From an optimization exercise on the open Yosys and OpenROAD flow, aimed at small area, a short achievable clock period and few clock cycles; shortcuts taken in it are not production practice.
RTL that was checked went through simulation tests only; none was proved equivalent to the original.
The series may have gaps, and a smaller design here may also do less where the tests do not look.
Function not checked in runs 2, 3 and 5: the RTL went through the layout flow alone.

<file path="design.v">
`timescale 1ns / 1ps
module spm (input wire clk, input wire  rst, input wire clr, input wire  y, input wire [7:0]   x, output wire p);
    wire[7:1] pp;
    genvar i;
    CSADD csa0 (clk, rst, clr, (x[0]&y), (pp[1]), (p));
    generate 
        for(i=1; i<7; i=i+1) begin
            CSADD csa (.clk(clk), .rst(rst), .clr(clr), .x(x[i]&y), .y(pp[i+1]), .sum(pp[i]));
        end 
    endgenerate
    TCMP tcmp (.clk(clk), .rst(rst), .clr(clr), .a(x[7]&y), .s(pp[7]));
endmodule
module CSADD(input wire clk, input wire rst, input wire clr, input wire x, input wire y,output reg  sum);
    reg sc;
    wire hsum1, hco1;
    wire hsum2, hco2;
    assign hsum1 = y ^ sc;
    assign hco1 = y & sc;
    assign hsum2 = x ^ hsum1;
    assign hco2 = x & hsum1;
    always @(posedge clk or posedge rst) begin
        if (rst) begin
            sum <= 1'b0;
            sc <= 1'b0;
        end
        else if (clr) begin
            sum <= 1'b0;
            sc <= 1'b0;
        end
        else begin
            sum <= hsum2;
            sc <= hco1 ^ hco2;
        end
    end
endmodule
module TCMP (input wire clk, input wire rst, input wire clr, input wire a, output reg  s);
    reg z;
    always @(posedge clk or posedge rst) begin
        if (rst) begin
            s <= 1'b0; z <= 1'b0;
        end
        else if (clr) begin
            s <= 1'b0; z <= 1'b0;
        end
        else begin
            z <= a | z; s <= a ^ z;
        end
    end
endmodule
`timescale 1ns / 1ps
module fsm(input wire clk, input wire  rst, input wire start, input wire  [7:0]   mc, input wire  [7:0]   mp, output reg  [15:0]  pro, output wire done);
    wire        pp;
    reg [7:0]   Y;
    reg         sign_mp;   
    reg [4:0]   iter, nextiter;
    reg [1:0]   state, next;
    localparam  INACTIVE=0, MULTIPLY=1, DONE=2;
    always @(posedge clk or posedge rst)
        if(rst)
            state  <= INACTIVE;
        else 
            state <= next;
    always @*
        case(state)
            INACTIVE    :   if(start) next = MULTIPLY; else next = INACTIVE;
            MULTIPLY :   if(iter == 16) next = DONE; else next = MULTIPLY; 
            DONE    :   if(start) next = MULTIPLY; else next = DONE;
            default :   next = INACTIVE;
        endcase
    always @(posedge clk)
        iter <= nextiter;
    always @*
        case(state)
            INACTIVE:   nextiter = 0;
            MULTIPLY:   nextiter = iter + 1;
            DONE:   nextiter = 0;
            default:   nextiter = 0;
        endcase
    always @(posedge clk or posedge rst)
        if(rst)
            sign_mp <= 1'b0;
        else if(start)
            sign_mp <= mp[7];   
    always @(posedge clk or posedge rst)
        if(rst)
            Y <= 8'b0;
        else if(start)
            Y <= mp;
        else if(state==MULTIPLY) begin
            if(iter >= 7)
                Y <= {sign_mp, Y[7:1]};
            else
                Y <= {Y[7], Y[7:1]};   
        end
    always @(posedge clk)
        if(start | rst)
            pro <= 16'b0;
        else if(state==MULTIPLY)
            pro <= {pp, pro[15:1]};
    wire si = (state==MULTIPLY) ? Y[0] : 1'b0;
    spm spm8(.clk(clk),.rst(rst),.clr(start),.x(mc),.y(si),.p(pp));
    assign done = (state == DONE);
endmodule
`timescale 1ns / 1ps
module twos_complement(
    input [14:0] in,
    output [14:0] out);
        assign out = ~in + 1 ;
endmodule
`timescale 1ns / 1ps
module BCD #(parameter p = 18)(input[14:0] in,output reg [19:0] bcd);
    integer i;
    always @(in) begin
        bcd = 20'b0;
        for (i = 14; i >= 0; i = i - 1) begin
            if (bcd[3:0] > 4) begin
                bcd[3:0] = bcd[3:0] + 3;
            end if (bcd[7:4] > 4) begin
                bcd[7:4] = bcd[7:4] + 3;
            end if (bcd[11:8] > 4) begin
                bcd[11:8] = bcd[11:8] + 3;
            end if (bcd[15:12] > 4) begin
                bcd[15:12] = bcd[15:12] + 3;
            end if (bcd[19:16] > 4) begin
                bcd[19:16] = bcd[19:16] + 3;
            end
            bcd = {bcd[18:0], in[i]};
        end
    end
endmodule
`timescale 1ns / 1ps
module spm_mul_bcd(
    input  wire        clk,
    input  wire        rst,
    input  wire        start,
    input  wire [7:0]  mc,
    input  wire [7:0]  mp,
    output wire [15:0] product,
    output wire [19:0] bcd,
    output wire        done
);
    wire        sign = product[15];
    wire [14:0] mag;
    fsm sm(.clk(clk), .rst(rst), .start(start), .mc(mc), .mp(mp), .pro(product), .done(done));
    twos_complement tc(.in(product[14:0]), .out(mag));
    BCD binary_bcd(.in(sign ? mag : product[14:0]), .bcd(bcd));
endmodule
</file>
<file path="run.sh">
#!/bin/bash
# synth_recipe.tcl (not shown) runs the flow's synth.tcl, then flattens the netlist and writes it again
# the make line also repeats each setting of config.mk as NAME=value (left out here)
make -C /OpenROAD-flow-scripts/flow DESIGN_CONFIG=/design/flow/config.mk WORK_HOME=/design/flow/orfs CLKGATE_MAP_FILE= SYNTH_SCRIPT=/design/flow/synth_recipe.tcl finish
</file>
<file path="config.mk">
export PLATFORM = sky130hd
export DESIGN_NAME = spm_mul_bcd
export DESIGN_NICKNAME = spm_mul_bcd
export VERILOG_FILES = /design/flow/design.v
export SDC_FILE = /design/flow/constraint.sdc
export NUM_CORES = 4
export LEC_CHECK = 0
export CAP_MARGIN = 20
export CORE_MARGIN = 2
export CORE_UTILIZATION = 40
export SLEW_MARGIN = 20
</file>
<file path="constraint.sdc">
create_clock -name core_clock -period 18.0 [get_ports {clk}]
set_input_delay 3.6000 -clock core_clock [delete_from_list [all_inputs] [get_ports {clk}]]
set_output_delay 3.6000 -clock core_clock [all_outputs]
set_load 0.01 [all_outputs]
</file>
==> run_1/layer_met3.png <==
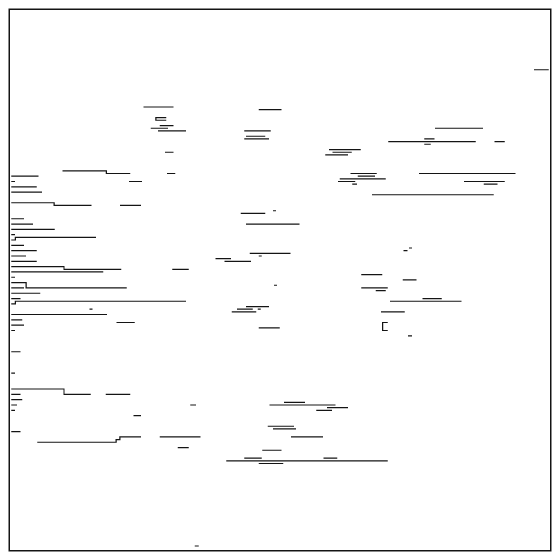
longest straight run	43.5 um
share of all routed wire	4.7%
nets with wire on the layer	98

==> run_1/flops_by_reg.png <==
Bar = 50 um. Other sequential cells in the stronger grey, the rest of the logic in the fainter grey.
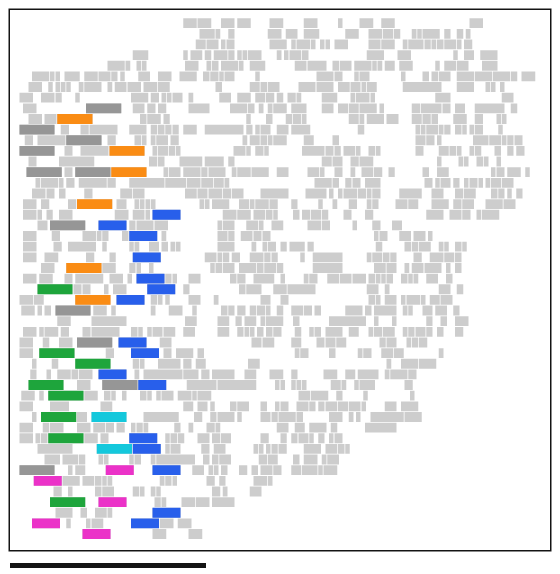
colour	netlist name	sequential cells
magenta	sm.iter	5
blue	sm.pro	16
green	sm.Y	8
orange	sm.spm8.genblk1.csa.sum	6
cyan	sm.state	2
not coloured	11
final core occ: 0.449
Seq/total area: 0.137
Seq. cell area: 0.00110 mm^2

==> run_1/layer_met2.png <==
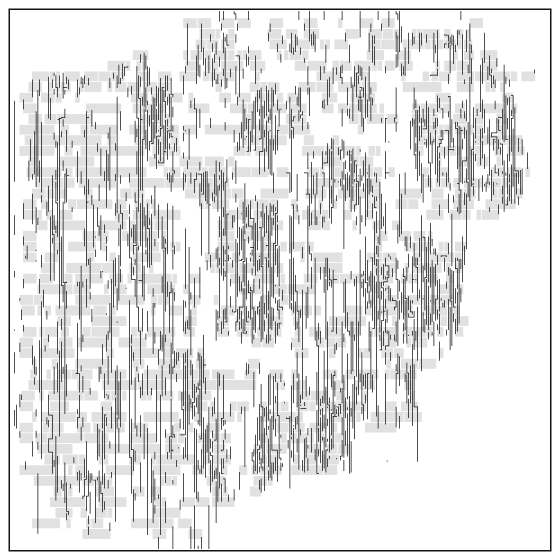
longest straight run	48.6 um
share of all routed wire	47%
wire length on this layer	8,210 um
GR Util met2: 0.300
DRT Wirelength: 17.6 mm

==> results.tsv, run 1 <==
metric	value	unit
run status	timing/DRC/antenna clean	
WHS Path Cells	1	
clk sinks	48	
Post-CTS Setup Inserts	0	
CTS tree	built	
biggest regs	sm.pro (16), sm.Y (8)	
layout cells sized above 1	0.0996	
row cnt	49	
dominant kind of cell	multi-input combinational cells	
area of the core	0.0178	mm^2
Detail Route Antenna Nets	0	
cts repair resizes	0	
most frequent cell after synthesis	nand2_1	
Die Y-Extent	138	um
synth top area cells	dfrtp_1 (9.4%), ha_1 (6.8%), nand2_1 (6.3%)	
worst slew pin tran	1.08	ns
async set-or-reset flop fraction in the synthesized netlist	0.563	
CP startpoint	sm.pro[6]$_SDFFE_PP0P_	
Gate Count Post-Synth	931	
Final Slew Violations	0	
minimum clock period	16.19	ns
largest family of logic cells by synthesized area	compound AO/OA/AOI/OAI gates	
vias	6979	
multi-input combinational area share	0.710	
Critical Path Start Type	flip-flop	
critical path capture point	bcd[6]	
die area	0.0190	mm^2
worst r2r path cells	3	
crit path max fanout	15	
WP data arrival	12.59	ns
hold slack	0.495	ns
Setup Viol. Count Final	0	
CLK BUF	6	
met2 WL	8.21	mm
initial DRC count	514	
overflow left after global routing	0	
Setup WS post-layout	1.81	ns
Placed Instances	1175	
non-clk buf share	0.0752	
Finished Cell Area	0.00799	mm^2
post-synthesis mux area share	0.0629	
Worst Path Required	14.40	ns
Post-synth EDFFs	0	
ClkCell Share	0.0186	
Adder-Cell Fraction of Synth Area	0.0888	
complex-gate fraction of the synthesized area	0.312	
Max H-tree Level	2	
reg2reg end	sm.Y[4]$_DFFE_PP0P_	
commonest cells after routing, fill and taps aside	nand2_1 (120), nor2_1 (72), a21oi_1 (57)	
max_slew headroom	0.278	
CP Depth	49	
die outline width	138	um
Max Freq	61.8	MHz
clock latency (worst-skew pair)	0.29	ns
DRT Pass-1 Iters	4	
Yosys warnings	4	
Synth Flop Type	dfrtp_1	
cts hold-fix bufs	0	
Well Taps	229	
average size of a mapped cell	7.72	um^2
io pins	56	
XOR/XNOR Fraction of Synth Area	0.0685	
Post-synth top cells	nand2_1 (120), nor2_1 (72), a21oi_1 (57), inv_1 (44), ha_1 (39)	
WL met3	821	um
post-synthesis sequential area ratio	0.153	
Seq cells	48	
comb_multi_in	786	
antenna violations before repair	0	
PortBufs	54	
largest net degree at the start of global routing	34	
Worst-path clk slew	0.06	ns
kind of critical path	reg2out	
post-detail-place hpwl	13.1	mm
post-synth top area share	0.0941	
post-DR wirelength/cell	14.9	um
R2R setup slack	16.33	ns
Cell variety after synth	122	
CP max stage cell	or4_1	
Area growth, synth to finish	11.2	%
#FFs+latches synth	48	
Max Cap Viol	0	
GR peak layer	met2	
Synth Area in Simple Gates	0.256	
Hold Crit Class	reg2reg	
nets	1018	
family with the most delay on the worst path	simple AND/OR/NAND/NOR gates	
Buffers, non-clock	62	
met1 WL	8.36	mm
max reg flops	16	
Largest Register	sm.pro	
Final TNS setup	0	ns
largest stage delay on the critical path	0.70	ns
synthesized cell area	0.00718	mm^2
leading cell type in the layout, fill and taps excluded	nand2_1	
first-pass GRT wire length	30.1	mm
reg-to-reg startpoint	sm.state[1]$_DFF_PP0_	
gp weighted congestion	0.839	
CP dominant cell by count	ha_1	
Logic inverters	50	
vias in the first global route	6327	
area of the multi-input gates	0.00567	mm^2
CTS Buffer Depth	2	
Clock Skew	0.00416	ns
unrepaired setup endpoints after global routing	false	
hold path endpoint	sm.iter[0]$_SDFF_PN0_	
leading area contributor after synthesis	dfrtp_1	
CP Capture Type	primary output	
grt met1 use	0.245	
GR Util met3	0.0236	
drt via density	5.90	
placed cell areas	0.00784	mm^2
number of remaining DRC errors	0	
CTS root buf	clkbuf_16	
total track usage	0.179	
Max Used Layer	met4	
Layout Cells excl Fill	1183	
Place WS	2.24	ns
WP buf/inv	4	
n_diodes	0	
Initial Utilization	0.404	
filler cell count	1800	
Final Hold Violating Endpoints	0	
crit share post-route	0.899	
cts bufs inserted	5	
Worst Hold Launch	sm.iter[0]$_SDFF_PN0_	
Testbench counts for the RTL of run 1, summed over its fixed seeds: cycles 57,600.
==> run 2, diff against run 1 <==
==> design.v (replaced) <==
`timescale 1ns / 1ps
module spm_mul_bcd(
    input  wire        clk,
    input  wire        rst,
    input  wire        start,
    input  wire [7:0]  mc,
    input  wire [7:0]  mp,
    output wire [15:0] product,
    output reg  [19:0] bcd,
    output reg         done
);
    reg  [15:0] pro;
    wire signed [7:0]  a = mc;
    wire signed [7:0]  b = mp;
    wire signed [15:0] mul = a * b;
    always @(posedge clk)
        if (start)
            pro <= mul;
    always @(posedge clk or posedge rst)
        if (rst)
            done <= 1'b0;
        else if (start)
            done <= 1'b1;
    assign product = pro;
    reg [14:0] mag;
    reg        below;
    integer k;
    always @* begin
        below = 1'b0;
        for (k = 0; k < 15; k = k + 1) begin
            mag[k] = pro[k] ^ (pro[15] & below);
            below  = below | pro[k];
        end
    end
    function [3:0] add3(input [3:0] d);
        reg s;
        begin
            s = d[3] | (d[2] & (d[1] | d[0]));
            add3[3] = s;
            add3[2] = (d[3] & d[0]) | (d[2] & ~d[1] & ~d[0]);
            add3[1] = (d[1] & d[0]) | (d[1] & ~d[2] & ~d[3]) | (d[3] & ~d[0]);
            add3[0] = s ^ d[0];
        end
    endfunction
    integer i;
    always @* begin
        bcd = 20'b0;
        for (i = 14; i >= 0; i = i - 1) begin
            bcd[3:0]   = add3(bcd[3:0]);
            bcd[7:4]   = add3(bcd[7:4]);
            bcd[11:8]  = add3(bcd[11:8]);
            bcd[15:12] = add3(bcd[15:12]);
            bcd = {bcd[18:0], mag[i]};
        end
    end
endmodule
--- a/config.mk
+++ b/config.mk
@@ -5,7 +5,8 @@
 export SDC_FILE = /design/flow/constraint.sdc
 export NUM_CORES = 4
 export LEC_CHECK = 0
+export ABC_AREA = 1
 export CAP_MARGIN = 20
 export CORE_MARGIN = 2
-export CORE_UTILIZATION = 40
+export CORE_UTILIZATION = 65
 export SLEW_MARGIN = 20
==> run_2/detail.png <==
Region (26, 26) to (66, 66) um. Cells in grey, sequential cells in the stronger grey; small squares are vias.
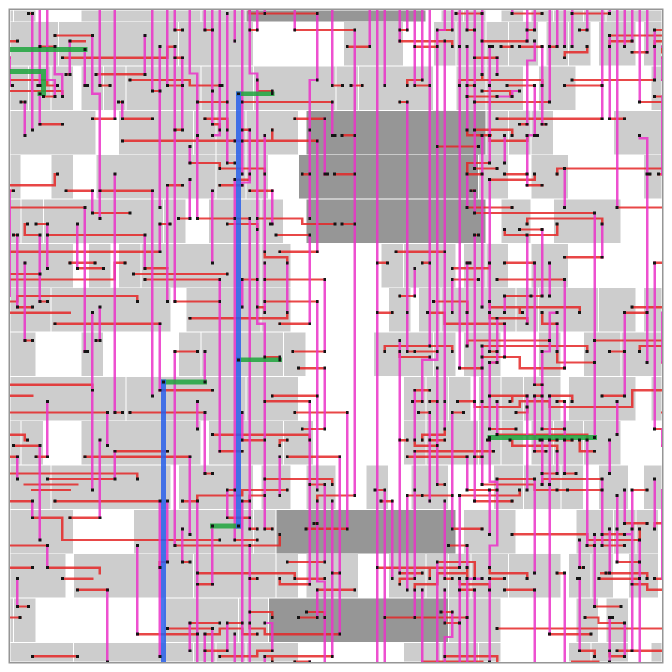
colour	layer
green	metal 3
blue	metal 4
magenta	metal 2
red	metal 1
cells with their middle in the window	138
most frequent	inv_1 (35), fa_1 (14), nand2_1 (13)
sequential cells in the window	5
netlist names of flops here include	pro (5)

==> run 2 against run 1 <==
  * Setup slack improved by 6.6 ns
  * Register-to-register slack better by 0.89 ns
  * Clock skew down 0.0042 ns
  * Die area down 56%
  * Largest cell class unchanged
  * Via count fell by 36%
==> results.tsv, run 2 <==
metric	value	unit	change
Max Used Layer	met4		
Area growth, synth to finish	12.4	%	
Place WS	8.66	ns	+6.43 ns
area of the core	0.00761	mm^2	-57%
worst slew pin tran	0.707	ns	-0.371 ns
final core occ	0.744		+0.295
GR peak layer	met2		
leading cell type in the layout, fill and taps excluded	inv_1		
Setup Viol. Count Final	0		unchanged
largest family of logic cells by synthesized area	adder cells		
commonest cells after routing, fill and taps aside	inv_1 (165), nand2_1 (149), fa_1 (55)		
Placed Instances	857		-27%
CP startpoint	pro[1]$_DFFE_PP_		
largest net degree at the start of global routing	18		-47%
ClkCell Share	0.00796		-0.0107
initial DRC count	96		-81%
CTS tree	built		
hold slack	0.477	ns	-0.0182 ns
crit path max fanout	7		-8
cts repair resizes	0		unchanged
die outline width	92.0	um	-33%
CP max stage cell	clkdlybuf4s50_1		
Logic inverters	182		+260%
drt via density	5.22		-12%
Worst Hold Launch	done$_DFFE_PP0P_		
Worst-path clk slew	0.06	ns	about the same
number of remaining DRC errors	0		unchanged
Adder-Cell Fraction of Synth Area	0.291		+0.202
crit share post-route	0.533		-0.366
io pins	56		unchanged
WHS Path Cells	1		unchanged
WP buf/inv	5		+1
Critical Path Start Type	flip-flop		
clk sinks	17		-65%
dominant kind of cell	multi-input combinational cells		
kind of critical path	reg2out		
most frequent cell after synthesis	inv_1		
Hold Crit Class	reg2reg		
Gate Count Post-Synth	720		-23%
Clock Skew	0	ns	-0.00416 ns
post-detail-place hpwl	8.80	mm	-33%
Detail Route Antenna Nets	0		unchanged
synthesized cell area	0.00504	mm^2	-30%
post-synth top area share	0.219		+0.125
largest stage delay on the critical path	0.55	ns	-0.15 ns
CLK BUF	4		-2
PortBufs	53		-1.9%
synth top area cells	fa_1 (22%), inv_1 (12%), nand2_1 (11%)		
comb_multi_in	503		-36%
async set-or-reset flop fraction in the synthesized netlist	0.0588		-0.504
leading area contributor after synthesis	fa_1		
CTS root buf	clkbuf_8		
DRT Pass-1 Iters	4		unchanged
Worst Path Required	14.40	ns	about the same
run status	timing/DRC/antenna clean		
filler cell count	602		-67%
multi-input combinational area share	0.665		-0.0446
Final TNS setup	0	ns	unchanged
Max Cap Viol	0		unchanged
Finished Cell Area	0.00566	mm^2	-29%
area of the multi-input gates	0.00376	mm^2	-34%
minimum clock period	9.60	ns	-6.59 ns
CP Depth	49		unchanged
die area	0.00847	mm^2	-56%
row cnt	32		-35%
complex-gate fraction of the synthesized area	0.119		-0.193
grt met1 use	0.280		+0.0350
Buffers, non-clock	53		-15%
Setup WS post-layout	8.40	ns	+6.59 ns
Post-CTS Setup Inserts	0		unchanged
n_diodes	0		unchanged
critical path capture point	bcd[13]		
post-synthesis mux area share	0		-0.0629
Post-synth top cells	inv_1 (165), nand2_1 (149), fa_1 (55), nand3_1 (42), nand2_2 (41)		
CTS Buffer Depth	2		unchanged
Cell variety after synth	42		-66%
max reg flops	16		unchanged
non-clk buf share	0.0937		+0.0185
cts hold-fix bufs	0		unchanged
layout cells sized above 1	0.133		+0.0335
gp weighted congestion	0.880		+4.8%
Final Slew Violations	0		unchanged
GR Util met2	0.529		+0.229
GR Util met3	0.0107		-0.0129
WL met3	200	um	-76%
Well Taps	102		-55%
==> run_2/wires.png <==
Two of the layers only.
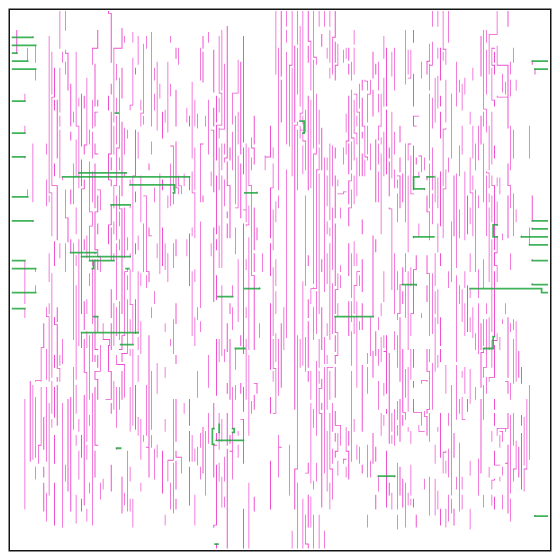
colour	layer	wire length
green	metal 3	201 um
magenta	metal 2	5,640 um
vias: 4,494
post-DR wirelength/cell: 11.7 um
total track usage: 0.256
DRT Wirelength: 10.1 mm

==> run 3, diff against run 2 <==
--- a/config.mk
+++ b/config.mk
@@ -8,5 +8,5 @@
 export ABC_AREA = 1
 export CAP_MARGIN = 20
 export CORE_MARGIN = 2
-export CORE_UTILIZATION = 65
+export CORE_UTILIZATION = 40
 export SLEW_MARGIN = 20
==> run_3/layer_met2.png <==
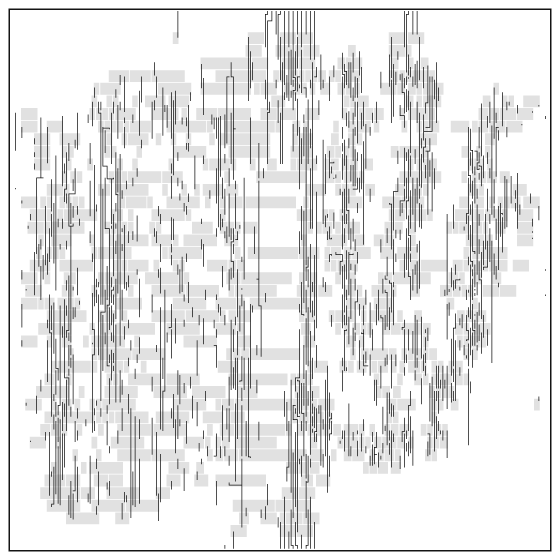
share of all routed wire	53%
longest straight run	41.1 um

==> run 3 against run 2 <==
  * Via count fell by 2.4%
  * Sequential cell count did not move
  * First-iteration DRC count up 110%
  * Final cell count rose by 7.7%
  * Maximum frequency fell by 0.42%
  * Die area up 59%
  * Core utilization decreased by 27 points
  * Non-clock buffer count is the same
  * Sequential share of layout area shrank 0.18 points
  * Still clean
  * Clock skew stayed put
==> results.tsv, run 3 <==
metric	value	unit	change
post-detail-place hpwl	8.80	mm	about the same
non-clk buf share	0.0918		-0.00189
Place WS	8.62	ns	-0.0430 ns
post-synth top area share	0.219		unchanged
DRT Pass-1 Iters	4		unchanged
largest net degree at the start of global routing	18		unchanged
gp weighted congestion	0.873		-0.73%
post-DR wirelength/cell	10.6	um	-9.8%
comb_multi_in	503		unchanged
crit path max fanout	7		unchanged
Post-synth top cells	inv_1 (165), nand2_1 (149), fa_1 (55), nand3_1 (42), nand2_2 (41)		
Finished Cell Area	0.00578	mm^2	+2.1%
crit share post-route	0.535		+0.00225
CTS root buf	clkbuf_16		
n_diodes	0		unchanged
Final TNS setup	0	ns	unchanged
Seq/total area	0.0875		
Cell variety after synth	42		unchanged
Yosys warnings	1		
DRT Wirelength	9.79	mm	-2.9%
vias	4387		-2.4%
cts repair resizes	0		unchanged
Area growth, synth to finish	14.7	%	
Hold Crit Class	reg2reg		
WHS Path Cells	1		unchanged
Placed Instances	923		+7.7%
hold slack	0.462	ns	-0.0149 ns
filler cell count	1200		+99%
Logic inverters	182		unchanged
Critical Path Start Type	flip-flop		
minimum clock period	9.64	ns	+0.0406 ns
CP startpoint	pro[1]$_DFFE_PP_		
commonest cells after routing, fill and taps aside	inv_1 (165), nand2_1 (149), fa_1 (55)		
cts hold-fix bufs	0		unchanged
Max Cap Viol	0		unchanged
Detail Route Antenna Nets	0		unchanged
multi-input combinational area share	0.652		-0.0134
CP max stage cell	clkdlybuf4s50_1		
leading area contributor after synthesis	fa_1		
GR Util met2	0.298		-0.231
post-synthesis mux area share	0		unchanged
WL met3	163	um	-19%
row cnt	40		+25%
CTS Buffer Depth	2		unchanged
final core occ	0.475		-0.269
clk sinks	17		unchanged
layout cells sized above 1	0.133		unchanged
Worst Hold Launch	done$_DFFE_PP0P_		
complex-gate fraction of the synthesized area	0.119		unchanged
Max Used Layer	met4		
WP buf/inv	3		-2
kind of critical path	reg2out		
area of the multi-input gates	0.00376	mm^2	unchanged
grt met1 use	0.179		-0.101
Post-CTS Setup Inserts	0		unchanged
Worst-path clk slew	0.05	ns	about the same
leading cell type in the layout, fill and taps excluded	inv_1		
largest stage delay on the critical path	0.53	ns	-0.02 ns
Setup WS post-layout	8.36	ns	-0.0406 ns
number of remaining DRC errors	0		unchanged
dominant kind of cell	multi-input combinational cells		
area of the core	0.0122	mm^2	+60%
die outline width	116	um	+26%
synth top area cells	fa_1 (22%), inv_1 (12%), nand2_1 (11%)		
Adder-Cell Fraction of Synth Area	0.291		unchanged
Clock Skew	0	ns	unchanged
most frequent cell after synthesis	inv_1		
run status	timing/DRC/antenna clean		
CLK BUF	4		unchanged
Setup Viol. Count Final	0		unchanged
Gate Count Post-Synth	720		unchanged
io pins	56		unchanged
CTS tree	built		
ClkCell Share	0.0136		+0.00569
max reg flops	16		unchanged
total track usage	0.153		-0.103
GR peak layer	met2		
die area	0.0135	mm^2	+59%
Buffers, non-clock	53		unchanged
critical path capture point	bcd[5]		
async set-or-reset flop fraction in the synthesized netlist	0.0588		unchanged
Well Taps	168		+65%
CP dominant cell by count	nand2_2		
Final Slew Violations	0		unchanged
worst slew pin tran	0.699	ns	-0.00878 ns
synthesized cell area	0.00504	mm^2	unchanged
drt via density	4.73		-9.3%
first-pass GRT wire length	17.3	mm	
GR Util met3	0.00623		-0.00445
initial DRC count	200		+110%
==> run_3/detail.png <==
Region (38, 38) to (78, 78) um. Cells in grey, sequential cells in the stronger grey; small squares are vias.
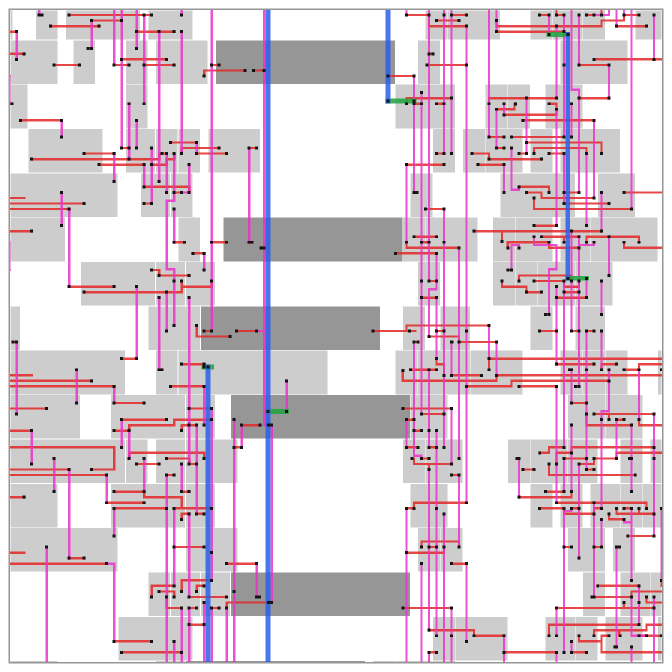
colour	layer
red	metal 1
blue	metal 4
magenta	metal 2
green	metal 3
netlist names of flops here include	pro (5)
sequential cells in the window	5
most frequent	inv_1 (23), nand2_1 (16)
cells with their middle in the window	111

==> run 4, diff against run 3 <==
==> design.v (replaced) <==
`timescale 1ns / 1ps
module spm_mul_bcd(
    input  wire        clk,
    input  wire        rst,
    input  wire        start,
    input  wire [7:0]  mc,
    input  wire [7:0]  mp,
    output wire [15:0] product,
    output reg  [19:0] bcd,
    output reg         done
);
    reg  [15:0] pro;
    wire signed [7:0]  a = mc;
    wire signed [7:0]  b = mp;
    wire signed [15:0] mul = a * b;
    always @(posedge clk)
        if (start)
            pro <= mul;
    always @(posedge clk or posedge rst)
        if (rst)
            done <= 1'b0;
        else if (start)
            done <= 1'b1;
    assign product = pro;
    wire [14:0] mag = pro[15] ? (~pro[14:0] + 15'd1) : pro[14:0];
    integer i;
    always @* begin
        bcd = 20'b0;
        for (i = 14; i >= 0; i = i - 1) begin
            if (bcd[3:0]   > 4) bcd[3:0]   = bcd[3:0]   + 3;
            if (bcd[7:4]   > 4) bcd[7:4]   = bcd[7:4]   + 3;
            if (bcd[11:8]  > 4) bcd[11:8]  = bcd[11:8]  + 3;
            if (bcd[15:12] > 4) bcd[15:12] = bcd[15:12] + 3;
            if (bcd[19:16] > 4) bcd[19:16] = bcd[19:16] + 3;
            bcd = {bcd[18:0], mag[i]};
        end
    end
endmodule
--- a/config.mk
+++ b/config.mk
@@ -5,7 +5,6 @@
 export SDC_FILE = /design/flow/constraint.sdc
 export NUM_CORES = 4
 export LEC_CHECK = 0
-export ABC_AREA = 1
 export CAP_MARGIN = 20
 export CORE_MARGIN = 2
 export CORE_UTILIZATION = 40
==> run_4/routing.png <==
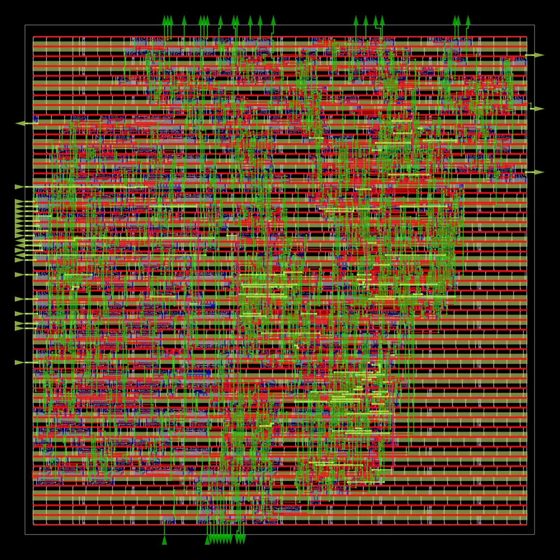
vias: 7,145
met2 WL: 9.12 mm
Max Used Layer: met4

==> run 4 against run 3 <==
  * Still clean on timing, DRC and antenna
  * Worst hold slack better by 0.013 ns
  * Clock skew stayed put
  * Cell area is 50% higher
  * Setup slack worse by 7.4 ns
  * Sequential cell count stayed put
  * Critical endpoint is now bcd[6]
  * First-iteration DRC count is 110% higher
  * Sequential share of layout area is 2.9 points lower
  * Largest cell class unchanged
  * Critical path type unchanged
  * Core utilization is 1.3 points lower
  * Critical path depth is 5 higher
  * Highest routed layer unchanged
==> results.tsv, run 4 <==
metric	value	unit	change
GR Util met2	0.324		+0.0261
Detail Route Antenna Nets	0		unchanged
die outline width	142	um	+22%
row cnt	50		+25%
Seq cells	17		
final core occ	0.462		-0.0130
nets	1119		
Finished Cell Area	0.00864	mm^2	+50%
Layout Cells excl Fill	1219		
multi-input combinational area share	0.780		+0.128
Gate Count Post-Synth	939		+30%
CP Depth	57		
largest family of logic cells by synthesized area	compound AO/OA/AOI/OAI gates		
biggest regs	pro (16), done (1)		
Final Slew Violations	0		unchanged
reg2reg end	done$_DFFE_PP0P_		
Adder-Cell Fraction of Synth Area	0.241		-0.0492
CTS Buffer Depth	2		unchanged
non-clk buf share	0.0799		-0.0119
antenna violations before repair	0		
Buffers, non-clock	74		+40%
worst slew pin tran	0.902	ns	+0.203 ns
PortBufs	54		
crit share post-route	0.948		+0.412
Yosys warnings	1		unchanged
largest stage delay on the critical path	0.66	ns	+0.13 ns
Placed Instances	1205		+31%
Max Cap Viol	0		unchanged
Seq/total area	0.0585		-0.0290
WHS Path Cells	1		unchanged
cts hold-fix bufs	0		unchanged
leading area contributor after synthesis	fa_1		
Setup Viol. Count Final	0		unchanged
met1 WL	8.23	mm	
commonest cells after routing, fill and taps aside	inv_1 (89), nand2_1 (62), nor2_1 (58)		
synth top area cells	fa_1 (14%), ha_1 (9.7%), edfxtp_1 (6.3%)		
Worst Hold Launch	done$_DFFE_PP0P_		
CP startpoint	pro[3]$_DFFE_PP_		
largest net degree at the start of global routing	25		+7
area of the multi-input gates	0.00674	mm^2	+79%
max reg flops	16		unchanged
Post-synth top cells	inv_1 (89), nand2_1 (63), nor2_1 (61), ha_1 (59), fa_1 (55)		
post-synth top area share	0.145		-0.0741
CP Capture Type	primary output		
cts repair resizes	1		+1
area of the core	0.0187	mm^2	+54%
grt met1 use	0.232		+0.0533
cts bufs inserted	3		
WL met3	691	um	+320%
post-DR wirelength/cell	15.0	um	+42%
Cell variety after synth	108		+160%
hold slack	0.475	ns	+0.0131 ns
Logic inverters	90		-51%
Synth Flop Type	edfxtp_1		
CLK BUF	4		unchanged
CP dominant cell by count	ha_1		
Final TNS setup	0	ns	unchanged
leading cell type in the layout, fill and taps excluded	inv_1		
post-synthesis mux area share	0.0765		+0.0765
die area	0.0202	mm^2	+49%
family with the most delay on the worst path	simple AND/OR/NAND/NOR gates		
Die Y-Extent	142	um	
clk sinks	17		unchanged
Area growth, synth to finish	13.5	%	
number of remaining DRC errors	0		unchanged
GR Util met3	0.0145		+0.00824
overflow left after global routing	0		
minimum clock period	17.06	ns	+7.42 ns
Place WS	0.280	ns	-8.34 ns
layout cells sized above 1	0.112		-0.0214
io pins	56		unchanged
kind of critical path	reg2out		
CP max stage cell	or4_4		
synthesized cell area	0.00762	mm^2	+51%
critical path capture point	bcd[6]		
async set-or-reset flop fraction in the synthesized netlist	0.0588		unchanged
n_diodes	0		unchanged
gp weighted congestion	0.917		+5.0%
comb_multi_in	800		+59%
CTS tree	built		
ClkCell Share	0.00912		-0.00452
Critical Path Start Type	flip-flop		
clock latency (worst-skew pair)	0.25	ns	
dominant kind of cell	multi-input combinational cells		
GR peak layer	met2		
Post-CTS Setup Inserts	0		unchanged
most frequent cell after synthesis	inv_1		
CTS root buf	clkbuf_16		
filler cell count	1857		+55%
run status	timing/DRC/antenna clean		
Setup WS post-layout	0.940	ns	-7.42 ns
Clock Skew	0	ns	unchanged
post-synthesis sequential area ratio	0.0663		
Worst-path clk slew	0.05	ns	about the same
DRT Pass-1 Iters	5		+1
WP data arrival	13.46	ns	
Initial Utilization	0.407		
Hold Crit Class	reg2reg		
crit path max fanout	8		+1
first-pass GRT wire length	30.7	mm	+78%
complex-gate fraction of the synthesized area	0.256		+0.137
drt via density	5.86		+24%
initial DRC count	414		+110%
WP buf/inv	6		+3
post-detail-place hpwl	14.7	mm	+67%
placed cell areas	0.00838	mm^2	
Well Taps	234		+39%
total track usage	0.178		+0.0248
DRT Wirelength	18.3	mm	+87%
Testbench counts for the RTL of run 4, summed over its fixed seeds: cycles 3,200.
==> run_4/detail.png <==
Region (51, 51) to (91, 91) um. Cells in grey, sequential cells in the stronger grey; small squares are vias.
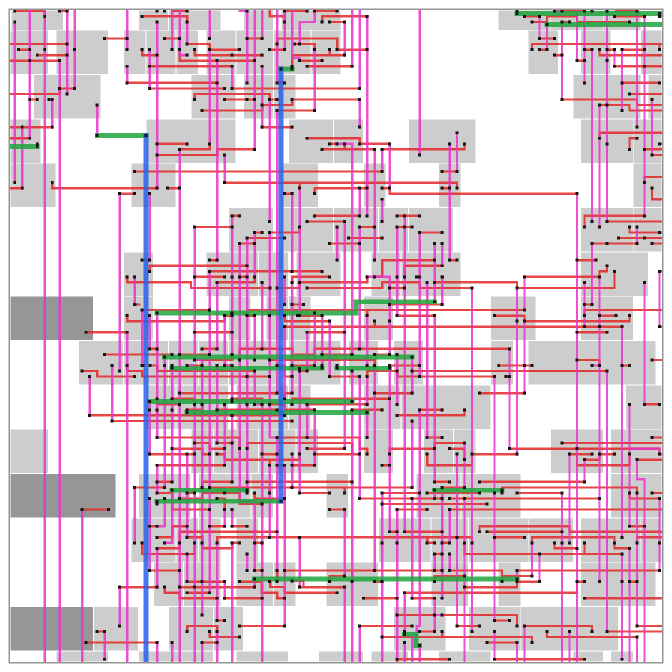
colour	layer
magenta	metal 2
green	metal 3
red	metal 1
blue	metal 4
most frequent	nand2_1 (12), nor2_1 (10), a21oi_1 (10)
sequential cells in the window	1
cells with their middle in the window	109
netlist names of flops here include	pro (1)

--- run 5 (changed files replaced; the others as in run 4) ---
==> design.v <==
module mul8s(input [7:0] a, input [7:0] b, output [15:0] p);
    wire pp0_0 = (a[0] & b[0]);
    wire pp0_1 = (a[0] & b[1]);
    wire pp0_2 = (a[0] & b[2]);
    wire pp0_3 = (a[0] & b[3]);
    wire pp0_4 = (a[0] & b[4]);
    wire pp0_5 = (a[0] & b[5]);
    wire pp0_6 = (a[0] & b[6]);
    wire pp0_7 = ~(a[0] & b[7]);
    wire pp1_0 = (a[1] & b[0]);
    wire pp1_1 = (a[1] & b[1]);
    wire pp1_2 = (a[1] & b[2]);
    wire pp1_3 = (a[1] & b[3]);
    wire pp1_4 = (a[1] & b[4]);
    wire pp1_5 = (a[1] & b[5]);
    wire pp1_6 = (a[1] & b[6]);
    wire pp1_7 = ~(a[1] & b[7]);
    wire pp2_0 = (a[2] & b[0]);
    wire pp2_1 = (a[2] & b[1]);
    wire pp2_2 = (a[2] & b[2]);
    wire pp2_3 = (a[2] & b[3]);
    wire pp2_4 = (a[2] & b[4]);
    wire pp2_5 = (a[2] & b[5]);
    wire pp2_6 = (a[2] & b[6]);
    wire pp2_7 = ~(a[2] & b[7]);
    wire pp3_0 = (a[3] & b[0]);
    wire pp3_1 = (a[3] & b[1]);
    wire pp3_2 = (a[3] & b[2]);
    wire pp3_3 = (a[3] & b[3]);
    wire pp3_4 = (a[3] & b[4]);
    wire pp3_5 = (a[3] & b[5]);
    wire pp3_6 = (a[3] & b[6]);
    wire pp3_7 = ~(a[3] & b[7]);
    wire pp4_0 = (a[4] & b[0]);
    wire pp4_1 = (a[4] & b[1]);
    wire pp4_2 = (a[4] & b[2]);
    wire pp4_3 = (a[4] & b[3]);
    wire pp4_4 = (a[4] & b[4]);
    wire pp4_5 = (a[4] & b[5]);
    wire pp4_6 = (a[4] & b[6]);
    wire pp4_7 = ~(a[4] & b[7]);
    wire pp5_0 = (a[5] & b[0]);
    wire pp5_1 = (a[5] & b[1]);
    wire pp5_2 = (a[5] & b[2]);
    wire pp5_3 = (a[5] & b[3]);
    wire pp5_4 = (a[5] & b[4]);
    wire pp5_5 = (a[5] & b[5]);
    wire pp5_6 = (a[5] & b[6]);
    wire pp5_7 = ~(a[5] & b[7]);
    wire pp6_0 = (a[6] & b[0]);
    wire pp6_1 = (a[6] & b[1]);
    wire pp6_2 = (a[6] & b[2]);
    wire pp6_3 = (a[6] & b[3]);
    wire pp6_4 = (a[6] & b[4]);
    wire pp6_5 = (a[6] & b[5]);
    wire pp6_6 = (a[6] & b[6]);
    wire pp6_7 = ~(a[6] & b[7]);
    wire pp7_0 = ~(a[7] & b[0]);
    wire pp7_1 = ~(a[7] & b[1]);
    wire pp7_2 = ~(a[7] & b[2]);
    wire pp7_3 = ~(a[7] & b[3]);
    wire pp7_4 = ~(a[7] & b[4]);
    wire pp7_5 = ~(a[7] & b[5]);
    wire pp7_6 = ~(a[7] & b[6]);
    wire pp7_7 = (a[7] & b[7]);
    wire s1 = pp0_6 ^ pp1_5;
    wire c1 = pp0_6 & pp1_5;
    wire s2 = pp0_7 ^ pp1_6 ^ pp2_5;
    wire c2 = (pp0_7 & pp1_6) | (pp0_7 & pp2_5) | (pp1_6 & pp2_5);
    wire s3 = pp3_4 ^ pp4_3;
    wire c3 = pp3_4 & pp4_3;
    wire s4 = pp1_7 ^ pp2_6 ^ pp3_5;
    wire c4 = (pp1_7 & pp2_6) | (pp1_7 & pp3_5) | (pp2_6 & pp3_5);
    wire s5 = pp4_4 ^ pp5_3 ^ pp6_2;
    wire c5 = (pp4_4 & pp5_3) | (pp4_4 & pp6_2) | (pp5_3 & pp6_2);
    wire s6 = pp2_7 ^ pp3_6 ^ pp4_5;
    wire c6 = (pp2_7 & pp3_6) | (pp2_7 & pp4_5) | (pp3_6 & pp4_5);
    wire s7 = pp0_4 ^ pp1_3;
    wire c7 = pp0_4 & pp1_3;
    wire s8 = pp0_5 ^ pp1_4 ^ pp2_3;
    wire c8 = (pp0_5 & pp1_4) | (pp0_5 & pp2_3) | (pp1_4 & pp2_3);
    wire s9 = pp3_2 ^ pp4_1;
    wire c9 = pp3_2 & pp4_1;
    wire s10 = s1 ^ pp2_4 ^ pp3_3;
    wire c10 = (s1 & pp2_4) | (s1 & pp3_3) | (pp2_4 & pp3_3);
    wire s11 = pp4_2 ^ pp5_1 ^ pp6_0;
    wire c11 = (pp4_2 & pp5_1) | (pp4_2 & pp6_0) | (pp5_1 & pp6_0);
    wire s12 = c1 ^ s2 ^ s3;
    wire c12 = (c1 & s2) | (c1 & s3) | (s2 & s3);
    wire s13 = pp5_2 ^ pp6_1 ^ pp7_0;
    wire c13 = (pp5_2 & pp6_1) | (pp5_2 & pp7_0) | (pp6_1 & pp7_0);
    wire s14 = c2 ^ c3 ^ s4;
    wire c14 = (c2 & c3) | (c2 & s4) | (c3 & s4);
    wire s15 = s5 ^ pp7_1 ^ 1'b1;
    wire c15 = (s5 & pp7_1) | (s5 & 1'b1) | (pp7_1 & 1'b1);
    wire s16 = c4 ^ c5 ^ s6;
    wire c16 = (c4 & c5) | (c4 & s6) | (c5 & s6);
    wire s17 = pp5_4 ^ pp6_3 ^ pp7_2;
    wire c17 = (pp5_4 & pp6_3) | (pp5_4 & pp7_2) | (pp6_3 & pp7_2);
    wire s18 = c6 ^ pp3_7 ^ pp4_6;
    wire c18 = (c6 & pp3_7) | (c6 & pp4_6) | (pp3_7 & pp4_6);
    wire s19 = pp5_5 ^ pp6_4 ^ pp7_3;
    wire c19 = (pp5_5 & pp6_4) | (pp5_5 & pp7_3) | (pp6_4 & pp7_3);
    wire s20 = pp4_7 ^ pp5_6 ^ pp6_5;
    wire c20 = (pp4_7 & pp5_6) | (pp4_7 & pp6_5) | (pp5_6 & pp6_5);
    wire s21 = pp0_3 ^ pp1_2;
    wire c21 = pp0_3 & pp1_2;
    wire s22 = s7 ^ pp2_2 ^ pp3_1;
    wire c22 = (s7 & pp2_2) | (s7 & pp3_1) | (pp2_2 & pp3_1);
    wire s23 = c7 ^ s8 ^ s9;
    wire c23 = (c7 & s8) | (c7 & s9) | (s8 & s9);
    wire s24 = c8 ^ c9 ^ s10;
    wire c24 = (c8 & c9) | (c8 & s10) | (c9 & s10);
    wire s25 = c10 ^ c11 ^ s12;
    wire c25 = (c10 & c11) | (c10 & s12) | (c11 & s12);
    wire s26 = c12 ^ c13 ^ s14;
    wire c26 = (c12 & c13) | (c12 & s14) | (c13 & s14);
    wire s27 = c14 ^ c15 ^ s16;
    wire c27 = (c14 & c15) | (c14 & s16) | (c15 & s16);
    wire s28 = c16 ^ c17 ^ s18;
    wire c28 = (c16 & c17) | (c16 & s18) | (c17 & s18);
    wire s29 = c18 ^ c19 ^ s20;
    wire c29 = (c18 & c19) | (c18 & s20) | (c19 & s20);
    wire s30 = c20 ^ pp5_7 ^ pp6_6;
    wire c30 = (c20 & pp5_7) | (c20 & pp6_6) | (pp5_7 & pp6_6);
    wire s31 = pp0_2 ^ pp1_1;
    wire c31 = pp0_2 & pp1_1;
    wire s32 = s21 ^ pp2_1 ^ pp3_0;
    wire c32 = (s21 & pp2_1) | (s21 & pp3_0) | (pp2_1 & pp3_0);
    wire s33 = c21 ^ s22 ^ pp4_0;
    wire c33 = (c21 & s22) | (c21 & pp4_0) | (s22 & pp4_0);
    wire s34 = c22 ^ s23 ^ pp5_0;
    wire c34 = (c22 & s23) | (c22 & pp5_0) | (s23 & pp5_0);
    wire s35 = c23 ^ s24 ^ s11;
    wire c35 = (c23 & s24) | (c23 & s11) | (s24 & s11);
    wire s36 = c24 ^ s25 ^ s13;
    wire c36 = (c24 & s25) | (c24 & s13) | (s25 & s13);
    wire s37 = c25 ^ s26 ^ s15;
    wire c37 = (c25 & s26) | (c25 & s15) | (s26 & s15);
    wire s38 = c26 ^ s27 ^ s17;
    wire c38 = (c26 & s27) | (c26 & s17) | (s27 & s17);
    wire s39 = c27 ^ s28 ^ s19;
    wire c39 = (c27 & s28) | (c27 & s19) | (s28 & s19);
    wire s40 = c28 ^ s29 ^ pp7_4;
    wire c40 = (c28 & s29) | (c28 & pp7_4) | (s29 & pp7_4);
    wire s41 = c29 ^ s30 ^ pp7_5;
    wire c41 = (c29 & s30) | (c29 & pp7_5) | (s30 & pp7_5);
    wire s42 = c30 ^ pp6_7 ^ pp7_6;
    wire c42 = (c30 & pp6_7) | (c30 & pp7_6) | (pp6_7 & pp7_6);
    wire [15:0] r0 = {1'b1, c42, c41, c40, c39, c38, c37, c36, c35, c34, c33, c32, c31, s31, pp0_1, pp0_0};
    wire [15:0] r1 = {1'b0, pp7_7, s42, s41, s40, s39, s38, s37, s36, s35, s34, s33, s32, pp2_0, pp1_0, 1'b0};
    wire [15:0] g = r0 & r1;
    wire [15:0] t = r0 ^ r1;
    reg [15:0] G, P; integer i, l;
    always @* begin G = g; P = t;
        for (l = 0; l < 4; l = l + 1)
            for (i = 15; i >= 0; i = i - 1)
                if (i[l]) begin G[i] = G[i] | (P[i] & G[((i >> l) << l) - 1]); P[i] = P[i] & P[((i >> l) << l) - 1]; end
    end
    assign p = t ^ {G[14:0], 1'b0};
endmodule
`timescale 1ns / 1ps
module spm_mul_bcd(
    input  wire        clk,
    input  wire        rst,
    input  wire        start,
    input  wire [7:0]  mc,
    input  wire [7:0]  mp,
    output wire [15:0] product,
    output reg  [19:0] bcd,
    output reg         done
);
    reg  [15:0] pro;
    wire [15:0] mul;
    mul8s mult(.a(mc), .b(mp), .p(mul));
    always @(posedge clk)
        if (start)
            pro <= mul;
    always @(posedge clk or posedge rst)
        if (rst)
            done <= 1'b0;
        else if (start)
            done <= 1'b1;
    assign product = pro;
    reg [14:0] mag;
    reg        below;
    integer k;
    always @* begin
        below = 1'b0;
        for (k = 0; k < 15; k = k + 1) begin
            mag[k] = pro[k] ^ (pro[15] & below);
            below  = below | pro[k];
        end
    end
    function [3:0] add3(input [3:0] d);
        reg s;
        begin
            s = d[3] | (d[2] & (d[1] | d[0]));
            add3[3] = s;
            add3[2] = (d[3] & d[0]) | (d[2] & ~d[1] & ~d[0]);
            add3[1] = (d[1] & d[0]) | (d[1] & ~d[2] & ~d[3]) | (d[3] & ~d[0]);
            add3[0] = s ^ d[0];
        end
    endfunction
    integer i;
    always @* begin
        bcd = 20'b0;
        for (i = 13; i >= 0; i = i - 1) begin
            bcd[3:0]   = add3(bcd[3:0]);
            bcd[7:4]   = add3(bcd[7:4]);
            bcd[11:8]  = add3(bcd[11:8]);
            bcd[15:12] = add3(bcd[15:12]);
            bcd = {bcd[18:0], mag[i]};
        end
        if (mag[14])
            bcd = bcd | 20'h16384;
    end
endmodule
==> config.mk <==
export PLATFORM = sky130hd
export DESIGN_NAME = spm_mul_bcd
export DESIGN_NICKNAME = spm_mul_bcd
export VERILOG_FILES = /design/flow/design.v
export SDC_FILE = /design/flow/constraint.sdc
export NUM_CORES = 4
export LEC_CHECK = 0
export ABC_AREA = 1
export CAP_MARGIN = 20
export CORE_MARGIN = 2
export CORE_UTILIZATION = 40
export SLEW_MARGIN = 20
==> run_5/detail.png <==
Region (33, 33) to (73, 73) um. Cells in grey, sequential cells in the stronger grey; small squares are vias.
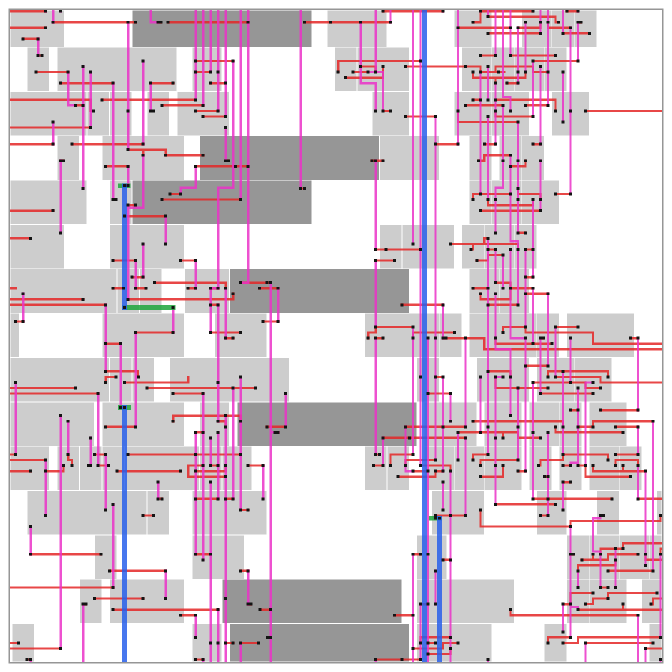
colour	layer
red	metal 1
green	metal 3
magenta	metal 2
blue	metal 4
sequential cells in the window	7
cells with their middle in the window	117
netlist names of flops here include	pro (7)
most frequent	inv_1 (29), nand2_1 (16)

==> run 5 against run 4 <==
  * Register-to-register slack about the same
  * Cell area decreased by 44%
  * Wire length fell by 53%
  * Critical path depth is 7 lower
  * First-iteration DRC count is 69% lower
  * Non-clock buffer count down 22
  * Synthesized cell count shrank 31%
  * Global-route usage down 2.0 points
  * Worst hold slack about the same
  * Setup slack gained 7.7 ns
  * Critical path type unchanged
  * Critical endpoint is now bcd[1]
==> results.tsv, run 5 <==
metric	value	unit	change
CP dominant cell by count	nand2_1		
post-synth top area share	0.182		+0.0377
Finished Cell Area	0.00482	mm^2	-44%
Detail Route Antenna Nets	0		unchanged
clk sinks	17		unchanged
crit share post-route	0.521		-0.427
comb_multi_in	439		-45%
GR Util met3	0.00307		-0.0114
number of remaining DRC errors	0		unchanged
max reg flops	16		unchanged
PortBufs	52		-3.7%
Clock Skew	0	ns	unchanged
n_diodes	0		unchanged
run status	timing/DRC/antenna clean		
antenna violations before repair	0		unchanged
Worst Hold Launch	done$_DFFE_PP0P_		
CP startpoint	pro[0]$_DFFE_PP_		
CTS Buffer Depth	2		unchanged
Seq/total area	0.105		+0.0464
Setup Viol. Count Final	0		unchanged
Post-synth top cells	nand2_1 (174), inv_1 (161), nand3_1 (45), fa_1 (38), o21ai_0 (28)		
Initial Utilization	0.408		+0.000805
CTS root buf	clkbuf_8		
first-pass GRT wire length	15.3	mm	-50%
non-clk buf share	0.108		+0.0281
Cell variety after synth	35		-68%
biggest regs	pro (16), done (1)		
Synth Flop Type	edfxtp_1		
worst slew pin tran	0.811	ns	-0.0909 ns
Area growth, synth to finish	15.5	%	
cts repair resizes	0		-1
reg2reg end	done$_DFFE_PP0P_		
largest net degree at the start of global routing	19		-24%
post-detail-place hpwl	7.42	mm	-49%
complex-gate fraction of the synthesized area	0.112		-0.144
Worst-path clk slew	0.06	ns	about the same
CP Capture Type	primary output		
Buffers, non-clock	52		-30%
Layout Cells excl Fill	822		-33%
CP max stage cell	clkdlybuf4s50_1		
clock latency (worst-skew pair)	0.24	ns	about the same
post-synthesis sequential area ratio	0.121		+0.0547
Well Taps	136		-42%
Hold Crit Class	reg2reg		
DRT Wirelength	8.50	mm	-53%
dominant kind of cell	multi-input combinational cells		
CP Depth	50		-12%
grt met1 use	0.180		-0.0519
initial DRC count	130		-69%
Logic inverters	174		+93%
die area	0.0113	mm^2	-44%
gp weighted congestion	0.834		-9.1%
WL met3	149	um	-78%
Die Y-Extent	106	um	-25%
Max Cap Viol	0		unchanged
WP data arrival	5.77	ns	-7.69 ns
kind of critical path	reg2out		
Yosys warnings	2		+1
hold slack	0.476	ns	+0.000292 ns
final core occ	0.471		+0.00906
GR Util met2	0.318		-0.00596
WHS Path Cells	1		unchanged
layout cells sized above 1	0.0802		-0.0315
Post-CTS Setup Inserts	0		unchanged
async set-or-reset flop fraction in the synthesized netlist	0.0588		unchanged
minimum clock period	9.37	ns	-7.69 ns
crit path max fanout	7		-1
Max Used Layer	met4		
CTS tree	built		
Adder-Cell Fraction of Synth Area	0.245		+0.00371
row cnt	37		-26%
drt via density	4.73		-19%
most frequent cell after synthesis	nand2_1		
synth top area cells	fa_1 (18%), nand2_1 (16%), inv_1 (14%)		
leading area contributor after synthesis	fa_1		
area of the core	0.0102	mm^2	-45%
CLK BUF	4		unchanged
die outline width	106	um	-25%
==> run_5/wires.png <==
Two of the layers only.
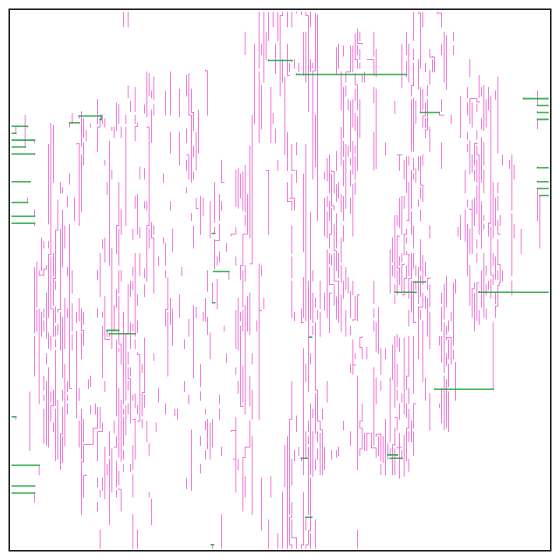
colour	layer	wire length
green	metal 3	150 um
magenta	metal 2	4,470 um
post-DR wirelength/cell: 10.3 um
total track usage: 0.158
vias: 3,889

==> run 6: a larger rewrite; changed files in full <==
removed: run.sh
==> design.v <==
module mul7u(input [6:0] a, input [6:0] b, output [13:0] p);
    wire pp0_0 = a[0] & b[0];
    wire pp0_1 = a[0] & b[1];
    wire pp0_2 = a[0] & b[2];
    wire pp0_3 = a[0] & b[3];
    wire pp0_4 = a[0] & b[4];
    wire pp0_5 = a[0] & b[5];
    wire pp0_6 = a[0] & b[6];
    wire pp1_0 = a[1] & b[0];
    wire pp1_1 = a[1] & b[1];
    wire pp1_2 = a[1] & b[2];
    wire pp1_3 = a[1] & b[3];
    wire pp1_4 = a[1] & b[4];
    wire pp1_5 = a[1] & b[5];
    wire pp1_6 = a[1] & b[6];
    wire pp2_0 = a[2] & b[0];
    wire pp2_1 = a[2] & b[1];
    wire pp2_2 = a[2] & b[2];
    wire pp2_3 = a[2] & b[3];
    wire pp2_4 = a[2] & b[4];
    wire pp2_5 = a[2] & b[5];
    wire pp2_6 = a[2] & b[6];
    wire pp3_0 = a[3] & b[0];
    wire pp3_1 = a[3] & b[1];
    wire pp3_2 = a[3] & b[2];
    wire pp3_3 = a[3] & b[3];
    wire pp3_4 = a[3] & b[4];
    wire pp3_5 = a[3] & b[5];
    wire pp3_6 = a[3] & b[6];
    wire pp4_0 = a[4] & b[0];
    wire pp4_1 = a[4] & b[1];
    wire pp4_2 = a[4] & b[2];
    wire pp4_3 = a[4] & b[3];
    wire pp4_4 = a[4] & b[4];
    wire pp4_5 = a[4] & b[5];
    wire pp4_6 = a[4] & b[6];
    wire pp5_0 = a[5] & b[0];
    wire pp5_1 = a[5] & b[1];
    wire pp5_2 = a[5] & b[2];
    wire pp5_3 = a[5] & b[3];
    wire pp5_4 = a[5] & b[4];
    wire pp5_5 = a[5] & b[5];
    wire pp5_6 = a[5] & b[6];
    wire pp6_0 = a[6] & b[0];
    wire pp6_1 = a[6] & b[1];
    wire pp6_2 = a[6] & b[2];
    wire pp6_3 = a[6] & b[3];
    wire pp6_4 = a[6] & b[4];
    wire pp6_5 = a[6] & b[5];
    wire pp6_6 = a[6] & b[6];
    wire s1 = pp0_6 ^ pp1_5;
    wire c1 = pp0_6 & pp1_5;
    wire s2 = pp1_6 ^ pp2_5;
    wire c2 = pp1_6 & pp2_5;
    wire s3 = pp0_4 ^ pp1_3;
    wire c3 = pp0_4 & pp1_3;
    wire s4 = pp0_5 ^ pp1_4 ^ pp2_3;
    wire c4 = (pp0_5 & pp1_4) | (pp0_5 & pp2_3) | (pp1_4 & pp2_3);
    wire s5 = pp3_2 ^ pp4_1;
    wire c5 = pp3_2 & pp4_1;
    wire s6 = s1 ^ pp2_4 ^ pp3_3;
    wire c6 = (s1 & pp2_4) | (s1 & pp3_3) | (pp2_4 & pp3_3);
    wire s7 = pp4_2 ^ pp5_1 ^ pp6_0;
    wire c7 = (pp4_2 & pp5_1) | (pp4_2 & pp6_0) | (pp5_1 & pp6_0);
    wire s8 = c1 ^ s2 ^ pp3_4;
    wire c8 = (c1 & s2) | (c1 & pp3_4) | (s2 & pp3_4);
    wire s9 = pp4_3 ^ pp5_2 ^ pp6_1;
    wire c9 = (pp4_3 & pp5_2) | (pp4_3 & pp6_1) | (pp5_2 & pp6_1);
    wire s10 = c2 ^ pp2_6 ^ pp3_5;
    wire c10 = (c2 & pp2_6) | (c2 & pp3_5) | (pp2_6 & pp3_5);
    wire s11 = pp4_4 ^ pp5_3 ^ pp6_2;
    wire c11 = (pp4_4 & pp5_3) | (pp4_4 & pp6_2) | (pp5_3 & pp6_2);
    wire s12 = pp3_6 ^ pp4_5 ^ pp5_4;
    wire c12 = (pp3_6 & pp4_5) | (pp3_6 & pp5_4) | (pp4_5 & pp5_4);
    wire s13 = pp0_3 ^ pp1_2;
    wire c13 = pp0_3 & pp1_2;
    wire s14 = s3 ^ pp2_2 ^ pp3_1;
    wire c14 = (s3 & pp2_2) | (s3 & pp3_1) | (pp2_2 & pp3_1);
    wire s15 = c3 ^ s4 ^ s5;
    wire c15 = (c3 & s4) | (c3 & s5) | (s4 & s5);
    wire s16 = c4 ^ c5 ^ s6;
    wire c16 = (c4 & c5) | (c4 & s6) | (c5 & s6);
    wire s17 = c6 ^ c7 ^ s8;
    wire c17 = (c6 & c7) | (c6 & s8) | (c7 & s8);
    wire s18 = c8 ^ c9 ^ s10;
    wire c18 = (c8 & c9) | (c8 & s10) | (c9 & s10);
    wire s19 = c10 ^ c11 ^ s12;
    wire c19 = (c10 & c11) | (c10 & s12) | (c11 & s12);
    wire s20 = c12 ^ pp4_6 ^ pp5_5;
    wire c20 = (c12 & pp4_6) | (c12 & pp5_5) | (pp4_6 & pp5_5);
    wire s21 = pp0_2 ^ pp1_1;
    wire c21 = pp0_2 & pp1_1;
    wire s22 = s13 ^ pp2_1 ^ pp3_0;
    wire c22 = (s13 & pp2_1) | (s13 & pp3_0) | (pp2_1 & pp3_0);
    wire s23 = c13 ^ s14 ^ pp4_0;
    wire c23 = (c13 & s14) | (c13 & pp4_0) | (s14 & pp4_0);
    wire s24 = c14 ^ s15 ^ pp5_0;
    wire c24 = (c14 & s15) | (c14 & pp5_0) | (s15 & pp5_0);
    wire s25 = c15 ^ s16 ^ s7;
    wire c25 = (c15 & s16) | (c15 & s7) | (s16 & s7);
    wire s26 = c16 ^ s17 ^ s9;
    wire c26 = (c16 & s17) | (c16 & s9) | (s17 & s9);
    wire s27 = c17 ^ s18 ^ s11;
    wire c27 = (c17 & s18) | (c17 & s11) | (s18 & s11);
    wire s28 = c18 ^ s19 ^ pp6_3;
    wire c28 = (c18 & s19) | (c18 & pp6_3) | (s19 & pp6_3);
    wire s29 = c19 ^ s20 ^ pp6_4;
    wire c29 = (c19 & s20) | (c19 & pp6_4) | (s20 & pp6_4);
    wire s30 = c20 ^ pp5_6 ^ pp6_5;
    wire c30 = (c20 & pp5_6) | (c20 & pp6_5) | (pp5_6 & pp6_5);
    wire [13:0] r0 = {1'b0, c30, c29, c28, c27, c26, c25, c24, c23, c22, c21, s21, pp0_1, pp0_0};
    wire [13:0] r1 = {1'b0, pp6_6, s30, s29, s28, s27, s26, s25, s24, s23, s22, pp2_0, pp1_0, 1'b0};
    wire [13:0] g = r0 & r1;
    wire [13:0] t = r0 ^ r1;
    reg [13:0] G, P;
    integer i, l;
    always @* begin
        G = g;
        P = t;
        for (l = 0; l < 4; l = l + 1)
            for (i = 13; i >= 0; i = i - 1)
                if (i[l]) begin
                    G[i] = G[i] | (P[i] & G[((i >> l) << l) - 1]);
                    P[i] = P[i] & P[((i >> l) << l) - 1];
                end
    end
    assign p = t ^ {G[12:0], 1'b0};
endmodule
`timescale 1ns / 1ps
module BCD(input [14:0] in, output reg [19:0] bcd);
    function [3:0] add3(input [3:0] d);
        reg s;
        begin
            s = d[3] | (d[2] & (d[1] | d[0]));
            add3[3] = s;
            add3[2] = (d[3] & d[0]) | (d[2] & ~d[1] & ~d[0]);
            add3[1] = (d[1] & d[0]) | (d[1] & ~d[2] & ~d[3]) | (d[3] & ~d[0]);
            add3[0] = s ^ d[0];
        end
    endfunction
    integer i;
    always @* begin
        bcd = 20'b0;
        for (i = 13; i >= 0; i = i - 1) begin
            bcd[3:0]   = add3(bcd[3:0]);
            bcd[7:4]   = add3(bcd[7:4]);
            bcd[11:8]  = add3(bcd[11:8]);
            bcd[15:12] = add3(bcd[15:12]);
            bcd = {bcd[18:0], in[i]};
        end
        if (in[14])
            bcd = bcd | 20'h16384;
    end
endmodule
`timescale 1ns / 1ps
module spm_mul_bcd(
    input  wire        clk,
    input  wire        rst,
    input  wire        start,
    input  wire [7:0]  mc,
    input  wire [7:0]  mp,
    output reg  [15:0] product,
    output wire [19:0] bcd,
    output reg         done
);
    reg  [7:0] am, bm;
    reg        ba, bb;
    integer k;
    always @* begin
        ba = 1'b0;
        bb = 1'b0;
        for (k = 0; k < 7; k = k + 1) begin
            am[k] = mc[k] ^ (mc[7] & ba);
            bm[k] = mp[k] ^ (mp[7] & bb);
            ba = ba | mc[k];
            bb = bb | mp[k];
        end
        am[7] = mc[7] & ~ba;
        bm[7] = mp[7] & ~bb;
    end
    wire [13:0] p77;
    mul7u mult(.a(am[6:0]), .b(bm[6:0]), .p(p77));
    wire [14:0] mul = {1'b0, p77} | ({15{am[7]}} & {bm, 7'b0}) | ({15{bm[7]}} & {1'b0, am[6:0], 7'b0});
    wire neg = (mc[7] ^ mp[7]) & (mc[7] | ba) & (mp[7] | bb);
    reg [14:0] mag;
    reg        sgn;
    always @(posedge clk)
        if (start) begin
            mag <= mul;
            sgn <= neg;
        end
    always @(posedge clk or posedge rst)
        if (rst)
            done <= 1'b0;
        else if (start)
            done <= 1'b1;
    reg below;
    always @* begin
        below = 1'b0;
        for (k = 0; k < 15; k = k + 1) begin
            product[k] = mag[k] ^ (sgn & below);
            below = below | mag[k];
        end
        product[15] = sgn;
    end
    BCD binary_bcd(.in(mag), .bcd(bcd));
endmodule
==> flow/run.sh <==
#!/bin/bash
# Pass-through flow: the standard layout, with its output logged here.
bash standard.sh > standard.log 2>&1
==> standard.sh <==
#!/bin/bash
# synth_recipe.tcl (not shown) runs the flow's synth.tcl, then flattens the netlist and writes it again
# the make line also repeats each setting of config.mk as NAME=value (left out here)
make -C /OpenROAD-flow-scripts/flow DESIGN_CONFIG=/design/flow/config.mk WORK_HOME=/design/flow/orfs CLKGATE_MAP_FILE= SYNTH_SCRIPT=/design/flow/synth_recipe.tcl "${@:-finish}"
==> run_6/detail.png <==
Region (32, 32) to (72, 72) um. Cells in grey, sequential cells in the stronger grey; small squares are vias.
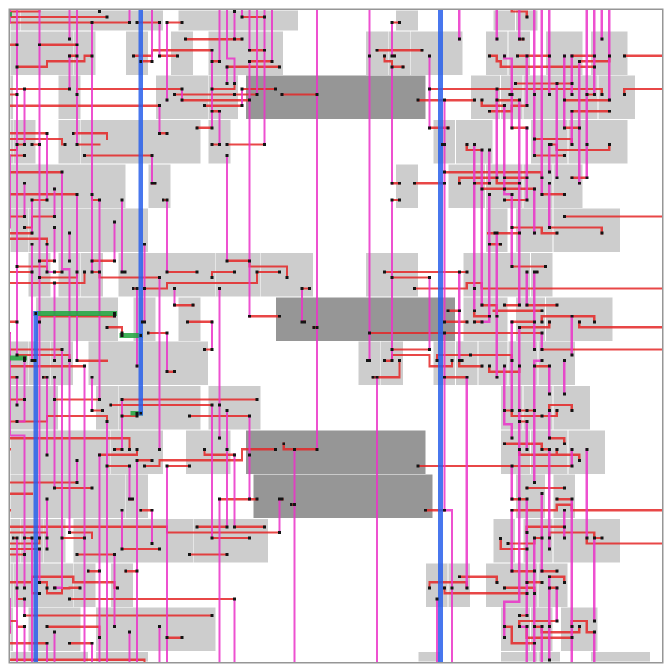
colour	layer
blue	metal 4
magenta	metal 2
red	metal 1
green	metal 3
netlist names of flops here include	mag (3), sgn (1)
most frequent	inv_1 (21), nor2_1 (13), nand2_2 (11)
cells with their middle in the window	104
sequential cells in the window	4

==> run 6 against run 5 <==
  * First-iteration DRC count is 10% lower
  * Register-to-register slack hardly changed
  * Critical path depth is 26 lower
  * Clock-buffer cell count stayed put
  * Die area is 4.7% lower
  * Sequential cell count stayed put
  * Sequential share of layout area is 0.36 points higher
  * Cell area is 3.3% lower
  * Worst hold slack worse by 0.0069 ns
  * Critical path type is now in2reg
==> results.tsv, run 6 <==
metric	value	unit	change
Final Slew Violations	0		
initial DRC count	117		-10%
kind of critical path	in2reg		
Worst Hold Launch	done$_DFFE_PP0P_		
Hold Crit Class	reg2reg		
complex-gate fraction of the synthesized area	0.142		+0.0304
Clock Skew	0	ns	unchanged
non-clk buf share	0.112		+0.00371
ClkCell Share	0.00966		
CP max stage cell	clkdlybuf4s50_1		
Worst Path Required	17.97	ns	
hold slack	0.469	ns	-0.00689 ns
Critical Path Start Type	input port		
clock latency (worst-skew pair)	0.25	ns	about the same
Seq/total area	0.108		+0.00360
hold path endpoint	done$_DFFE_PP0P_		
Max Cap Viol	0		unchanged
crit share post-route	0.489		-0.0315
CP startpoint	mp[0]		
area of the core	0.00968	mm^2	-5.3%
average size of a mapped cell	6.73	um^2	
crit path max fanout	8		+1
Logic inverters	125		-28%
Detail Route Antenna Nets	0		unchanged
vias in the first global route	3572		
placed cell areas	0.00462	mm^2	
worst slew pin tran	0.769	ns	-0.0420 ns
Layout Cells excl Fill	774		-5.8%
Worst-path clk slew	0.06	ns	about the same
cts repair resizes	0		unchanged
Post-synth top cells	inv_1 (110), nand2_1 (106), nor2_1 (73), nand2_2 (44), nand3_1 (35)		
antenna violations before repair	0		unchanged
drt via density	4.84		+2.4%
Yosys warnings	3		+1
CLK BUF	4		unchanged
io pins	56		
number of remaining DRC errors	0		unchanged
Final TNS setup	0	ns	
Setup WS post-layout	9.19	ns	
CTS root buf	clkbuf_8		
Cell variety after synth	39		+11%
filler cell count	994		
Area growth, synth to finish	17.4	%	
Synth Flop Type	edfxtp_1		
met2 WL	4.55	mm	
final core occ	0.481		+0.0101
#FFs+latches synth	17		
Gate Count Post-Synth	590		
minimum clock period	8.81	ns	-0.566 ns
comb_multi_in	443		+0.91%
R2R setup slack	17.23	ns	
post-synthesis sequential area ratio	0.127		+0.00626
WP buf/inv	5		
Die Y-Extent	104	um	-2.4%
commonest cells after routing, fill and taps aside	inv_1 (110), nand2_1 (106), nor2_1 (73)		
gp weighted congestion	0.885		+6.2%
post-DR wirelength/cell	11.3	um	+9.2%
Well Taps	133		-2.2%
row cnt	36		-2.7%
worst path cell trace	clkdlybuf4s50_1 -> or3_1 -> nor2_1 -> inv_1 -> nor2_1 -> inv_1 -> nand2_1 -> xor2_1 -> nor2_1 -> ha_1 -> fa_1 -> fa_1 -> inv_1 -> fa_1 -> inv_1 -> ha_1 -> a21o_1 -> a21o_1 -> nand3_1 -> nand2_1 -> a21o_1 -> a21o_1 -> xnor2_1 -> o221ai_1		
layout cells sized above 1	0.134		+0.0540
n_diodes	0		unchanged
leading area contributor after synthesis	fa_1		
Finished Cell Area	0.00466	mm^2	-3.3%
Adder-Cell Fraction of Synth Area	0.193		-0.0523
post-synth top area share	0.136		-0.0461
CTS Buffer Depth	2		unchanged
post-synthesis mux area share	0		
PortBufs	52		unchanged
Buffers, non-clock	52		unchanged
cts hold-fix bufs	0		
WHS Path Cells	1		unchanged
die outline width	104	um	-2.4%
area of the multi-input gates	0.00295	mm^2	
XOR/XNOR Fraction of Synth Area	0.0728		
die area	0.0107	mm^2	-4.7%
Place WS	8.94	ns	
critical path capture point	mag[12]$_DFFE_PP_		
first-pass GRT wire length	15.2	mm	-0.72%
leading cell type in the layout, fill and taps excluded	inv_1		
DRT Pass-1 Iters	4		
Setup Viol. Count Final	0		unchanged
Initial Utilization	0.410		+0.00185
GR Util met3	0.00126		-0.00181
WL met3	190	um	+28%
multi-input combinational area share	0.634		
total track usage	0.165		+0.00664
synthesized cell area	0.00397	mm^2	
async set-or-reset flop fraction in the synthesized netlist	0.0588		unchanged
most frequent cell after synthesis	inv_1		
biggest regs	mag (15), done (1), sgn (1)		
cts bufs inserted	3		
Max Freq	114	MHz	
largest net degree at the start of global routing	18		-1
CTS tree	built		
CP Depth	24		-52%
overflow left after global routing	0		
CP Capture Type	flip-flop		
WP data arrival	8.77	ns	+3.00 ns
synth top area cells	fa_1 (14%), edfxtp_1 (12%), inv_1 (10%)		
clk sinks	17		unchanged
Max Used Layer	met4		
Seq. cell area	505	um^2	
met1 WL	3.83	mm	
largest family of logic cells by synthesized area	simple AND/OR/NAND/NOR gates		
post-detail-place hpwl	7.66	mm	+3.2%
GR peak layer	met2		
reg2reg end	done$_DFFE_PP0P_		
max reg flops	15		-1
Post-CTS Setup Inserts	0		unchanged
dominant kind of cell	multi-input combinational cells		
grt met1 use	0.198		+0.0182
run status	timing/DRC/antenna clean		
Testbench counts for the RTL of run 6, summed over its fixed seeds: cycles 3,200.
==> run_6/layer_met2.png <==
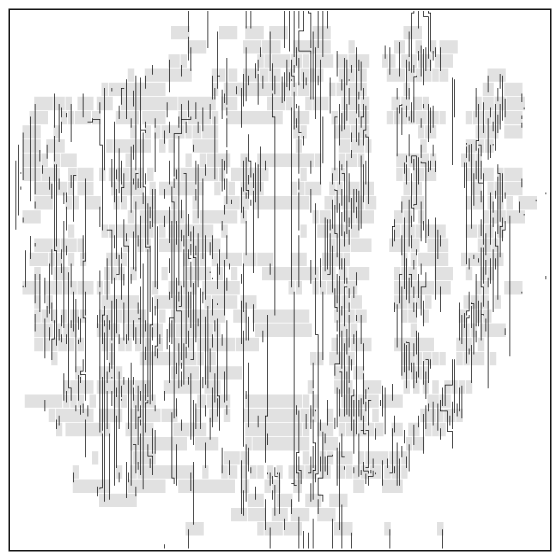
wire length on this layer	4,550 um
share of all routed wire	52%
nets with wire on the layer	615
longest straight run	43.2 um
main direction	vertical
vias: 3,750
DRT Wirelength: 8.74 mm
GR Util met2: 0.321

==> run 7, diff against run 6 <==
==> run.sh (new file) <==
#!/bin/bash
# synth_recipe.tcl (not shown) runs the flow's synth.tcl, then flattens the netlist and writes it again
# the make line also repeats each setting of config.mk as NAME=value (left out here)
make -C /OpenROAD-flow-scripts/flow DESIGN_CONFIG=/design/flow/config.mk WORK_HOME=/design/flow/orfs CLKGATE_MAP_FILE= SYNTH_SCRIPT=/design/flow/synth_recipe.tcl finish
removed: flow/run.sh
removed: standard.sh
==> run_7/wires.png <==
Two of the layers only.
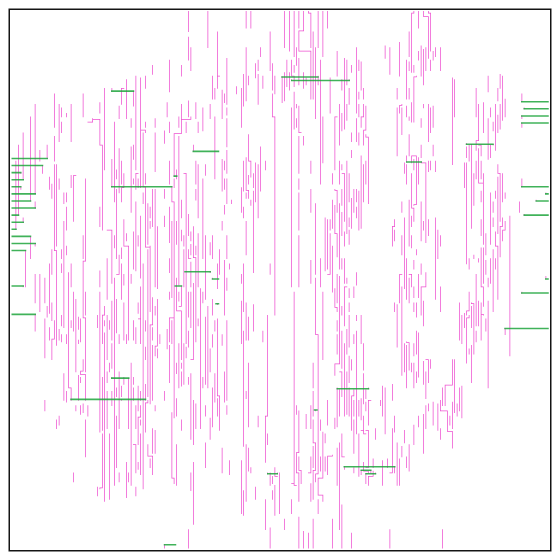
colour	layer	wire length
green	metal 3	191 um
magenta	metal 2	4,550 um

==> run 7 against run 6 <==
  * Highest routed layer unchanged
  * Die area did not move
  * Area after synthesis stayed put
  * Non-clock buffer count stayed put
==> results.tsv, run 7 <==
metric	value	unit	change
run status	timing/DRC/antenna clean		
largest family of logic cells by synthesized area	simple AND/OR/NAND/NOR gates		
area of the core	0.00968	mm^2	unchanged
area of the multi-input gates	0.00295	mm^2	unchanged
Logic inverters	125		unchanged
worst slew pin tran	0.769	ns	unchanged
final core occ	0.481		unchanged
hold path endpoint	done$_DFFE_PP0P_		
filler cell count	994		unchanged
Seq. cell area	505	um^2	unchanged
CLK BUF	4		unchanged
unrepaired setup endpoints after global routing	false		
complex-gate fraction of the synthesized area	0.142		unchanged
Cell variety after synth	39		unchanged
n_diodes	0		unchanged
WP buf/inv	5		unchanged
post-synth top area share	0.136		unchanged
io pins	56		unchanged
multi-input combinational area share	0.634		unchanged
Placed Instances	770		
met1 WL	3.83	mm	unchanged
antenna violations before repair	0		unchanged
dominant kind of cell	multi-input combinational cells		
Setup WS post-layout	9.19	ns	unchanged
async set-or-reset flop fraction in the synthesized netlist	0.0588		unchanged
vias	3750		unchanged
Synth Area in Simple Gates	0.333		
Final TNS setup	0	ns	unchanged
max reg flops	15		unchanged
Seq cells	17		
leading cell type in the layout, fill and taps excluded	inv_1		
WP data arrival	8.77	ns	about the same
largest net degree at the start of global routing	18		unchanged
PortBufs	52		unchanged
Place WS	8.94	ns	unchanged
GR Util met3	0.00126		unchanged
Synth Flop Type	edfxtp_1		
first-pass GRT wire length	15.2	mm	unchanged
Worst Path Required	17.97	ns	about the same
Max H-tree Level	1		
Gate Count Post-Synth	590		unchanged
Setup Viol. Count Final	0		unchanged
max_slew headroom	0.486		
cts repair resizes	0		unchanged
post-DR wirelength/cell	11.3	um	unchanged
non-clk buf share	0.112		unchanged
post-synthesis sequential area ratio	0.127		unchanged
number of remaining DRC errors	0		unchanged
crit path max fanout	8		unchanged
row cnt	36		unchanged
Yosys warnings	3		unchanged
Worst-path clk slew	0.06	ns	about the same
Hold Crit Class	reg2reg		
Largest Register	mag		
R2R setup slack	17.23	ns	about the same
CP max stage cell	clkdlybuf4s50_1		
Area growth, synth to finish	17.4	%	unchanged
Post-synth EDFFs	16		
kind of critical path	in2reg		
synth top area cells	fa_1 (14%), edfxtp_1 (12%), inv_1 (10%)		
vias in the first global route	3572		unchanged
WHS Path Cells	1		unchanged
die area	0.0107	mm^2	unchanged
placed cell areas	0.00462	mm^2	unchanged
Detail Route Antenna Nets	0		unchanged
#FFs+latches synth	17		unchanged
Final Slew Violations	0		unchanged
biggest regs	mag (15), done (1), sgn (1)		
drt via density	4.84		unchanged
Seq/total area	0.108		unchanged
Final Hold Violating Endpoints	0		
crit share post-route	0.489		unchanged
family with the most delay on the worst path	adder cells		
post-synthesis mux area share	0		unchanged
Layout Cells excl Fill	774		unchanged
Initial Utilization	0.410		unchanged
Worst Hold Launch	done$_DFFE_PP0P_		
clk sinks	17		unchanged
Finished Cell Area	0.00466	mm^2	unchanged
initial DRC count	117		unchanged
Max Freq	114	MHz	unchanged
grt met1 use	0.198		unchanged
DRT Wirelength	8.74	mm	unchanged
leading area contributor after synthesis	fa_1		
critical path capture point	mag[12]$_DFFE_PP_		
comb_multi_in	443		unchanged
post-detail-place hpwl	7.66	mm	unchanged
most frequent cell after synthesis	inv_1		
cts hold-fix bufs	0		unchanged
Critical Path Start Type	input port		
clock latency (worst-skew pair)	0.25	ns	about the same
largest stage delay on the critical path	0.52	ns	
GR Util met2	0.321		unchanged
die outline width	104	um	unchanged
reg-to-reg startpoint	done$_DFFE_PP0P_		
layout cells sized above 1	0.134		unchanged
XOR/XNOR Fraction of Synth Area	0.0728		unchanged
Well Taps	133		unchanged
cts bufs inserted	3		unchanged
Buffers, non-clock	52		unchanged
worst path cell trace	clkdlybuf4s50_1 -> or3_1 -> nor2_1 -> inv_1 -> nor2_1 -> inv_1 -> nand2_1 -> xor2_1 -> nor2_1 -> ha_1 -> fa_1 -> fa_1 -> inv_1 -> fa_1 -> inv_1 -> ha_1 -> a21o_1 -> a21o_1 -> nand3_1 -> nand2_1 -> a21o_1 -> a21o_1 -> xnor2_1 -> o221ai_1		
Max Cap Viol	0		unchanged
CP Depth	24		unchanged
Die Y-Extent	104	um	unchanged
ClkCell Share	0.00966		unchanged
Adder-Cell Fraction of Synth Area	0.193		unchanged
CTS Buffer Depth	2		unchanged
Clock Skew	0	ns	unchanged
overflow left after global routing	0		unchanged
GR peak layer	met2		
Post-CTS Setup Inserts	0		unchanged
gp weighted congestion	0.885		unchanged
reg2reg end	done$_DFFE_PP0P_		
CTS tree	built		
CP Capture Type	flip-flop		
synthesized cell area	0.00397	mm^2	unchanged
CP startpoint	mp[0]		
CTS root buf	clkbuf_8		
hold slack	0.469	ns	unchanged
Max Used Layer	met4		
WL met3	190	um	unchanged
Post-synth top cells	inv_1 (110), nand2_1 (106), nor2_1 (73), nand2_2 (44), nand3_1 (35)		
average size of a mapped cell	6.73	um^2	unchanged
commonest cells after routing, fill and taps aside	inv_1 (110), nand2_1 (106), nor2_1 (73)		
worst r2r path cells	1		
DRT Pass-1 Iters	4		unchanged
minimum clock period	8.81	ns	unchanged
==> run_7/routing.png <==
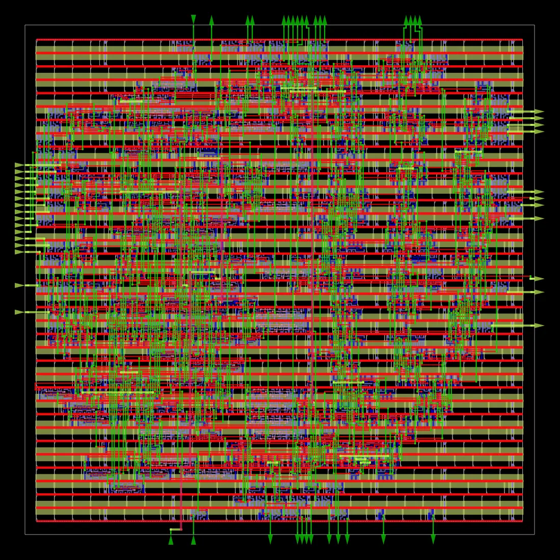
met2 WL: 4.55 mm
total track usage: 0.165

==> run 8, diff against run 7 <==
==> flow/run.sh (new file) <==
#!/bin/bash
# The standard layout, except that the port buffers are buf_1 cells instead
# of the buffer buffer_ports picks by default. Each tool's output is logged
# in this folder (standard.log holds the whole ORFS make run).
export BUFFER_PORTS_ARGS="-buffer_cell sky130_fd_sc_hd__buf_1"
bash standard.sh > standard.log 2>&1
==> standard.sh (new file) <==
#!/bin/bash
# synth_recipe.tcl (not shown) runs the flow's synth.tcl, then flattens the netlist and writes it again
# the make line also repeats each setting of config.mk as NAME=value (left out here)
make -C /OpenROAD-flow-scripts/flow DESIGN_CONFIG=/design/flow/config.mk WORK_HOME=/design/flow/orfs CLKGATE_MAP_FILE= SYNTH_SCRIPT=/design/flow/synth_recipe.tcl "${@:-finish}"
removed: run.sh
==> run_8/layer_met2.png <==
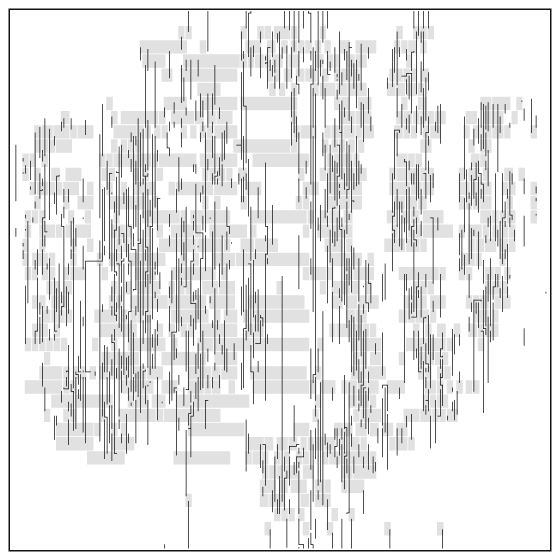
wire length on this layer	4,500 um
longest straight run	53.9 um
main direction	vertical
share of all routed wire	52%

==> run 8 against run 7 <==
  * Still clean on timing, DRC and antenna
  * Setup slack improved by 0.34 ns
  * Worst hold slack improved by 0.0049 ns
  * Core utilization fell by 3.3 points
  * Maximum frequency rose by 4.0%
  * Critical path depth did not move
  * Sequential cell count did not move
==> results.tsv, run 8 <==
metric	value	unit	change
dominant kind of cell	multi-input combinational cells		
grt met1 use	0.199		+0.000545
Area growth, synth to finish	9.23	%	
Max H-tree Level	1		unchanged
Placed Instances	770		unchanged
Hold Crit Class	reg2reg		
Post-synth EDFFs	16		unchanged
R2R setup slack	17.22	ns	about the same
GR peak layer	met2		
Worst Path Required	17.96	ns	about the same
WHS Path Cells	1		unchanged
total track usage	0.163		-0.00238
first-pass GRT wire length	15.0	mm	-1.1%
Die Y-Extent	104	um	unchanged
gp weighted congestion	0.870		-1.8%
filler cell count	1007		+1.3%
CTS root buf	clkbuf_8		
leading area contributor after synthesis	fa_1		
cts repair resizes	0		unchanged
async set-or-reset flop fraction in the synthesized netlist	0.0588		unchanged
GR Util met2	0.315		-0.00615
Largest Register	mag		
Adder-Cell Fraction of Synth Area	0.193		unchanged
largest stage delay on the critical path	0.50	ns	-0.02 ns
vias in the first global route	3489		-2.3%
CP Depth	24		unchanged
Logic inverters	125		unchanged
largest net degree at the start of global routing	18		unchanged
crit share post-route	0.470		-0.0188
Clock Skew	0	ns	unchanged
drt via density	4.84		about the same
PortBufs	52		unchanged
#FFs+latches synth	17		unchanged
Synth Flop Type	edfxtp_1		
layout cells sized above 1	0.136		+0.00156
WL met3	272	um	+43%
Worst-path clk slew	0.06	ns	about the same
post-detail-place hpwl	7.51	mm	-2.1%
WP data arrival	8.43	ns	-0.34 ns
Setup Viol. Count Final	0		unchanged
complex-gate fraction of the synthesized area	0.142		unchanged
Seq. cell area	505	um^2	unchanged
Max Freq	118	MHz	+4.0%
commonest cells after routing, fill and taps aside	inv_1 (110), nand2_1 (106), nor2_1 (73)		
io pins	56		unchanged
reg2reg end	done$_DFFE_PP0P_		
unrepaired setup endpoints after global routing	false		
vias	3748		-0.053%
Buffers, non-clock	52		unchanged
CLK BUF	3		-1
WP buf/inv	5		unchanged
Max Used Layer	met4		
hold path endpoint	done$_DFFE_PP0P_		
most frequent cell after synthesis	inv_1		
final core occ	0.448		-0.0335
antenna violations before repair	0		unchanged
run status	timing/DRC/antenna clean		
Seq/total area	0.117		+0.00810
average size of a mapped cell	6.73	um^2	unchanged
Max Cap Viol	0		unchanged
CTS Buffer Depth	2		unchanged
GR Util met3	0.00818		+0.00692
worst path cell trace	buf_1 -> or3_1 -> nor2_1 -> inv_1 -> nor2_1 -> inv_1 -> nand2_1 -> xor2_1 -> nor2_1 -> ha_1 -> fa_1 -> fa_1 -> inv_1 -> fa_1 -> inv_1 -> ha_1 -> a21o_1 -> a21o_1 -> nand3_1 -> nand2_1 -> a21o_1 -> a21o_1 -> xnor2_1 -> o221ai_1		
cts hold-fix bufs	0		unchanged
Synth Area in Simple Gates	0.333		unchanged
CP max stage cell	fa_1		
kind of critical path	in2reg		
n_diodes	0		unchanged
worst r2r path cells	1		unchanged
Well Taps	133		unchanged
CP Capture Type	flip-flop		
Seq cells	17		unchanged
Cell variety after synth	39		unchanged
Final Hold Violating Endpoints	0		unchanged
row cnt	36		unchanged
area of the core	0.00968	mm^2	unchanged
Critical Path Start Type	input port		
Layout Cells excl Fill	774		unchanged
met2 WL	4.50	mm	-0.90%
area of the multi-input gates	0.00295	mm^2	unchanged
Post-CTS Setup Inserts	0		unchanged
Post-synth top cells	inv_1 (110), nand2_1 (106), nor2_1 (73), nand2_2 (44), nand3_1 (35)		
die outline width	104	um	unchanged
die area	0.0107	mm^2	unchanged
worst slew pin tran	0.837	ns	+0.0679 ns
cts bufs inserted	3		unchanged
overflow left after global routing	0		unchanged
max_slew headroom	0.442		-0.0436
synthesized cell area	0.00397	mm^2	unchanged
post-synth top area share	0.136		unchanged
Gate Count Post-Synth	590		unchanged
crit path max fanout	8		unchanged
number of remaining DRC errors	0		unchanged
placed cell areas	0.00429	mm^2	-7.0%
==> run_8/layer_met3.png <==
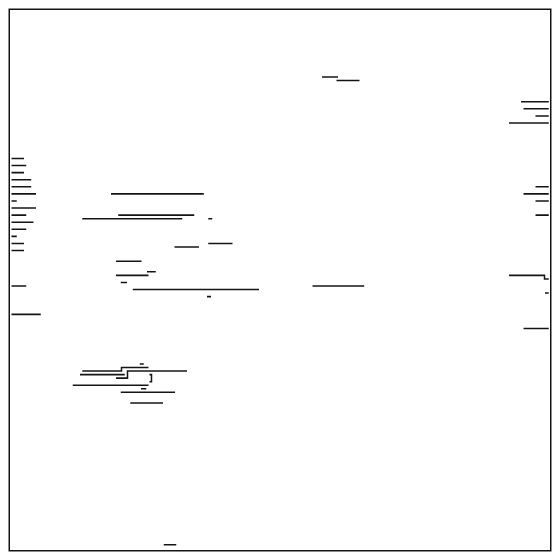
longest straight run	23.9 um
nets with wire on the layer	45

==> run 9, diff against run 8 <==
==> flow/run.sh (replaced) <==
#!/bin/bash
# The standard layout, except that the port buffers are buf_2 cells instead
# of the buffer buffer_ports picks by default. Each tool's output is logged
# in this folder (standard.log holds the whole ORFS make run).
export BUFFER_PORTS_ARGS="-buffer_cell sky130_fd_sc_hd__buf_2"
bash standard.sh > standard.log 2>&1
==> run_9/layer_met3.png <==
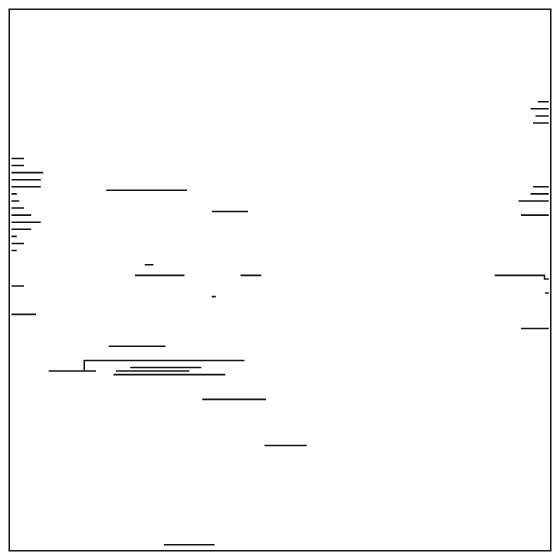
main direction	horizontal
share of all routed wire	3.0%
longest straight run	30.6 um
nets with wire on the layer	38

==> run 9 against run 8 <==
  * Still clean
  * Area after synthesis unchanged
  * Setup slack improved by 0.091 ns
  * Die area is the same
  * Cell area grew 1.5%
  * Sequential share of layout area fell by 0.17 points
  * Via count is 1.1% lower
  * Critical path depth is the same
  * Non-clock buffer count unchanged
==> results.tsv, run 9 <==
metric	value	unit	change
worst path cell trace	buf_2 -> or3_1 -> nor2_1 -> inv_1 -> nor2_1 -> inv_1 -> nand2_1 -> xor2_1 -> nor2_1 -> ha_1 -> fa_1 -> fa_1 -> inv_1 -> fa_1 -> inv_1 -> ha_1 -> a21o_1 -> a21o_1 -> nand3_1 -> nand2_1 -> a21o_1 -> a21o_1 -> xnor2_1 -> o221ai_1		
Hold Crit Class	reg2reg		
layout cells sized above 1	0.217		+0.0811
kind of critical path	in2reg		
Clock Skew	0	ns	unchanged
largest net degree at the start of global routing	18		unchanged
cts repair resizes	0		unchanged
Critical Path Start Type	input port		
row cnt	36		unchanged
Logic inverters	125		unchanged
dominant kind of cell	multi-input combinational cells		
GR peak layer	met2		
Max Used Layer	met4		
Largest Register	mag		
Cell variety after synth	39		unchanged
Worst Path Required	17.96	ns	about the same
Post-synth EDFFs	16		unchanged
#FFs+latches synth	17		unchanged
most frequent cell after synthesis	inv_1		
Max H-tree Level	1		unchanged
Seq/total area	0.115		-0.00172
Die Y-Extent	104	um	unchanged
Well Taps	133		unchanged
cts bufs inserted	3		unchanged
Worst-path clk slew	0.06	ns	about the same
gp weighted congestion	0.872		+0.24%
async set-or-reset flop fraction in the synthesized netlist	0.0588		unchanged
Layout Cells excl Fill	774		unchanged
GR Util met3	0.00441		-0.00378
Gate Count Post-Synth	590		unchanged
GR Util met2	0.322		+0.00710
run status	timing/DRC/antenna clean		
R2R setup slack	17.23	ns	about the same
synthesized cell area	0.00397	mm^2	unchanged
CTS root buf	clkbuf_8		
final core occ	0.455		+0.00672
crit share post-route	0.465		-0.00504
Seq cells	17		unchanged
CP max stage cell	fa_1		
die area	0.0107	mm^2	unchanged
crit path max fanout	8		unchanged
Final Hold Violating Endpoints	0		unchanged
post-detail-place hpwl	7.56	mm	+0.73%
CP Depth	24		unchanged
Area growth, synth to finish	10.9	%	
CP Capture Type	flip-flop		
Seq. cell area	505	um^2	unchanged
Synth Area in Simple Gates	0.333		unchanged
average size of a mapped cell	6.73	um^2	unchanged
placed cell areas	0.00436	mm^2	+1.5%
vias	3705		-1.1%
io pins	56		unchanged
unrepaired setup endpoints after global routing	false		
grt met1 use	0.195		-0.00432
WHS Path Cells	1		unchanged
complex-gate fraction of the synthesized area	0.142		unchanged
WP data arrival	8.34	ns	-0.09 ns
leading area contributor after synthesis	fa_1		
WP buf/inv	5		unchanged
Synth Flop Type	edfxtp_1		
Max Cap Viol	0		unchanged
filler cell count	1009		+0.20%
Buffers, non-clock	52		unchanged
Placed Instances	770		unchanged
Post-CTS Setup Inserts	0		unchanged
first-pass GRT wire length	15.0	mm	-0.46%
Setup Viol. Count Final	0		unchanged
Adder-Cell Fraction of Synth Area	0.193		unchanged
CTS Buffer Depth	2		unchanged
cts hold-fix bufs	0		unchanged
worst r2r path cells	1		unchanged
==> run_9/layer_met2.png <==
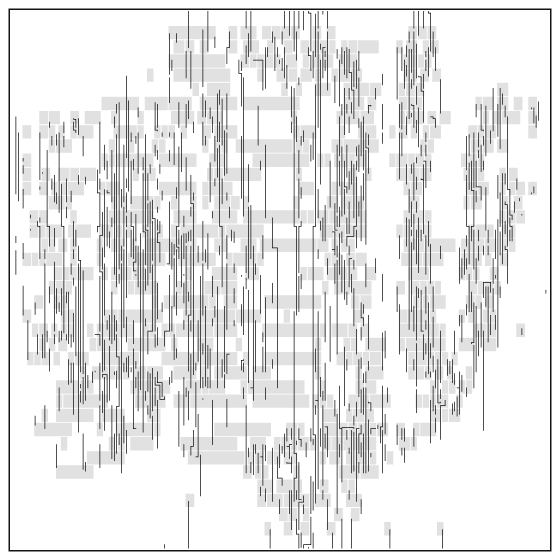
wire length on this layer	4,550 um
longest straight run	40.1 um

==> run 10, diff against run 9 <==
==> flow/run.sh (replaced) <==
#!/bin/bash
# The standard layout with buf_1 port buffers and repair_timing aiming at
# a setup slack margin of 10 ns. standard.log holds the whole ORFS run.
export BUFFER_PORTS_ARGS="-buffer_cell sky130_fd_sc_hd__buf_1"
export SETUP_SLACK_MARGIN=10
bash standard.sh > standard.log 2>&1
==> run_10/layer_met2.png <==
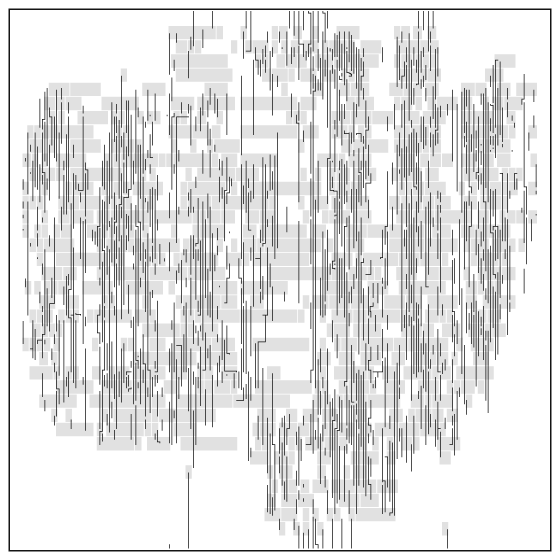
share of all routed wire	56%
nets with wire on the layer	659
wire length on this layer	5,790 um
GR Util met2: 0.330
DRT Wirelength: 10.4 mm
vias: 4,029

==> run 10 against run 9 <==
  * Still clean
  * Final cell count increased by 5.9%
  * Register-to-register slack about the same
  * Clock-buffer cell count unchanged
  * Global-route usage is 0.69 points higher
  * Setup slack improved by 0.30 ns
  * Wire length increased by 22%
  * First-iteration DRC count down 2.4%
  * Core utilization increased by 9.7 points
  * Clock skew unchanged
  * Non-clock buffer count increased by 46
  * Highest routed layer unchanged
==> results.tsv, run 10 <==
metric	value	unit	change
run status	timing/DRC/antenna clean		
Critical Path Start Type	flip-flop		
DRT Pass-1 Iters	4		
Post-synth top cells	inv_1 (110), nand2_1 (106), nor2_1 (73), nand2_2 (44), nand3_1 (35)		
kind of critical path	reg2out		
gp weighted congestion	0.856		-1.8%
post-detail-place hpwl	7.51	mm	-0.67%
Area growth, synth to finish	34.6	%	
Die Y-Extent	104	um	unchanged
CTS root buf	clkbuf_8		
Hold Crit Class	reg2reg		
leading area contributor after synthesis	fa_1		
row cnt	36		unchanged
Seq. cell area	505	um^2	unchanged
Synth Flop Type	edfxtp_1		
Worst Path Required	14.40	ns	-3.56 ns
GR peak layer	met2		
io pins	56		unchanged
first-pass GRT wire length	15.6	mm	+4.2%
filler cell count	923		-8.5%
met2 WL	5.79	mm	
largest stage delay on the critical path	0.48	ns	
Max H-tree Level	1		unchanged
met1 WL	4.25	mm	
vias in the first global route	3624		
post-synthesis mux area share	0		
drt via density	4.91		
Adder-Cell Fraction of Synth Area	0.193		unchanged
WP buf/inv	3		-2
Gate Count Post-Synth	590		unchanged
post-synthesis sequential area ratio	0.127		
synthesized cell area	0.00397	mm^2	unchanged
family with the most delay on the worst path	simple AND/OR/NAND/NOR gates		
worst r2r path cells	1		unchanged
Clock Skew	0	ns	unchanged
die outline width	104	um	
CP Depth	42		+75%
async set-or-reset flop fraction in the synthesized netlist	0.0588		unchanged
CP max stage cell	edfxtp_1		
XOR/XNOR Fraction of Synth Area	0.0728		
dominant kind of cell	multi-input combinational cells		
most frequent cell after synthesis	inv_1		
Buffers, non-clock	98		+88%
CP Capture Type	primary output		
Max Used Layer	met4		
Max Cap Viol	0		unchanged
average size of a mapped cell	6.73	um^2	unchanged
WL met3	211	um	
area of the multi-input gates	0.00354	mm^2	
CLK BUF	3		
#FFs+latches synth	17		unchanged
Seq/total area	0.0946		-0.0203
area of the core	0.00968	mm^2	
Final Slew Violations	0		
Seq cells	17		unchanged
nets	752		
Post-synth EDFFs	16		unchanged
Setup WS post-layout	9.93	ns	
Finished Cell Area	0.00535	mm^2	
unrepaired setup endpoints after global routing	true		
Placed Instances	770		unchanged
cts bufs inserted	3		unchanged
Post-CTS Setup Inserts	9		+9
PortBufs	52		
number of remaining DRC errors	0		
CTS Buffer Depth	2		unchanged
clk sinks	17		
worst slew pin tran	0.899	ns	
comb_multi_in	443		
CP startpoint	mag[13]$_DFFE_PP_		
Initial Utilization	0.410		
Setup Viol. Count Final	0		unchanged
complex-gate fraction of the synthesized area	0.142		unchanged
max_slew headroom	0.401		
initial DRC count	121		
crit share post-route	0.448		-0.0169
reg2reg end	done$_DFFE_PP0P_		
WP data arrival	4.47	ns	-3.87 ns
CP dominant cell by count	nand2_4		
post-synth top area share	0.136		
Worst-path clk slew	0.07	ns	about the same
Final Hold Violating Endpoints	0		unchanged
critical path capture point	bcd[9]		
Well Taps	133		unchanged
minimum clock period	8.07	ns	
hold slack	0.470	ns	
non-clk buf share	0.114		
R2R setup slack	17.23	ns	about the same
Yosys warnings	3		
final core occ	0.552		+0.0974
grt met1 use	0.201		+0.00612
commonest cells after routing, fill and taps aside	inv_1 (96), nand2_1 (79), nor2_1 (68)		
cts hold-fix bufs	0		unchanged
Cell variety after synth	39		unchanged
cts repair resizes	15		+15
Final TNS setup	0	ns	
Largest Register	mag		
Synth Area in Simple Gates	0.333		unchanged
placed cell areas	0.00432	mm^2	-0.92%
Layout Cells excl Fill	820		+5.9%
leading cell type in the layout, fill and taps excluded	inv_1		
WHS Path Cells	1		unchanged
CTS tree	built		
GR Util met3	0.00755		+0.00315
reg-to-reg startpoint	done$_DFFE_PP0P_		
Logic inverters	125		unchanged
Max Freq	124	MHz	
Worst Hold Launch	done$_DFFE_PP0P_		
crit path max fanout	5		-3
biggest regs	mag (15), done (1), sgn (1)		
die area	0.0107	mm^2	unchanged
clock latency (worst-skew pair)	0.25	ns	
layout cells sized above 1	0.354		+0.137
synth top area cells	fa_1 (14%), edfxtp_1 (12%), inv_1 (10%)		
Detail Route Antenna Nets	0		
largest net degree at the start of global routing	18		unchanged
==> run_10/wires.png <==
Two of the layers only.
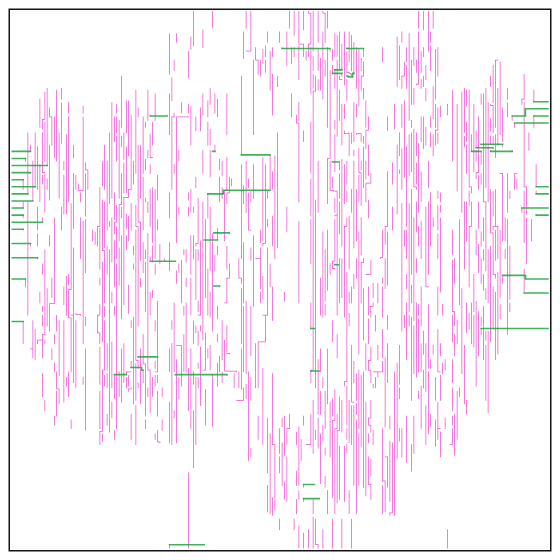
colour	layer	wire length
magenta	metal 2	5,790 um
green	metal 3	212 um
total track usage: 0.170
post-DR wirelength/cell: 12.7 um

==> run 11, diff against run 10 <==
==> flow/run.sh (replaced) <==
#!/bin/bash
# The standard layout with buf_1 port buffers and repair_timing aiming at
# a setup slack margin of 9.7 ns. standard.log holds the whole ORFS run.
export BUFFER_PORTS_ARGS="-buffer_cell sky130_fd_sc_hd__buf_1"
export SETUP_SLACK_MARGIN=9.7
bash standard.sh > standard.log 2>&1
--- a/config.mk
+++ b/config.mk
@@ -8,5 +8,5 @@
 export ABC_AREA = 1
 export CAP_MARGIN = 20
 export CORE_MARGIN = 2
-export CORE_UTILIZATION = 40
+export CORE_UTILIZATION = 70
 export SLEW_MARGIN = 20
==> run_11/layer_met2.png <==
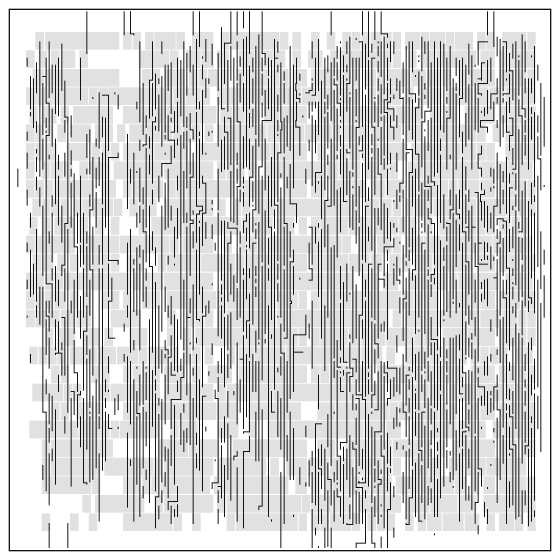
main direction	vertical
wire length on this layer	6,600 um

==> run 11 against run 10 <==
  * Synthesized cell count unchanged
  * Non-clock buffer count decreased by 20
  * Die area decreased by 41%
  * Clock-buffer cell count unchanged
  * Core utilization increased by 34 points
  * Clock skew unchanged
  * Worst hold slack improved by 0.0023 ns
  * Critical endpoint is now bcd[7]
  * Largest cell class unchanged
==> results.tsv, run 11 <==
metric	value	unit	change
WP buf/inv	7		+4
leading cell type in the layout, fill and taps excluded	inv_1		
Seq/total area	0.103		+0.00833
post-synthesis sequential area ratio	0.127		unchanged
CP Capture Type	primary output		
Synth Area in Simple Gates	0.333		unchanged
vias in the first global route	3708		+2.3%
Worst Path Required	14.40	ns	about the same
R2R setup slack	17.22	ns	about the same
clock latency (worst-skew pair)	0.25	ns	about the same
Initial Utilization	0.721		+0.311
async set-or-reset flop fraction in the synthesized netlist	0.0588		unchanged
Final Hold Violating Endpoints	0		unchanged
grt met1 use	0.328		+0.128
XOR/XNOR Fraction of Synth Area	0.0728		unchanged
CP dominant cell by count	nand2_2		
synthesized cell area	0.00397	mm^2	unchanged
Setup Viol. Count Final	0		unchanged
minimum clock period	8.71	ns	+0.635 ns
post-detail-place hpwl	7.62	mm	+1.5%
placed cell areas	0.00421	mm^2	-2.3%
reg2reg end	done$_DFFE_PP0P_		
Post-synth EDFFs	16		unchanged
non-clk buf share	0.0871		-0.0269
area of the core	0.00551	mm^2	-43%
unrepaired setup endpoints after global routing	true		
synth top area cells	fa_1 (14%), edfxtp_1 (12%), inv_1 (10%)		
Clock Skew	0	ns	unchanged
PortBufs	52		unchanged
post-DR wirelength/cell	18.3	um	+44%
reg-to-reg startpoint	done$_DFFE_PP0P_		
Die Y-Extent	79.3	um	-23%
leading area contributor after synthesis	fa_1		
commonest cells after routing, fill and taps aside	inv_1 (103), nand2_1 (84), nor2_1 (71)		
cts bufs inserted	3		unchanged
Max Freq	115	MHz	-7.3%
Logic inverters	125		unchanged
largest net degree at the start of global routing	18		unchanged
Post-synth top cells	inv_1 (110), nand2_1 (106), nor2_1 (73), nand2_2 (44), nand3_1 (35)		
Final Slew Violations	0		unchanged
worst r2r path cells	1		unchanged
WHS Path Cells	1		unchanged
comb_multi_in	443		unchanged
Hold Crit Class	reg2reg		
clk sinks	17		unchanged
Yosys warnings	3		unchanged
complex-gate fraction of the synthesized area	0.142		unchanged
DRT Pass-1 Iters	5		+1
hold slack	0.472	ns	+0.00230 ns
nets	732		-2.7%
Cell variety after synth	39		unchanged
kind of critical path	reg2out		
Max H-tree Level	1		unchanged
#FFs+latches synth	17		unchanged
post-synth top area share	0.136		unchanged
met1 WL	4.39	mm	+3.3%
met2 WL	6.60	mm	+14%
GR peak layer	met2		
Worst Hold Launch	done$_DFFE_PP0P_		
Largest Register	mag		
final core occ	0.892		+0.340
cts hold-fix bufs	0		unchanged
total track usage	0.293		+0.123
gp weighted congestion	0.958		+12%
drt via density	6.34		+29%
Critical Path Start Type	flip-flop		
WP data arrival	5.11	ns	+0.64 ns
CTS tree	built		
CP Depth	41		-2.4%
Buffers, non-clock	78		-20%
die outline width	79.3	um	-23%
cts repair resizes	1		-14
biggest regs	mag (15), done (1), sgn (1)		
crit path max fanout	5		unchanged
GR Util met2	0.582		+0.252
Setup WS post-layout	9.29	ns	-0.635 ns
die area	0.00629	mm^2	-41%
Detail Route Antenna Nets	0		unchanged
Synth Flop Type	edfxtp_1		
WL met3	1.32	mm	+520%
Finished Cell Area	0.00491	mm^2	-8.1%
post-synthesis mux area share	0		unchanged
CTS root buf	clkbuf_8		
critical path capture point	bcd[7]		
io pins	56		unchanged
worst slew pin tran	1.02	ns	+0.119 ns
Area growth, synth to finish	23.7	%	
Layout Cells excl Fill	739		-9.9%
number of remaining DRC errors	0		unchanged
Adder-Cell Fraction of Synth Area	0.193		unchanged
CP max stage cell	edfxtp_1		
Max Used Layer	met4		
Gate Count Post-Synth	590		unchanged
Worst-path clk slew	0.07	ns	about the same
CP startpoint	mag[13]$_DFFE_PP_		
run status	timing/DRC/antenna clean		
most frequent cell after synthesis	inv_1		
family with the most delay on the worst path	simple AND/OR/NAND/NOR gates		
filler cell count	262		-72%
Max Cap Viol	0		unchanged
CLK BUF	3		unchanged
area of the multi-input gates	0.00336	mm^2	-4.9%
crit share post-route	0.484		+0.0353
largest stage delay on the critical path	0.49	ns	about the same
Seq. cell area	505	um^2	unchanged
first-pass GRT wire length	15.0	mm	-4.2%
Final TNS setup	0	ns	unchanged
Post-CTS Setup Inserts	2		-7
Placed Instances	709		-7.9%
dominant kind of cell	multi-input combinational cells		
==> run_11/layer_met3.png <==
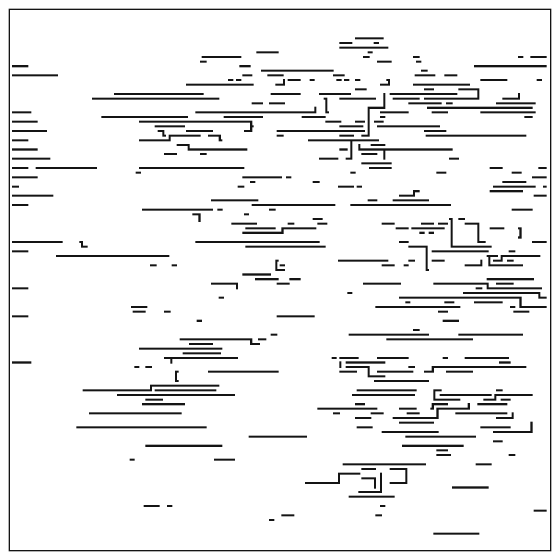
nets with wire on the layer	197
longest straight run	18.9 um
wire length on this layer	1,320 um
share of all routed wire	9.7%
main direction	horizontal
DRT Wirelength: 13.5 mm
vias: 4,683
GR Util met3: 0.0216

==> run 12, diff against run 11 <==
==> flow/run.sh (replaced) <==
#!/bin/bash
# The standard layout with buf_1 port buffers and repair_timing aiming at
# a setup slack margin of 0 ns. standard.log holds the whole ORFS run.
export BUFFER_PORTS_ARGS="-buffer_cell sky130_fd_sc_hd__buf_1"
bash standard.sh > standard.log 2>&1
==> run_12/layer_met3.png <==
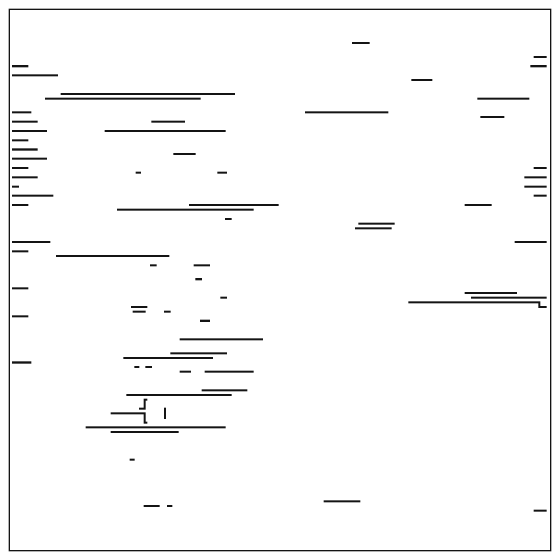
longest straight run	25.3 um
nets with wire on the layer	61
share of all routed wire	4.5%
wire length on this layer	402 um
vias: 3,836
DRT Wirelength: 8.87 mm

==> run 12 against run 11 <==
  * Final cell count decreased by 3.5%
  * Global-route usage decreased by 0.12 points
  * Clock skew unchanged
  * Synthesized cell count unchanged
  * Setup slack improved by 0.31 ns
  * Non-clock buffer count decreased by 26
  * Core utilization decreased by 12 points
  * Area after synthesis unchanged
  * Register-to-register slack about the same
==> results.tsv, run 12 <==
metric	value	unit	change
Hold Crit Class	reg2reg		
Layout Cells excl Fill	713		-3.5%
Max Freq	119	MHz	+3.7%
Post-CTS Setup Inserts	0		-2
io pins	56		unchanged
complex-gate fraction of the synthesized area	0.142		unchanged
kind of critical path	in2reg		
Final TNS setup	0	ns	unchanged
comb_multi_in	443		unchanged
async set-or-reset flop fraction in the synthesized netlist	0.0588		unchanged
worst slew pin tran	0.965	ns	-0.0536 ns
grt met1 use	0.329		+0.000728
CP Depth	24		-41%
final core occ	0.774		-0.118
largest net degree at the start of global routing	18		unchanged
#FFs+latches synth	17		unchanged
synth top area cells	fa_1 (14%), edfxtp_1 (12%), inv_1 (10%)		
met1 WL	3.66	mm	-16%
Largest Register	mag		
GR Util met3	0.0216		unchanged
worst r2r path cells	1		unchanged
Detail Route Antenna Nets	0		unchanged
most frequent cell after synthesis	inv_1		
PortBufs	52		unchanged
DRT Pass-1 Iters	5		unchanged
largest stage delay on the critical path	0.51	ns	+0.02 ns
CP Capture Type	flip-flop		
post-synthesis mux area share	0		unchanged
Critical Path Start Type	input port		
Worst-path clk slew	0.07	ns	about the same
filler cell count	433		+65%
Area growth, synth to finish	7.31	%	
cts hold-fix bufs	0		unchanged
R2R setup slack	17.22	ns	about the same
CP max stage cell	fa_1		
Placed Instances	709		unchanged
Cell variety after synth	39		unchanged
dominant kind of cell	multi-input combinational cells		
unrepaired setup endpoints after global routing	false		
CTS tree	built		
WHS Path Cells	1		unchanged
WL met3	401	um	-70%
WP buf/inv	5		-2
reg2reg end	done$_DFFE_PP0P_		
Setup WS post-layout	9.60	ns	+0.308 ns
area of the multi-input gates	0.00295	mm^2	-12%
clock latency (worst-skew pair)	0.25	ns	about the same
post-detail-place hpwl	7.62	mm	unchanged
CTS root buf	clkbuf_8		
Clock Skew	0	ns	unchanged
post-synth top area share	0.136		unchanged
Setup Viol. Count Final	0		unchanged
run status	timing/DRC/antenna clean		
number of remaining DRC errors	0		unchanged
leading area contributor after synthesis	fa_1		
cts repair resizes	0		-1
XOR/XNOR Fraction of Synth Area	0.0728		unchanged
Seq. cell area	505	um^2	unchanged
cts bufs inserted	3		unchanged
placed cell areas	0.00421	mm^2	unchanged
reg-to-reg startpoint	done$_DFFE_PP0P_		
hold slack	0.472	ns	-0.000550 ns
CLK BUF	3		unchanged
Worst Hold Launch	done$_DFFE_PP0P_		
commonest cells after routing, fill and taps aside	inv_1 (110), nand2_1 (106), nor2_1 (73)		
vias in the first global route	3685		-0.62%
family with the most delay on the worst path	adder cells		
biggest regs	mag (15), done (1), sgn (1)		
GR Util met2	0.577		-0.00508
Max Cap Viol	0		unchanged
WP data arrival	8.37	ns	+3.26 ns
post-DR wirelength/cell	12.4	um	-32%
Finished Cell Area	0.00426	mm^2	-13%
Synth Area in Simple Gates	0.333		unchanged
crit path max fanout	8		+3
critical path capture point	mag[12]$_DFFE_PP_		
CP startpoint	mp[0]		
Initial Utilization	0.721		unchanged
crit share post-route	0.467		-0.0171
Yosys warnings	3		unchanged
Seq/total area	0.119		+0.0157
area of the core	0.00551	mm^2	unchanged
Buffers, non-clock	52		-33%
Die Y-Extent	79.3	um	unchanged
nets	706		-3.6%
Adder-Cell Fraction of Synth Area	0.193		unchanged
Logic inverters	125		unchanged
total track usage	0.292		-0.00121
clk sinks	17		unchanged
minimum clock period	8.40	ns	-0.308 ns
drt via density	5.38		-15%
post-synthesis sequential area ratio	0.127		unchanged
==> run_12/detail.png <==
Region (20, 20) to (60, 60) um. Cells in grey, sequential cells in the stronger grey; small squares are vias.
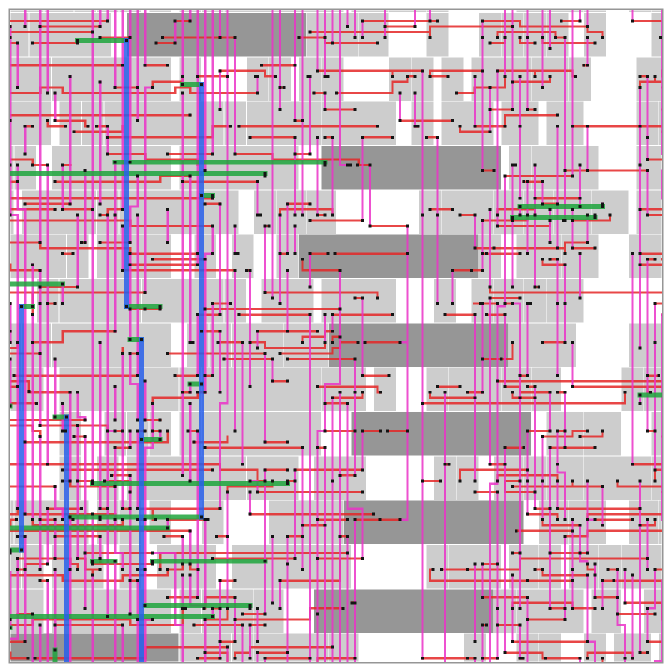
colour	layer
green	metal 3
magenta	metal 2
blue	metal 4
red	metal 1
sequential cells in the window	8
netlist names of flops here include	mag (8)
cells with their middle in the window	161
most frequent	inv_1 (37), nor2_1 (19), nand2_1 (14)

==> run 13, diff against run 12 <==
--- a/design.v
+++ b/design.v
@@ -163,25 +163,27 @@
     output wire [19:0] bcd,
     output reg         done
 );
-    reg  [7:0] am, bm;
-    reg        ba, bb;
-    integer k;
-    always @* begin
-        ba = 1'b0;
-        bb = 1'b0;
-        for (k = 0; k < 7; k = k + 1) begin
-            am[k] = mc[k] ^ (mc[7] & ba);
-            bm[k] = mp[k] ^ (mp[7] & bb);
-            ba = ba | mc[k];
-            bb = bb | mp[k];
-        end
-        am[7] = mc[7] & ~ba;
-        bm[7] = mp[7] & ~bb;
-    end
+    wire [7:1] oa, ob;
+    assign oa[1] = mc[0];
+    assign oa[2] = mc[0] | mc[1];
+    assign oa[3] = oa[2] | mc[2];
+    assign oa[4] = oa[2] | (mc[2] | mc[3]);
+    assign oa[5] = oa[4] | mc[4];
+    assign oa[6] = oa[4] | (mc[4] | mc[5]);
+    assign oa[7] = oa[4] | (mc[4] | mc[5] | mc[6]);
+    assign ob[1] = mp[0];
+    assign ob[2] = mp[0] | mp[1];
+    assign ob[3] = ob[2] | mp[2];
+    assign ob[4] = ob[2] | (mp[2] | mp[3]);
+    assign ob[5] = ob[4] | mp[4];
+    assign ob[6] = ob[4] | (mp[4] | mp[5]);
+    assign ob[7] = ob[4] | (mp[4] | mp[5] | mp[6]);
+    wire [7:0] am = {mc[7] & ~oa[7], mc[6:1] ^ ({6{mc[7]}} & oa[6:1]), mc[0]};
+    wire [7:0] bm = {mp[7] & ~ob[7], mp[6:1] ^ ({6{mp[7]}} & ob[6:1]), mp[0]};
     wire [13:0] p77;
     mul7u mult(.a(am[6:0]), .b(bm[6:0]), .p(p77));
     wire [14:0] mul = {1'b0, p77} | ({15{am[7]}} & {bm, 7'b0}) | ({15{bm[7]}} & {1'b0, am[6:0], 7'b0});
-    wire neg = (mc[7] ^ mp[7]) & (mc[7] | ba) & (mp[7] | bb);
+    wire neg = (mc[7] ^ mp[7]) & (mc[7] | oa[7]) & (mp[7] | ob[7]);
     reg [14:0] mag;
     reg        sgn;
     always @(posedge clk)
@@ -195,6 +197,7 @@
         else if (start)
             done <= 1'b1;
     reg below;
+    integer k;
     always @* begin
         below = 1'b0;
         for (k = 0; k < 15; k = k + 1) begin
==> run_13/wires.png <==
Two of the layers only.
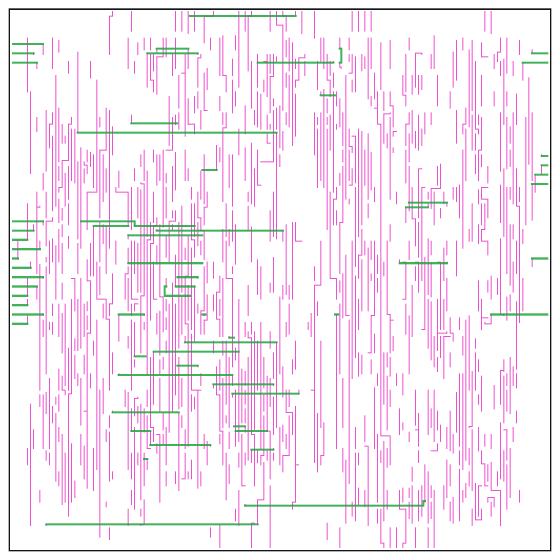
colour	layer	wire length
green	metal 3	396 um
magenta	metal 2	4,290 um
total track usage: 0.303
DRT Wirelength: 8.64 mm
post-DR wirelength/cell: 12.2 um

==> run 13 against run 12 <==
  * Still clean on timing, DRC and antenna
  * Non-clock buffer count unchanged
  * Register-to-register slack about the same
  * Setup slack improved by 0.14 ns
  * Critical path type unchanged
  * Largest cell class unchanged
==> results.tsv, run 13 <==
metric	value	unit	change
Place WS	9.46	ns	
dominant kind of cell	multi-input combinational cells		
synth top area cells	fa_1 (14%), edfxtp_1 (12%), inv_1 (11%)		
Cell variety after synth	40		+2.6%
run status	timing/DRC/antenna clean		
Largest Register	mag		
Worst Path Required	17.97	ns	
hold slack	0.474	ns	+0.00262 ns
CP Depth	24		unchanged
Worst Hold Launch	done$_DFFE_PP0P_		
Max H-tree Level	1		
worst r2r path cells	1		unchanged
crit share post-route	0.459		-0.00773
async set-or-reset flop fraction in the synthesized netlist	0.0588		unchanged
CP max stage cell	fa_1		
Well Taps	72		
Buffers, non-clock	52		unchanged
cts repair resizes	0		unchanged
row cnt	27		
GR peak layer	met2		
Max Used Layer	met4		
vias in the first global route	3676		-0.24%
grt met1 use	0.376		+0.0468
Max Cap Viol	0		unchanged
first-pass GRT wire length	15.3	mm	
Setup WS post-layout	9.74	ns	+0.139 ns
critical path capture point	mag[12]$_DFFE_PP_		
final core occ	0.771		-0.00304
drt via density	5.38		about the same
comb_multi_in	437		-1.4%
CP Capture Type	flip-flop		
worst slew pin tran	0.993	ns	+0.0280 ns
Setup Viol. Count Final	0		unchanged
clock latency (worst-skew pair)	0.26	ns	about the same
Yosys warnings	3		unchanged
worst path cell trace	buf_1 -> nor2_1 -> nand2_1 -> or3_1 -> nor2_1 -> inv_1 -> nand3_1 -> nand2_1 -> nor2_1 -> ha_1 -> fa_1 -> fa_1 -> inv_1 -> fa_1 -> inv_1 -> ha_1 -> a21o_1 -> a21o_1 -> nand3_1 -> nand2_1 -> a21oi_1 -> o21bai_1 -> xnor2_1 -> o221ai_1		
Final Hold Violating Endpoints	0		
vias	3800		-0.94%
commonest cells after routing, fill and taps aside	inv_1 (110), nand2_1 (101), nor2_1 (69)		
filler cell count	443		+2.3%
Synth Flop Type	edfxtp_1		
Critical Path Start Type	input port		
most frequent cell after synthesis	inv_1		
CLK BUF	4		+1
complex-gate fraction of the synthesized area	0.144		+0.00187
placed cell areas	0.00415	mm^2	-1.6%
WHS Path Cells	1		unchanged
Placed Instances	702		-0.99%
minimum clock period	8.26	ns	-0.139 ns
Layout Cells excl Fill	706		-0.98%
Finished Cell Area	0.00419	mm^2	-1.6%
max_slew headroom	0.338		
Worst-path clk slew	0.07	ns	about the same
Die Y-Extent	78.7	um	-0.73%
cts bufs inserted	3		unchanged
largest stage delay on the critical path	0.50	ns	about the same
Detail Route Antenna Nets	0		unchanged
io pins	56		unchanged
CTS tree	built		
PortBufs	52		unchanged
post-synthesis sequential area ratio	0.129		+0.00196
post-synth top area share	0.138		+0.00209
R2R setup slack	17.22	ns	about the same
reg-to-reg startpoint	done$_DFFE_PP0P_		
CP startpoint	mp[0]		
Seq cells	17		
met1 WL	3.81	mm	+3.9%
Initial Utilization	0.719		-0.00209
post-detail-place hpwl	7.26	mm	-4.8%
WP buf/inv	4		-1
Post-synth EDFFs	16		
Synth Area in Simple Gates	0.324		-0.00928
met2 WL	4.29	mm	
largest net degree at the start of global routing	18		unchanged
nets	699		-0.99%
Final Slew Violations	0		
Max Freq	121	MHz	+1.7%
synthesized cell area	0.00391	mm^2	
crit path max fanout	7		-1
post-synthesis mux area share	0		unchanged
Final TNS setup	0	ns	unchanged
initial DRC count	107		
Area growth, synth to finish	7.20	%	
CTS root buf	clkbuf_8		
area of the multi-input gates	0.00289	mm^2	-2.2%
max reg flops	15		
Post-CTS Setup Inserts	0		unchanged
n_diodes	0		
area of the core	0.00544	mm^2	-1.2%
number of remaining DRC errors	0		unchanged
hold path endpoint	done$_DFFE_PP0P_		
die area	0.00620	mm^2	
CTS Buffer Depth	2		
family with the most delay on the worst path	adder cells		
ClkCell Share	0.0107		
#FFs+latches synth	17		unchanged
Gate Count Post-Synth	585		
Hold Crit Class	reg2reg		
biggest regs	mag (15), done (1), sgn (1)		
antenna violations before repair	0		
Adder-Cell Fraction of Synth Area	0.196		+0.00296
leading area contributor after synthesis	fa_1		
average size of a mapped cell	6.68	um^2	
DRT Pass-1 Iters	5		unchanged
overflow left after global routing	0		
layout cells sized above 1	0.128		
multi-input combinational area share	0.689		
XOR/XNOR Fraction of Synth Area	0.0717		-0.00112
GR Util met3	0.0261		+0.00455
Logic inverters	124		-0.80%
Clock Skew	0	ns	unchanged
GR Util met2	0.548		-0.0293
Post-synth top cells	inv_1 (110), nand2_1 (101), nor2_1 (69), nand2_2 (42), nand3_1 (38)		
cts hold-fix bufs	0		unchanged
WP data arrival	8.23	ns	-0.14 ns
largest family of logic cells by synthesized area	simple AND/OR/NAND/NOR gates		
non-clk buf share	0.0466		
Seq/total area	0.121		+0.00195
unrepaired setup endpoints after global routing	false		
WL met3	395	um	-1.5%
die outline width	78.7	um	
Seq. cell area	505	um^2	unchanged
kind of critical path	in2reg		
clk sinks	17		unchanged
reg2reg end	done$_DFFE_PP0P_		
Testbench counts for the RTL of run 13, summed over its fixed seeds: cycles 3,200.
==> run_13/detail.png <==
Region (19, 19) to (59, 59) um. Cells in grey, sequential cells in the stronger grey; small squares are vias.
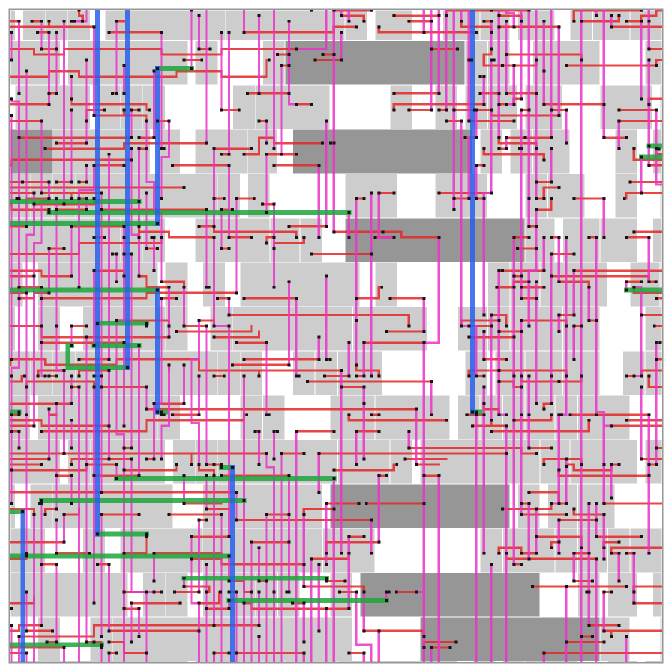
colour	layer
magenta	metal 2
red	metal 1
green	metal 3
blue	metal 4
most frequent	inv_1 (39), nor2_1 (26), fa_1 (18)
netlist names of flops here include	mag (6)
sequential cells in the window	6
cells with their middle in the window	160

-- afterwards: timing with drivers on the ports --
The flow's constraints put no driver on any port. The routed layouts listed below were extracted and timed again, unchanged, in two steps. Step 1, drivers: a clkbuf_16 drives clk and a buf_2 each remaining input, both assumed. Step 2, shift: input delay + t, output delay - t, t = (earliest + latest rising clock arrival at the registers) / 2. This alone moves slack from input paths to output paths. Slacks: ideal ports / drivers / drivers and shift; pairs: ideal ports / drivers.
| run | t (ns) | setup slack, ns | latest minus earliest clock arrival (ns) |
|---|---|---|---|
| run 1 | 0.321 | 1.810 / 1.780 / 2.101 | 0.004 / 0.004 |
| run 2 | 0.274 | 8.405 / 8.379 / 8.652 | 0.003 / 0.003 |
| run 3 | 0.281 | 8.364 / 8.332 / 8.613 | 0.001 / 0.000 |
| run 4 | 0.286 | 0.940 / 0.905 / 1.191 | 0.000 / 0.000 |
| run 5 | 0.267 | 8.627 / 8.602 / 8.868 | 0.002 / 0.003 |
| run 6 | 0.278 | 9.193 / 9.201 / 8.923 | 0.004 / 0.004 |
| run 7 | 0.278 | 9.193 / 9.201 / 8.923 | 0.004 / 0.004 |
| run 8 | 0.276 | 9.532 / 9.541 / 9.265 | 0.002 / 0.003 |
| run 9 | 0.274 | 9.623 / 9.630 / 9.356 | 0.002 / 0.002 |
| run 10 | 0.282 | 9.927 / 9.897 / 9.669 | 0.004 / 0.004 |
| run 11 | 0.281 | 9.293 / 9.265 / 9.398 | 0.002 / 0.001 |
| run 12 | 0.281 | 9.601 / 9.606 / 9.325 | 0.002 / 0.002 |
| run 13 | 0.288 | 9.740 / 9.748 / 9.459 | 0.005 / 0.005 |
After both steps every run listed still meets setup and hold. The setup slack of run 13, which loses most, moves by +0.008 ns with the drivers and by -0.281 ns with both steps.
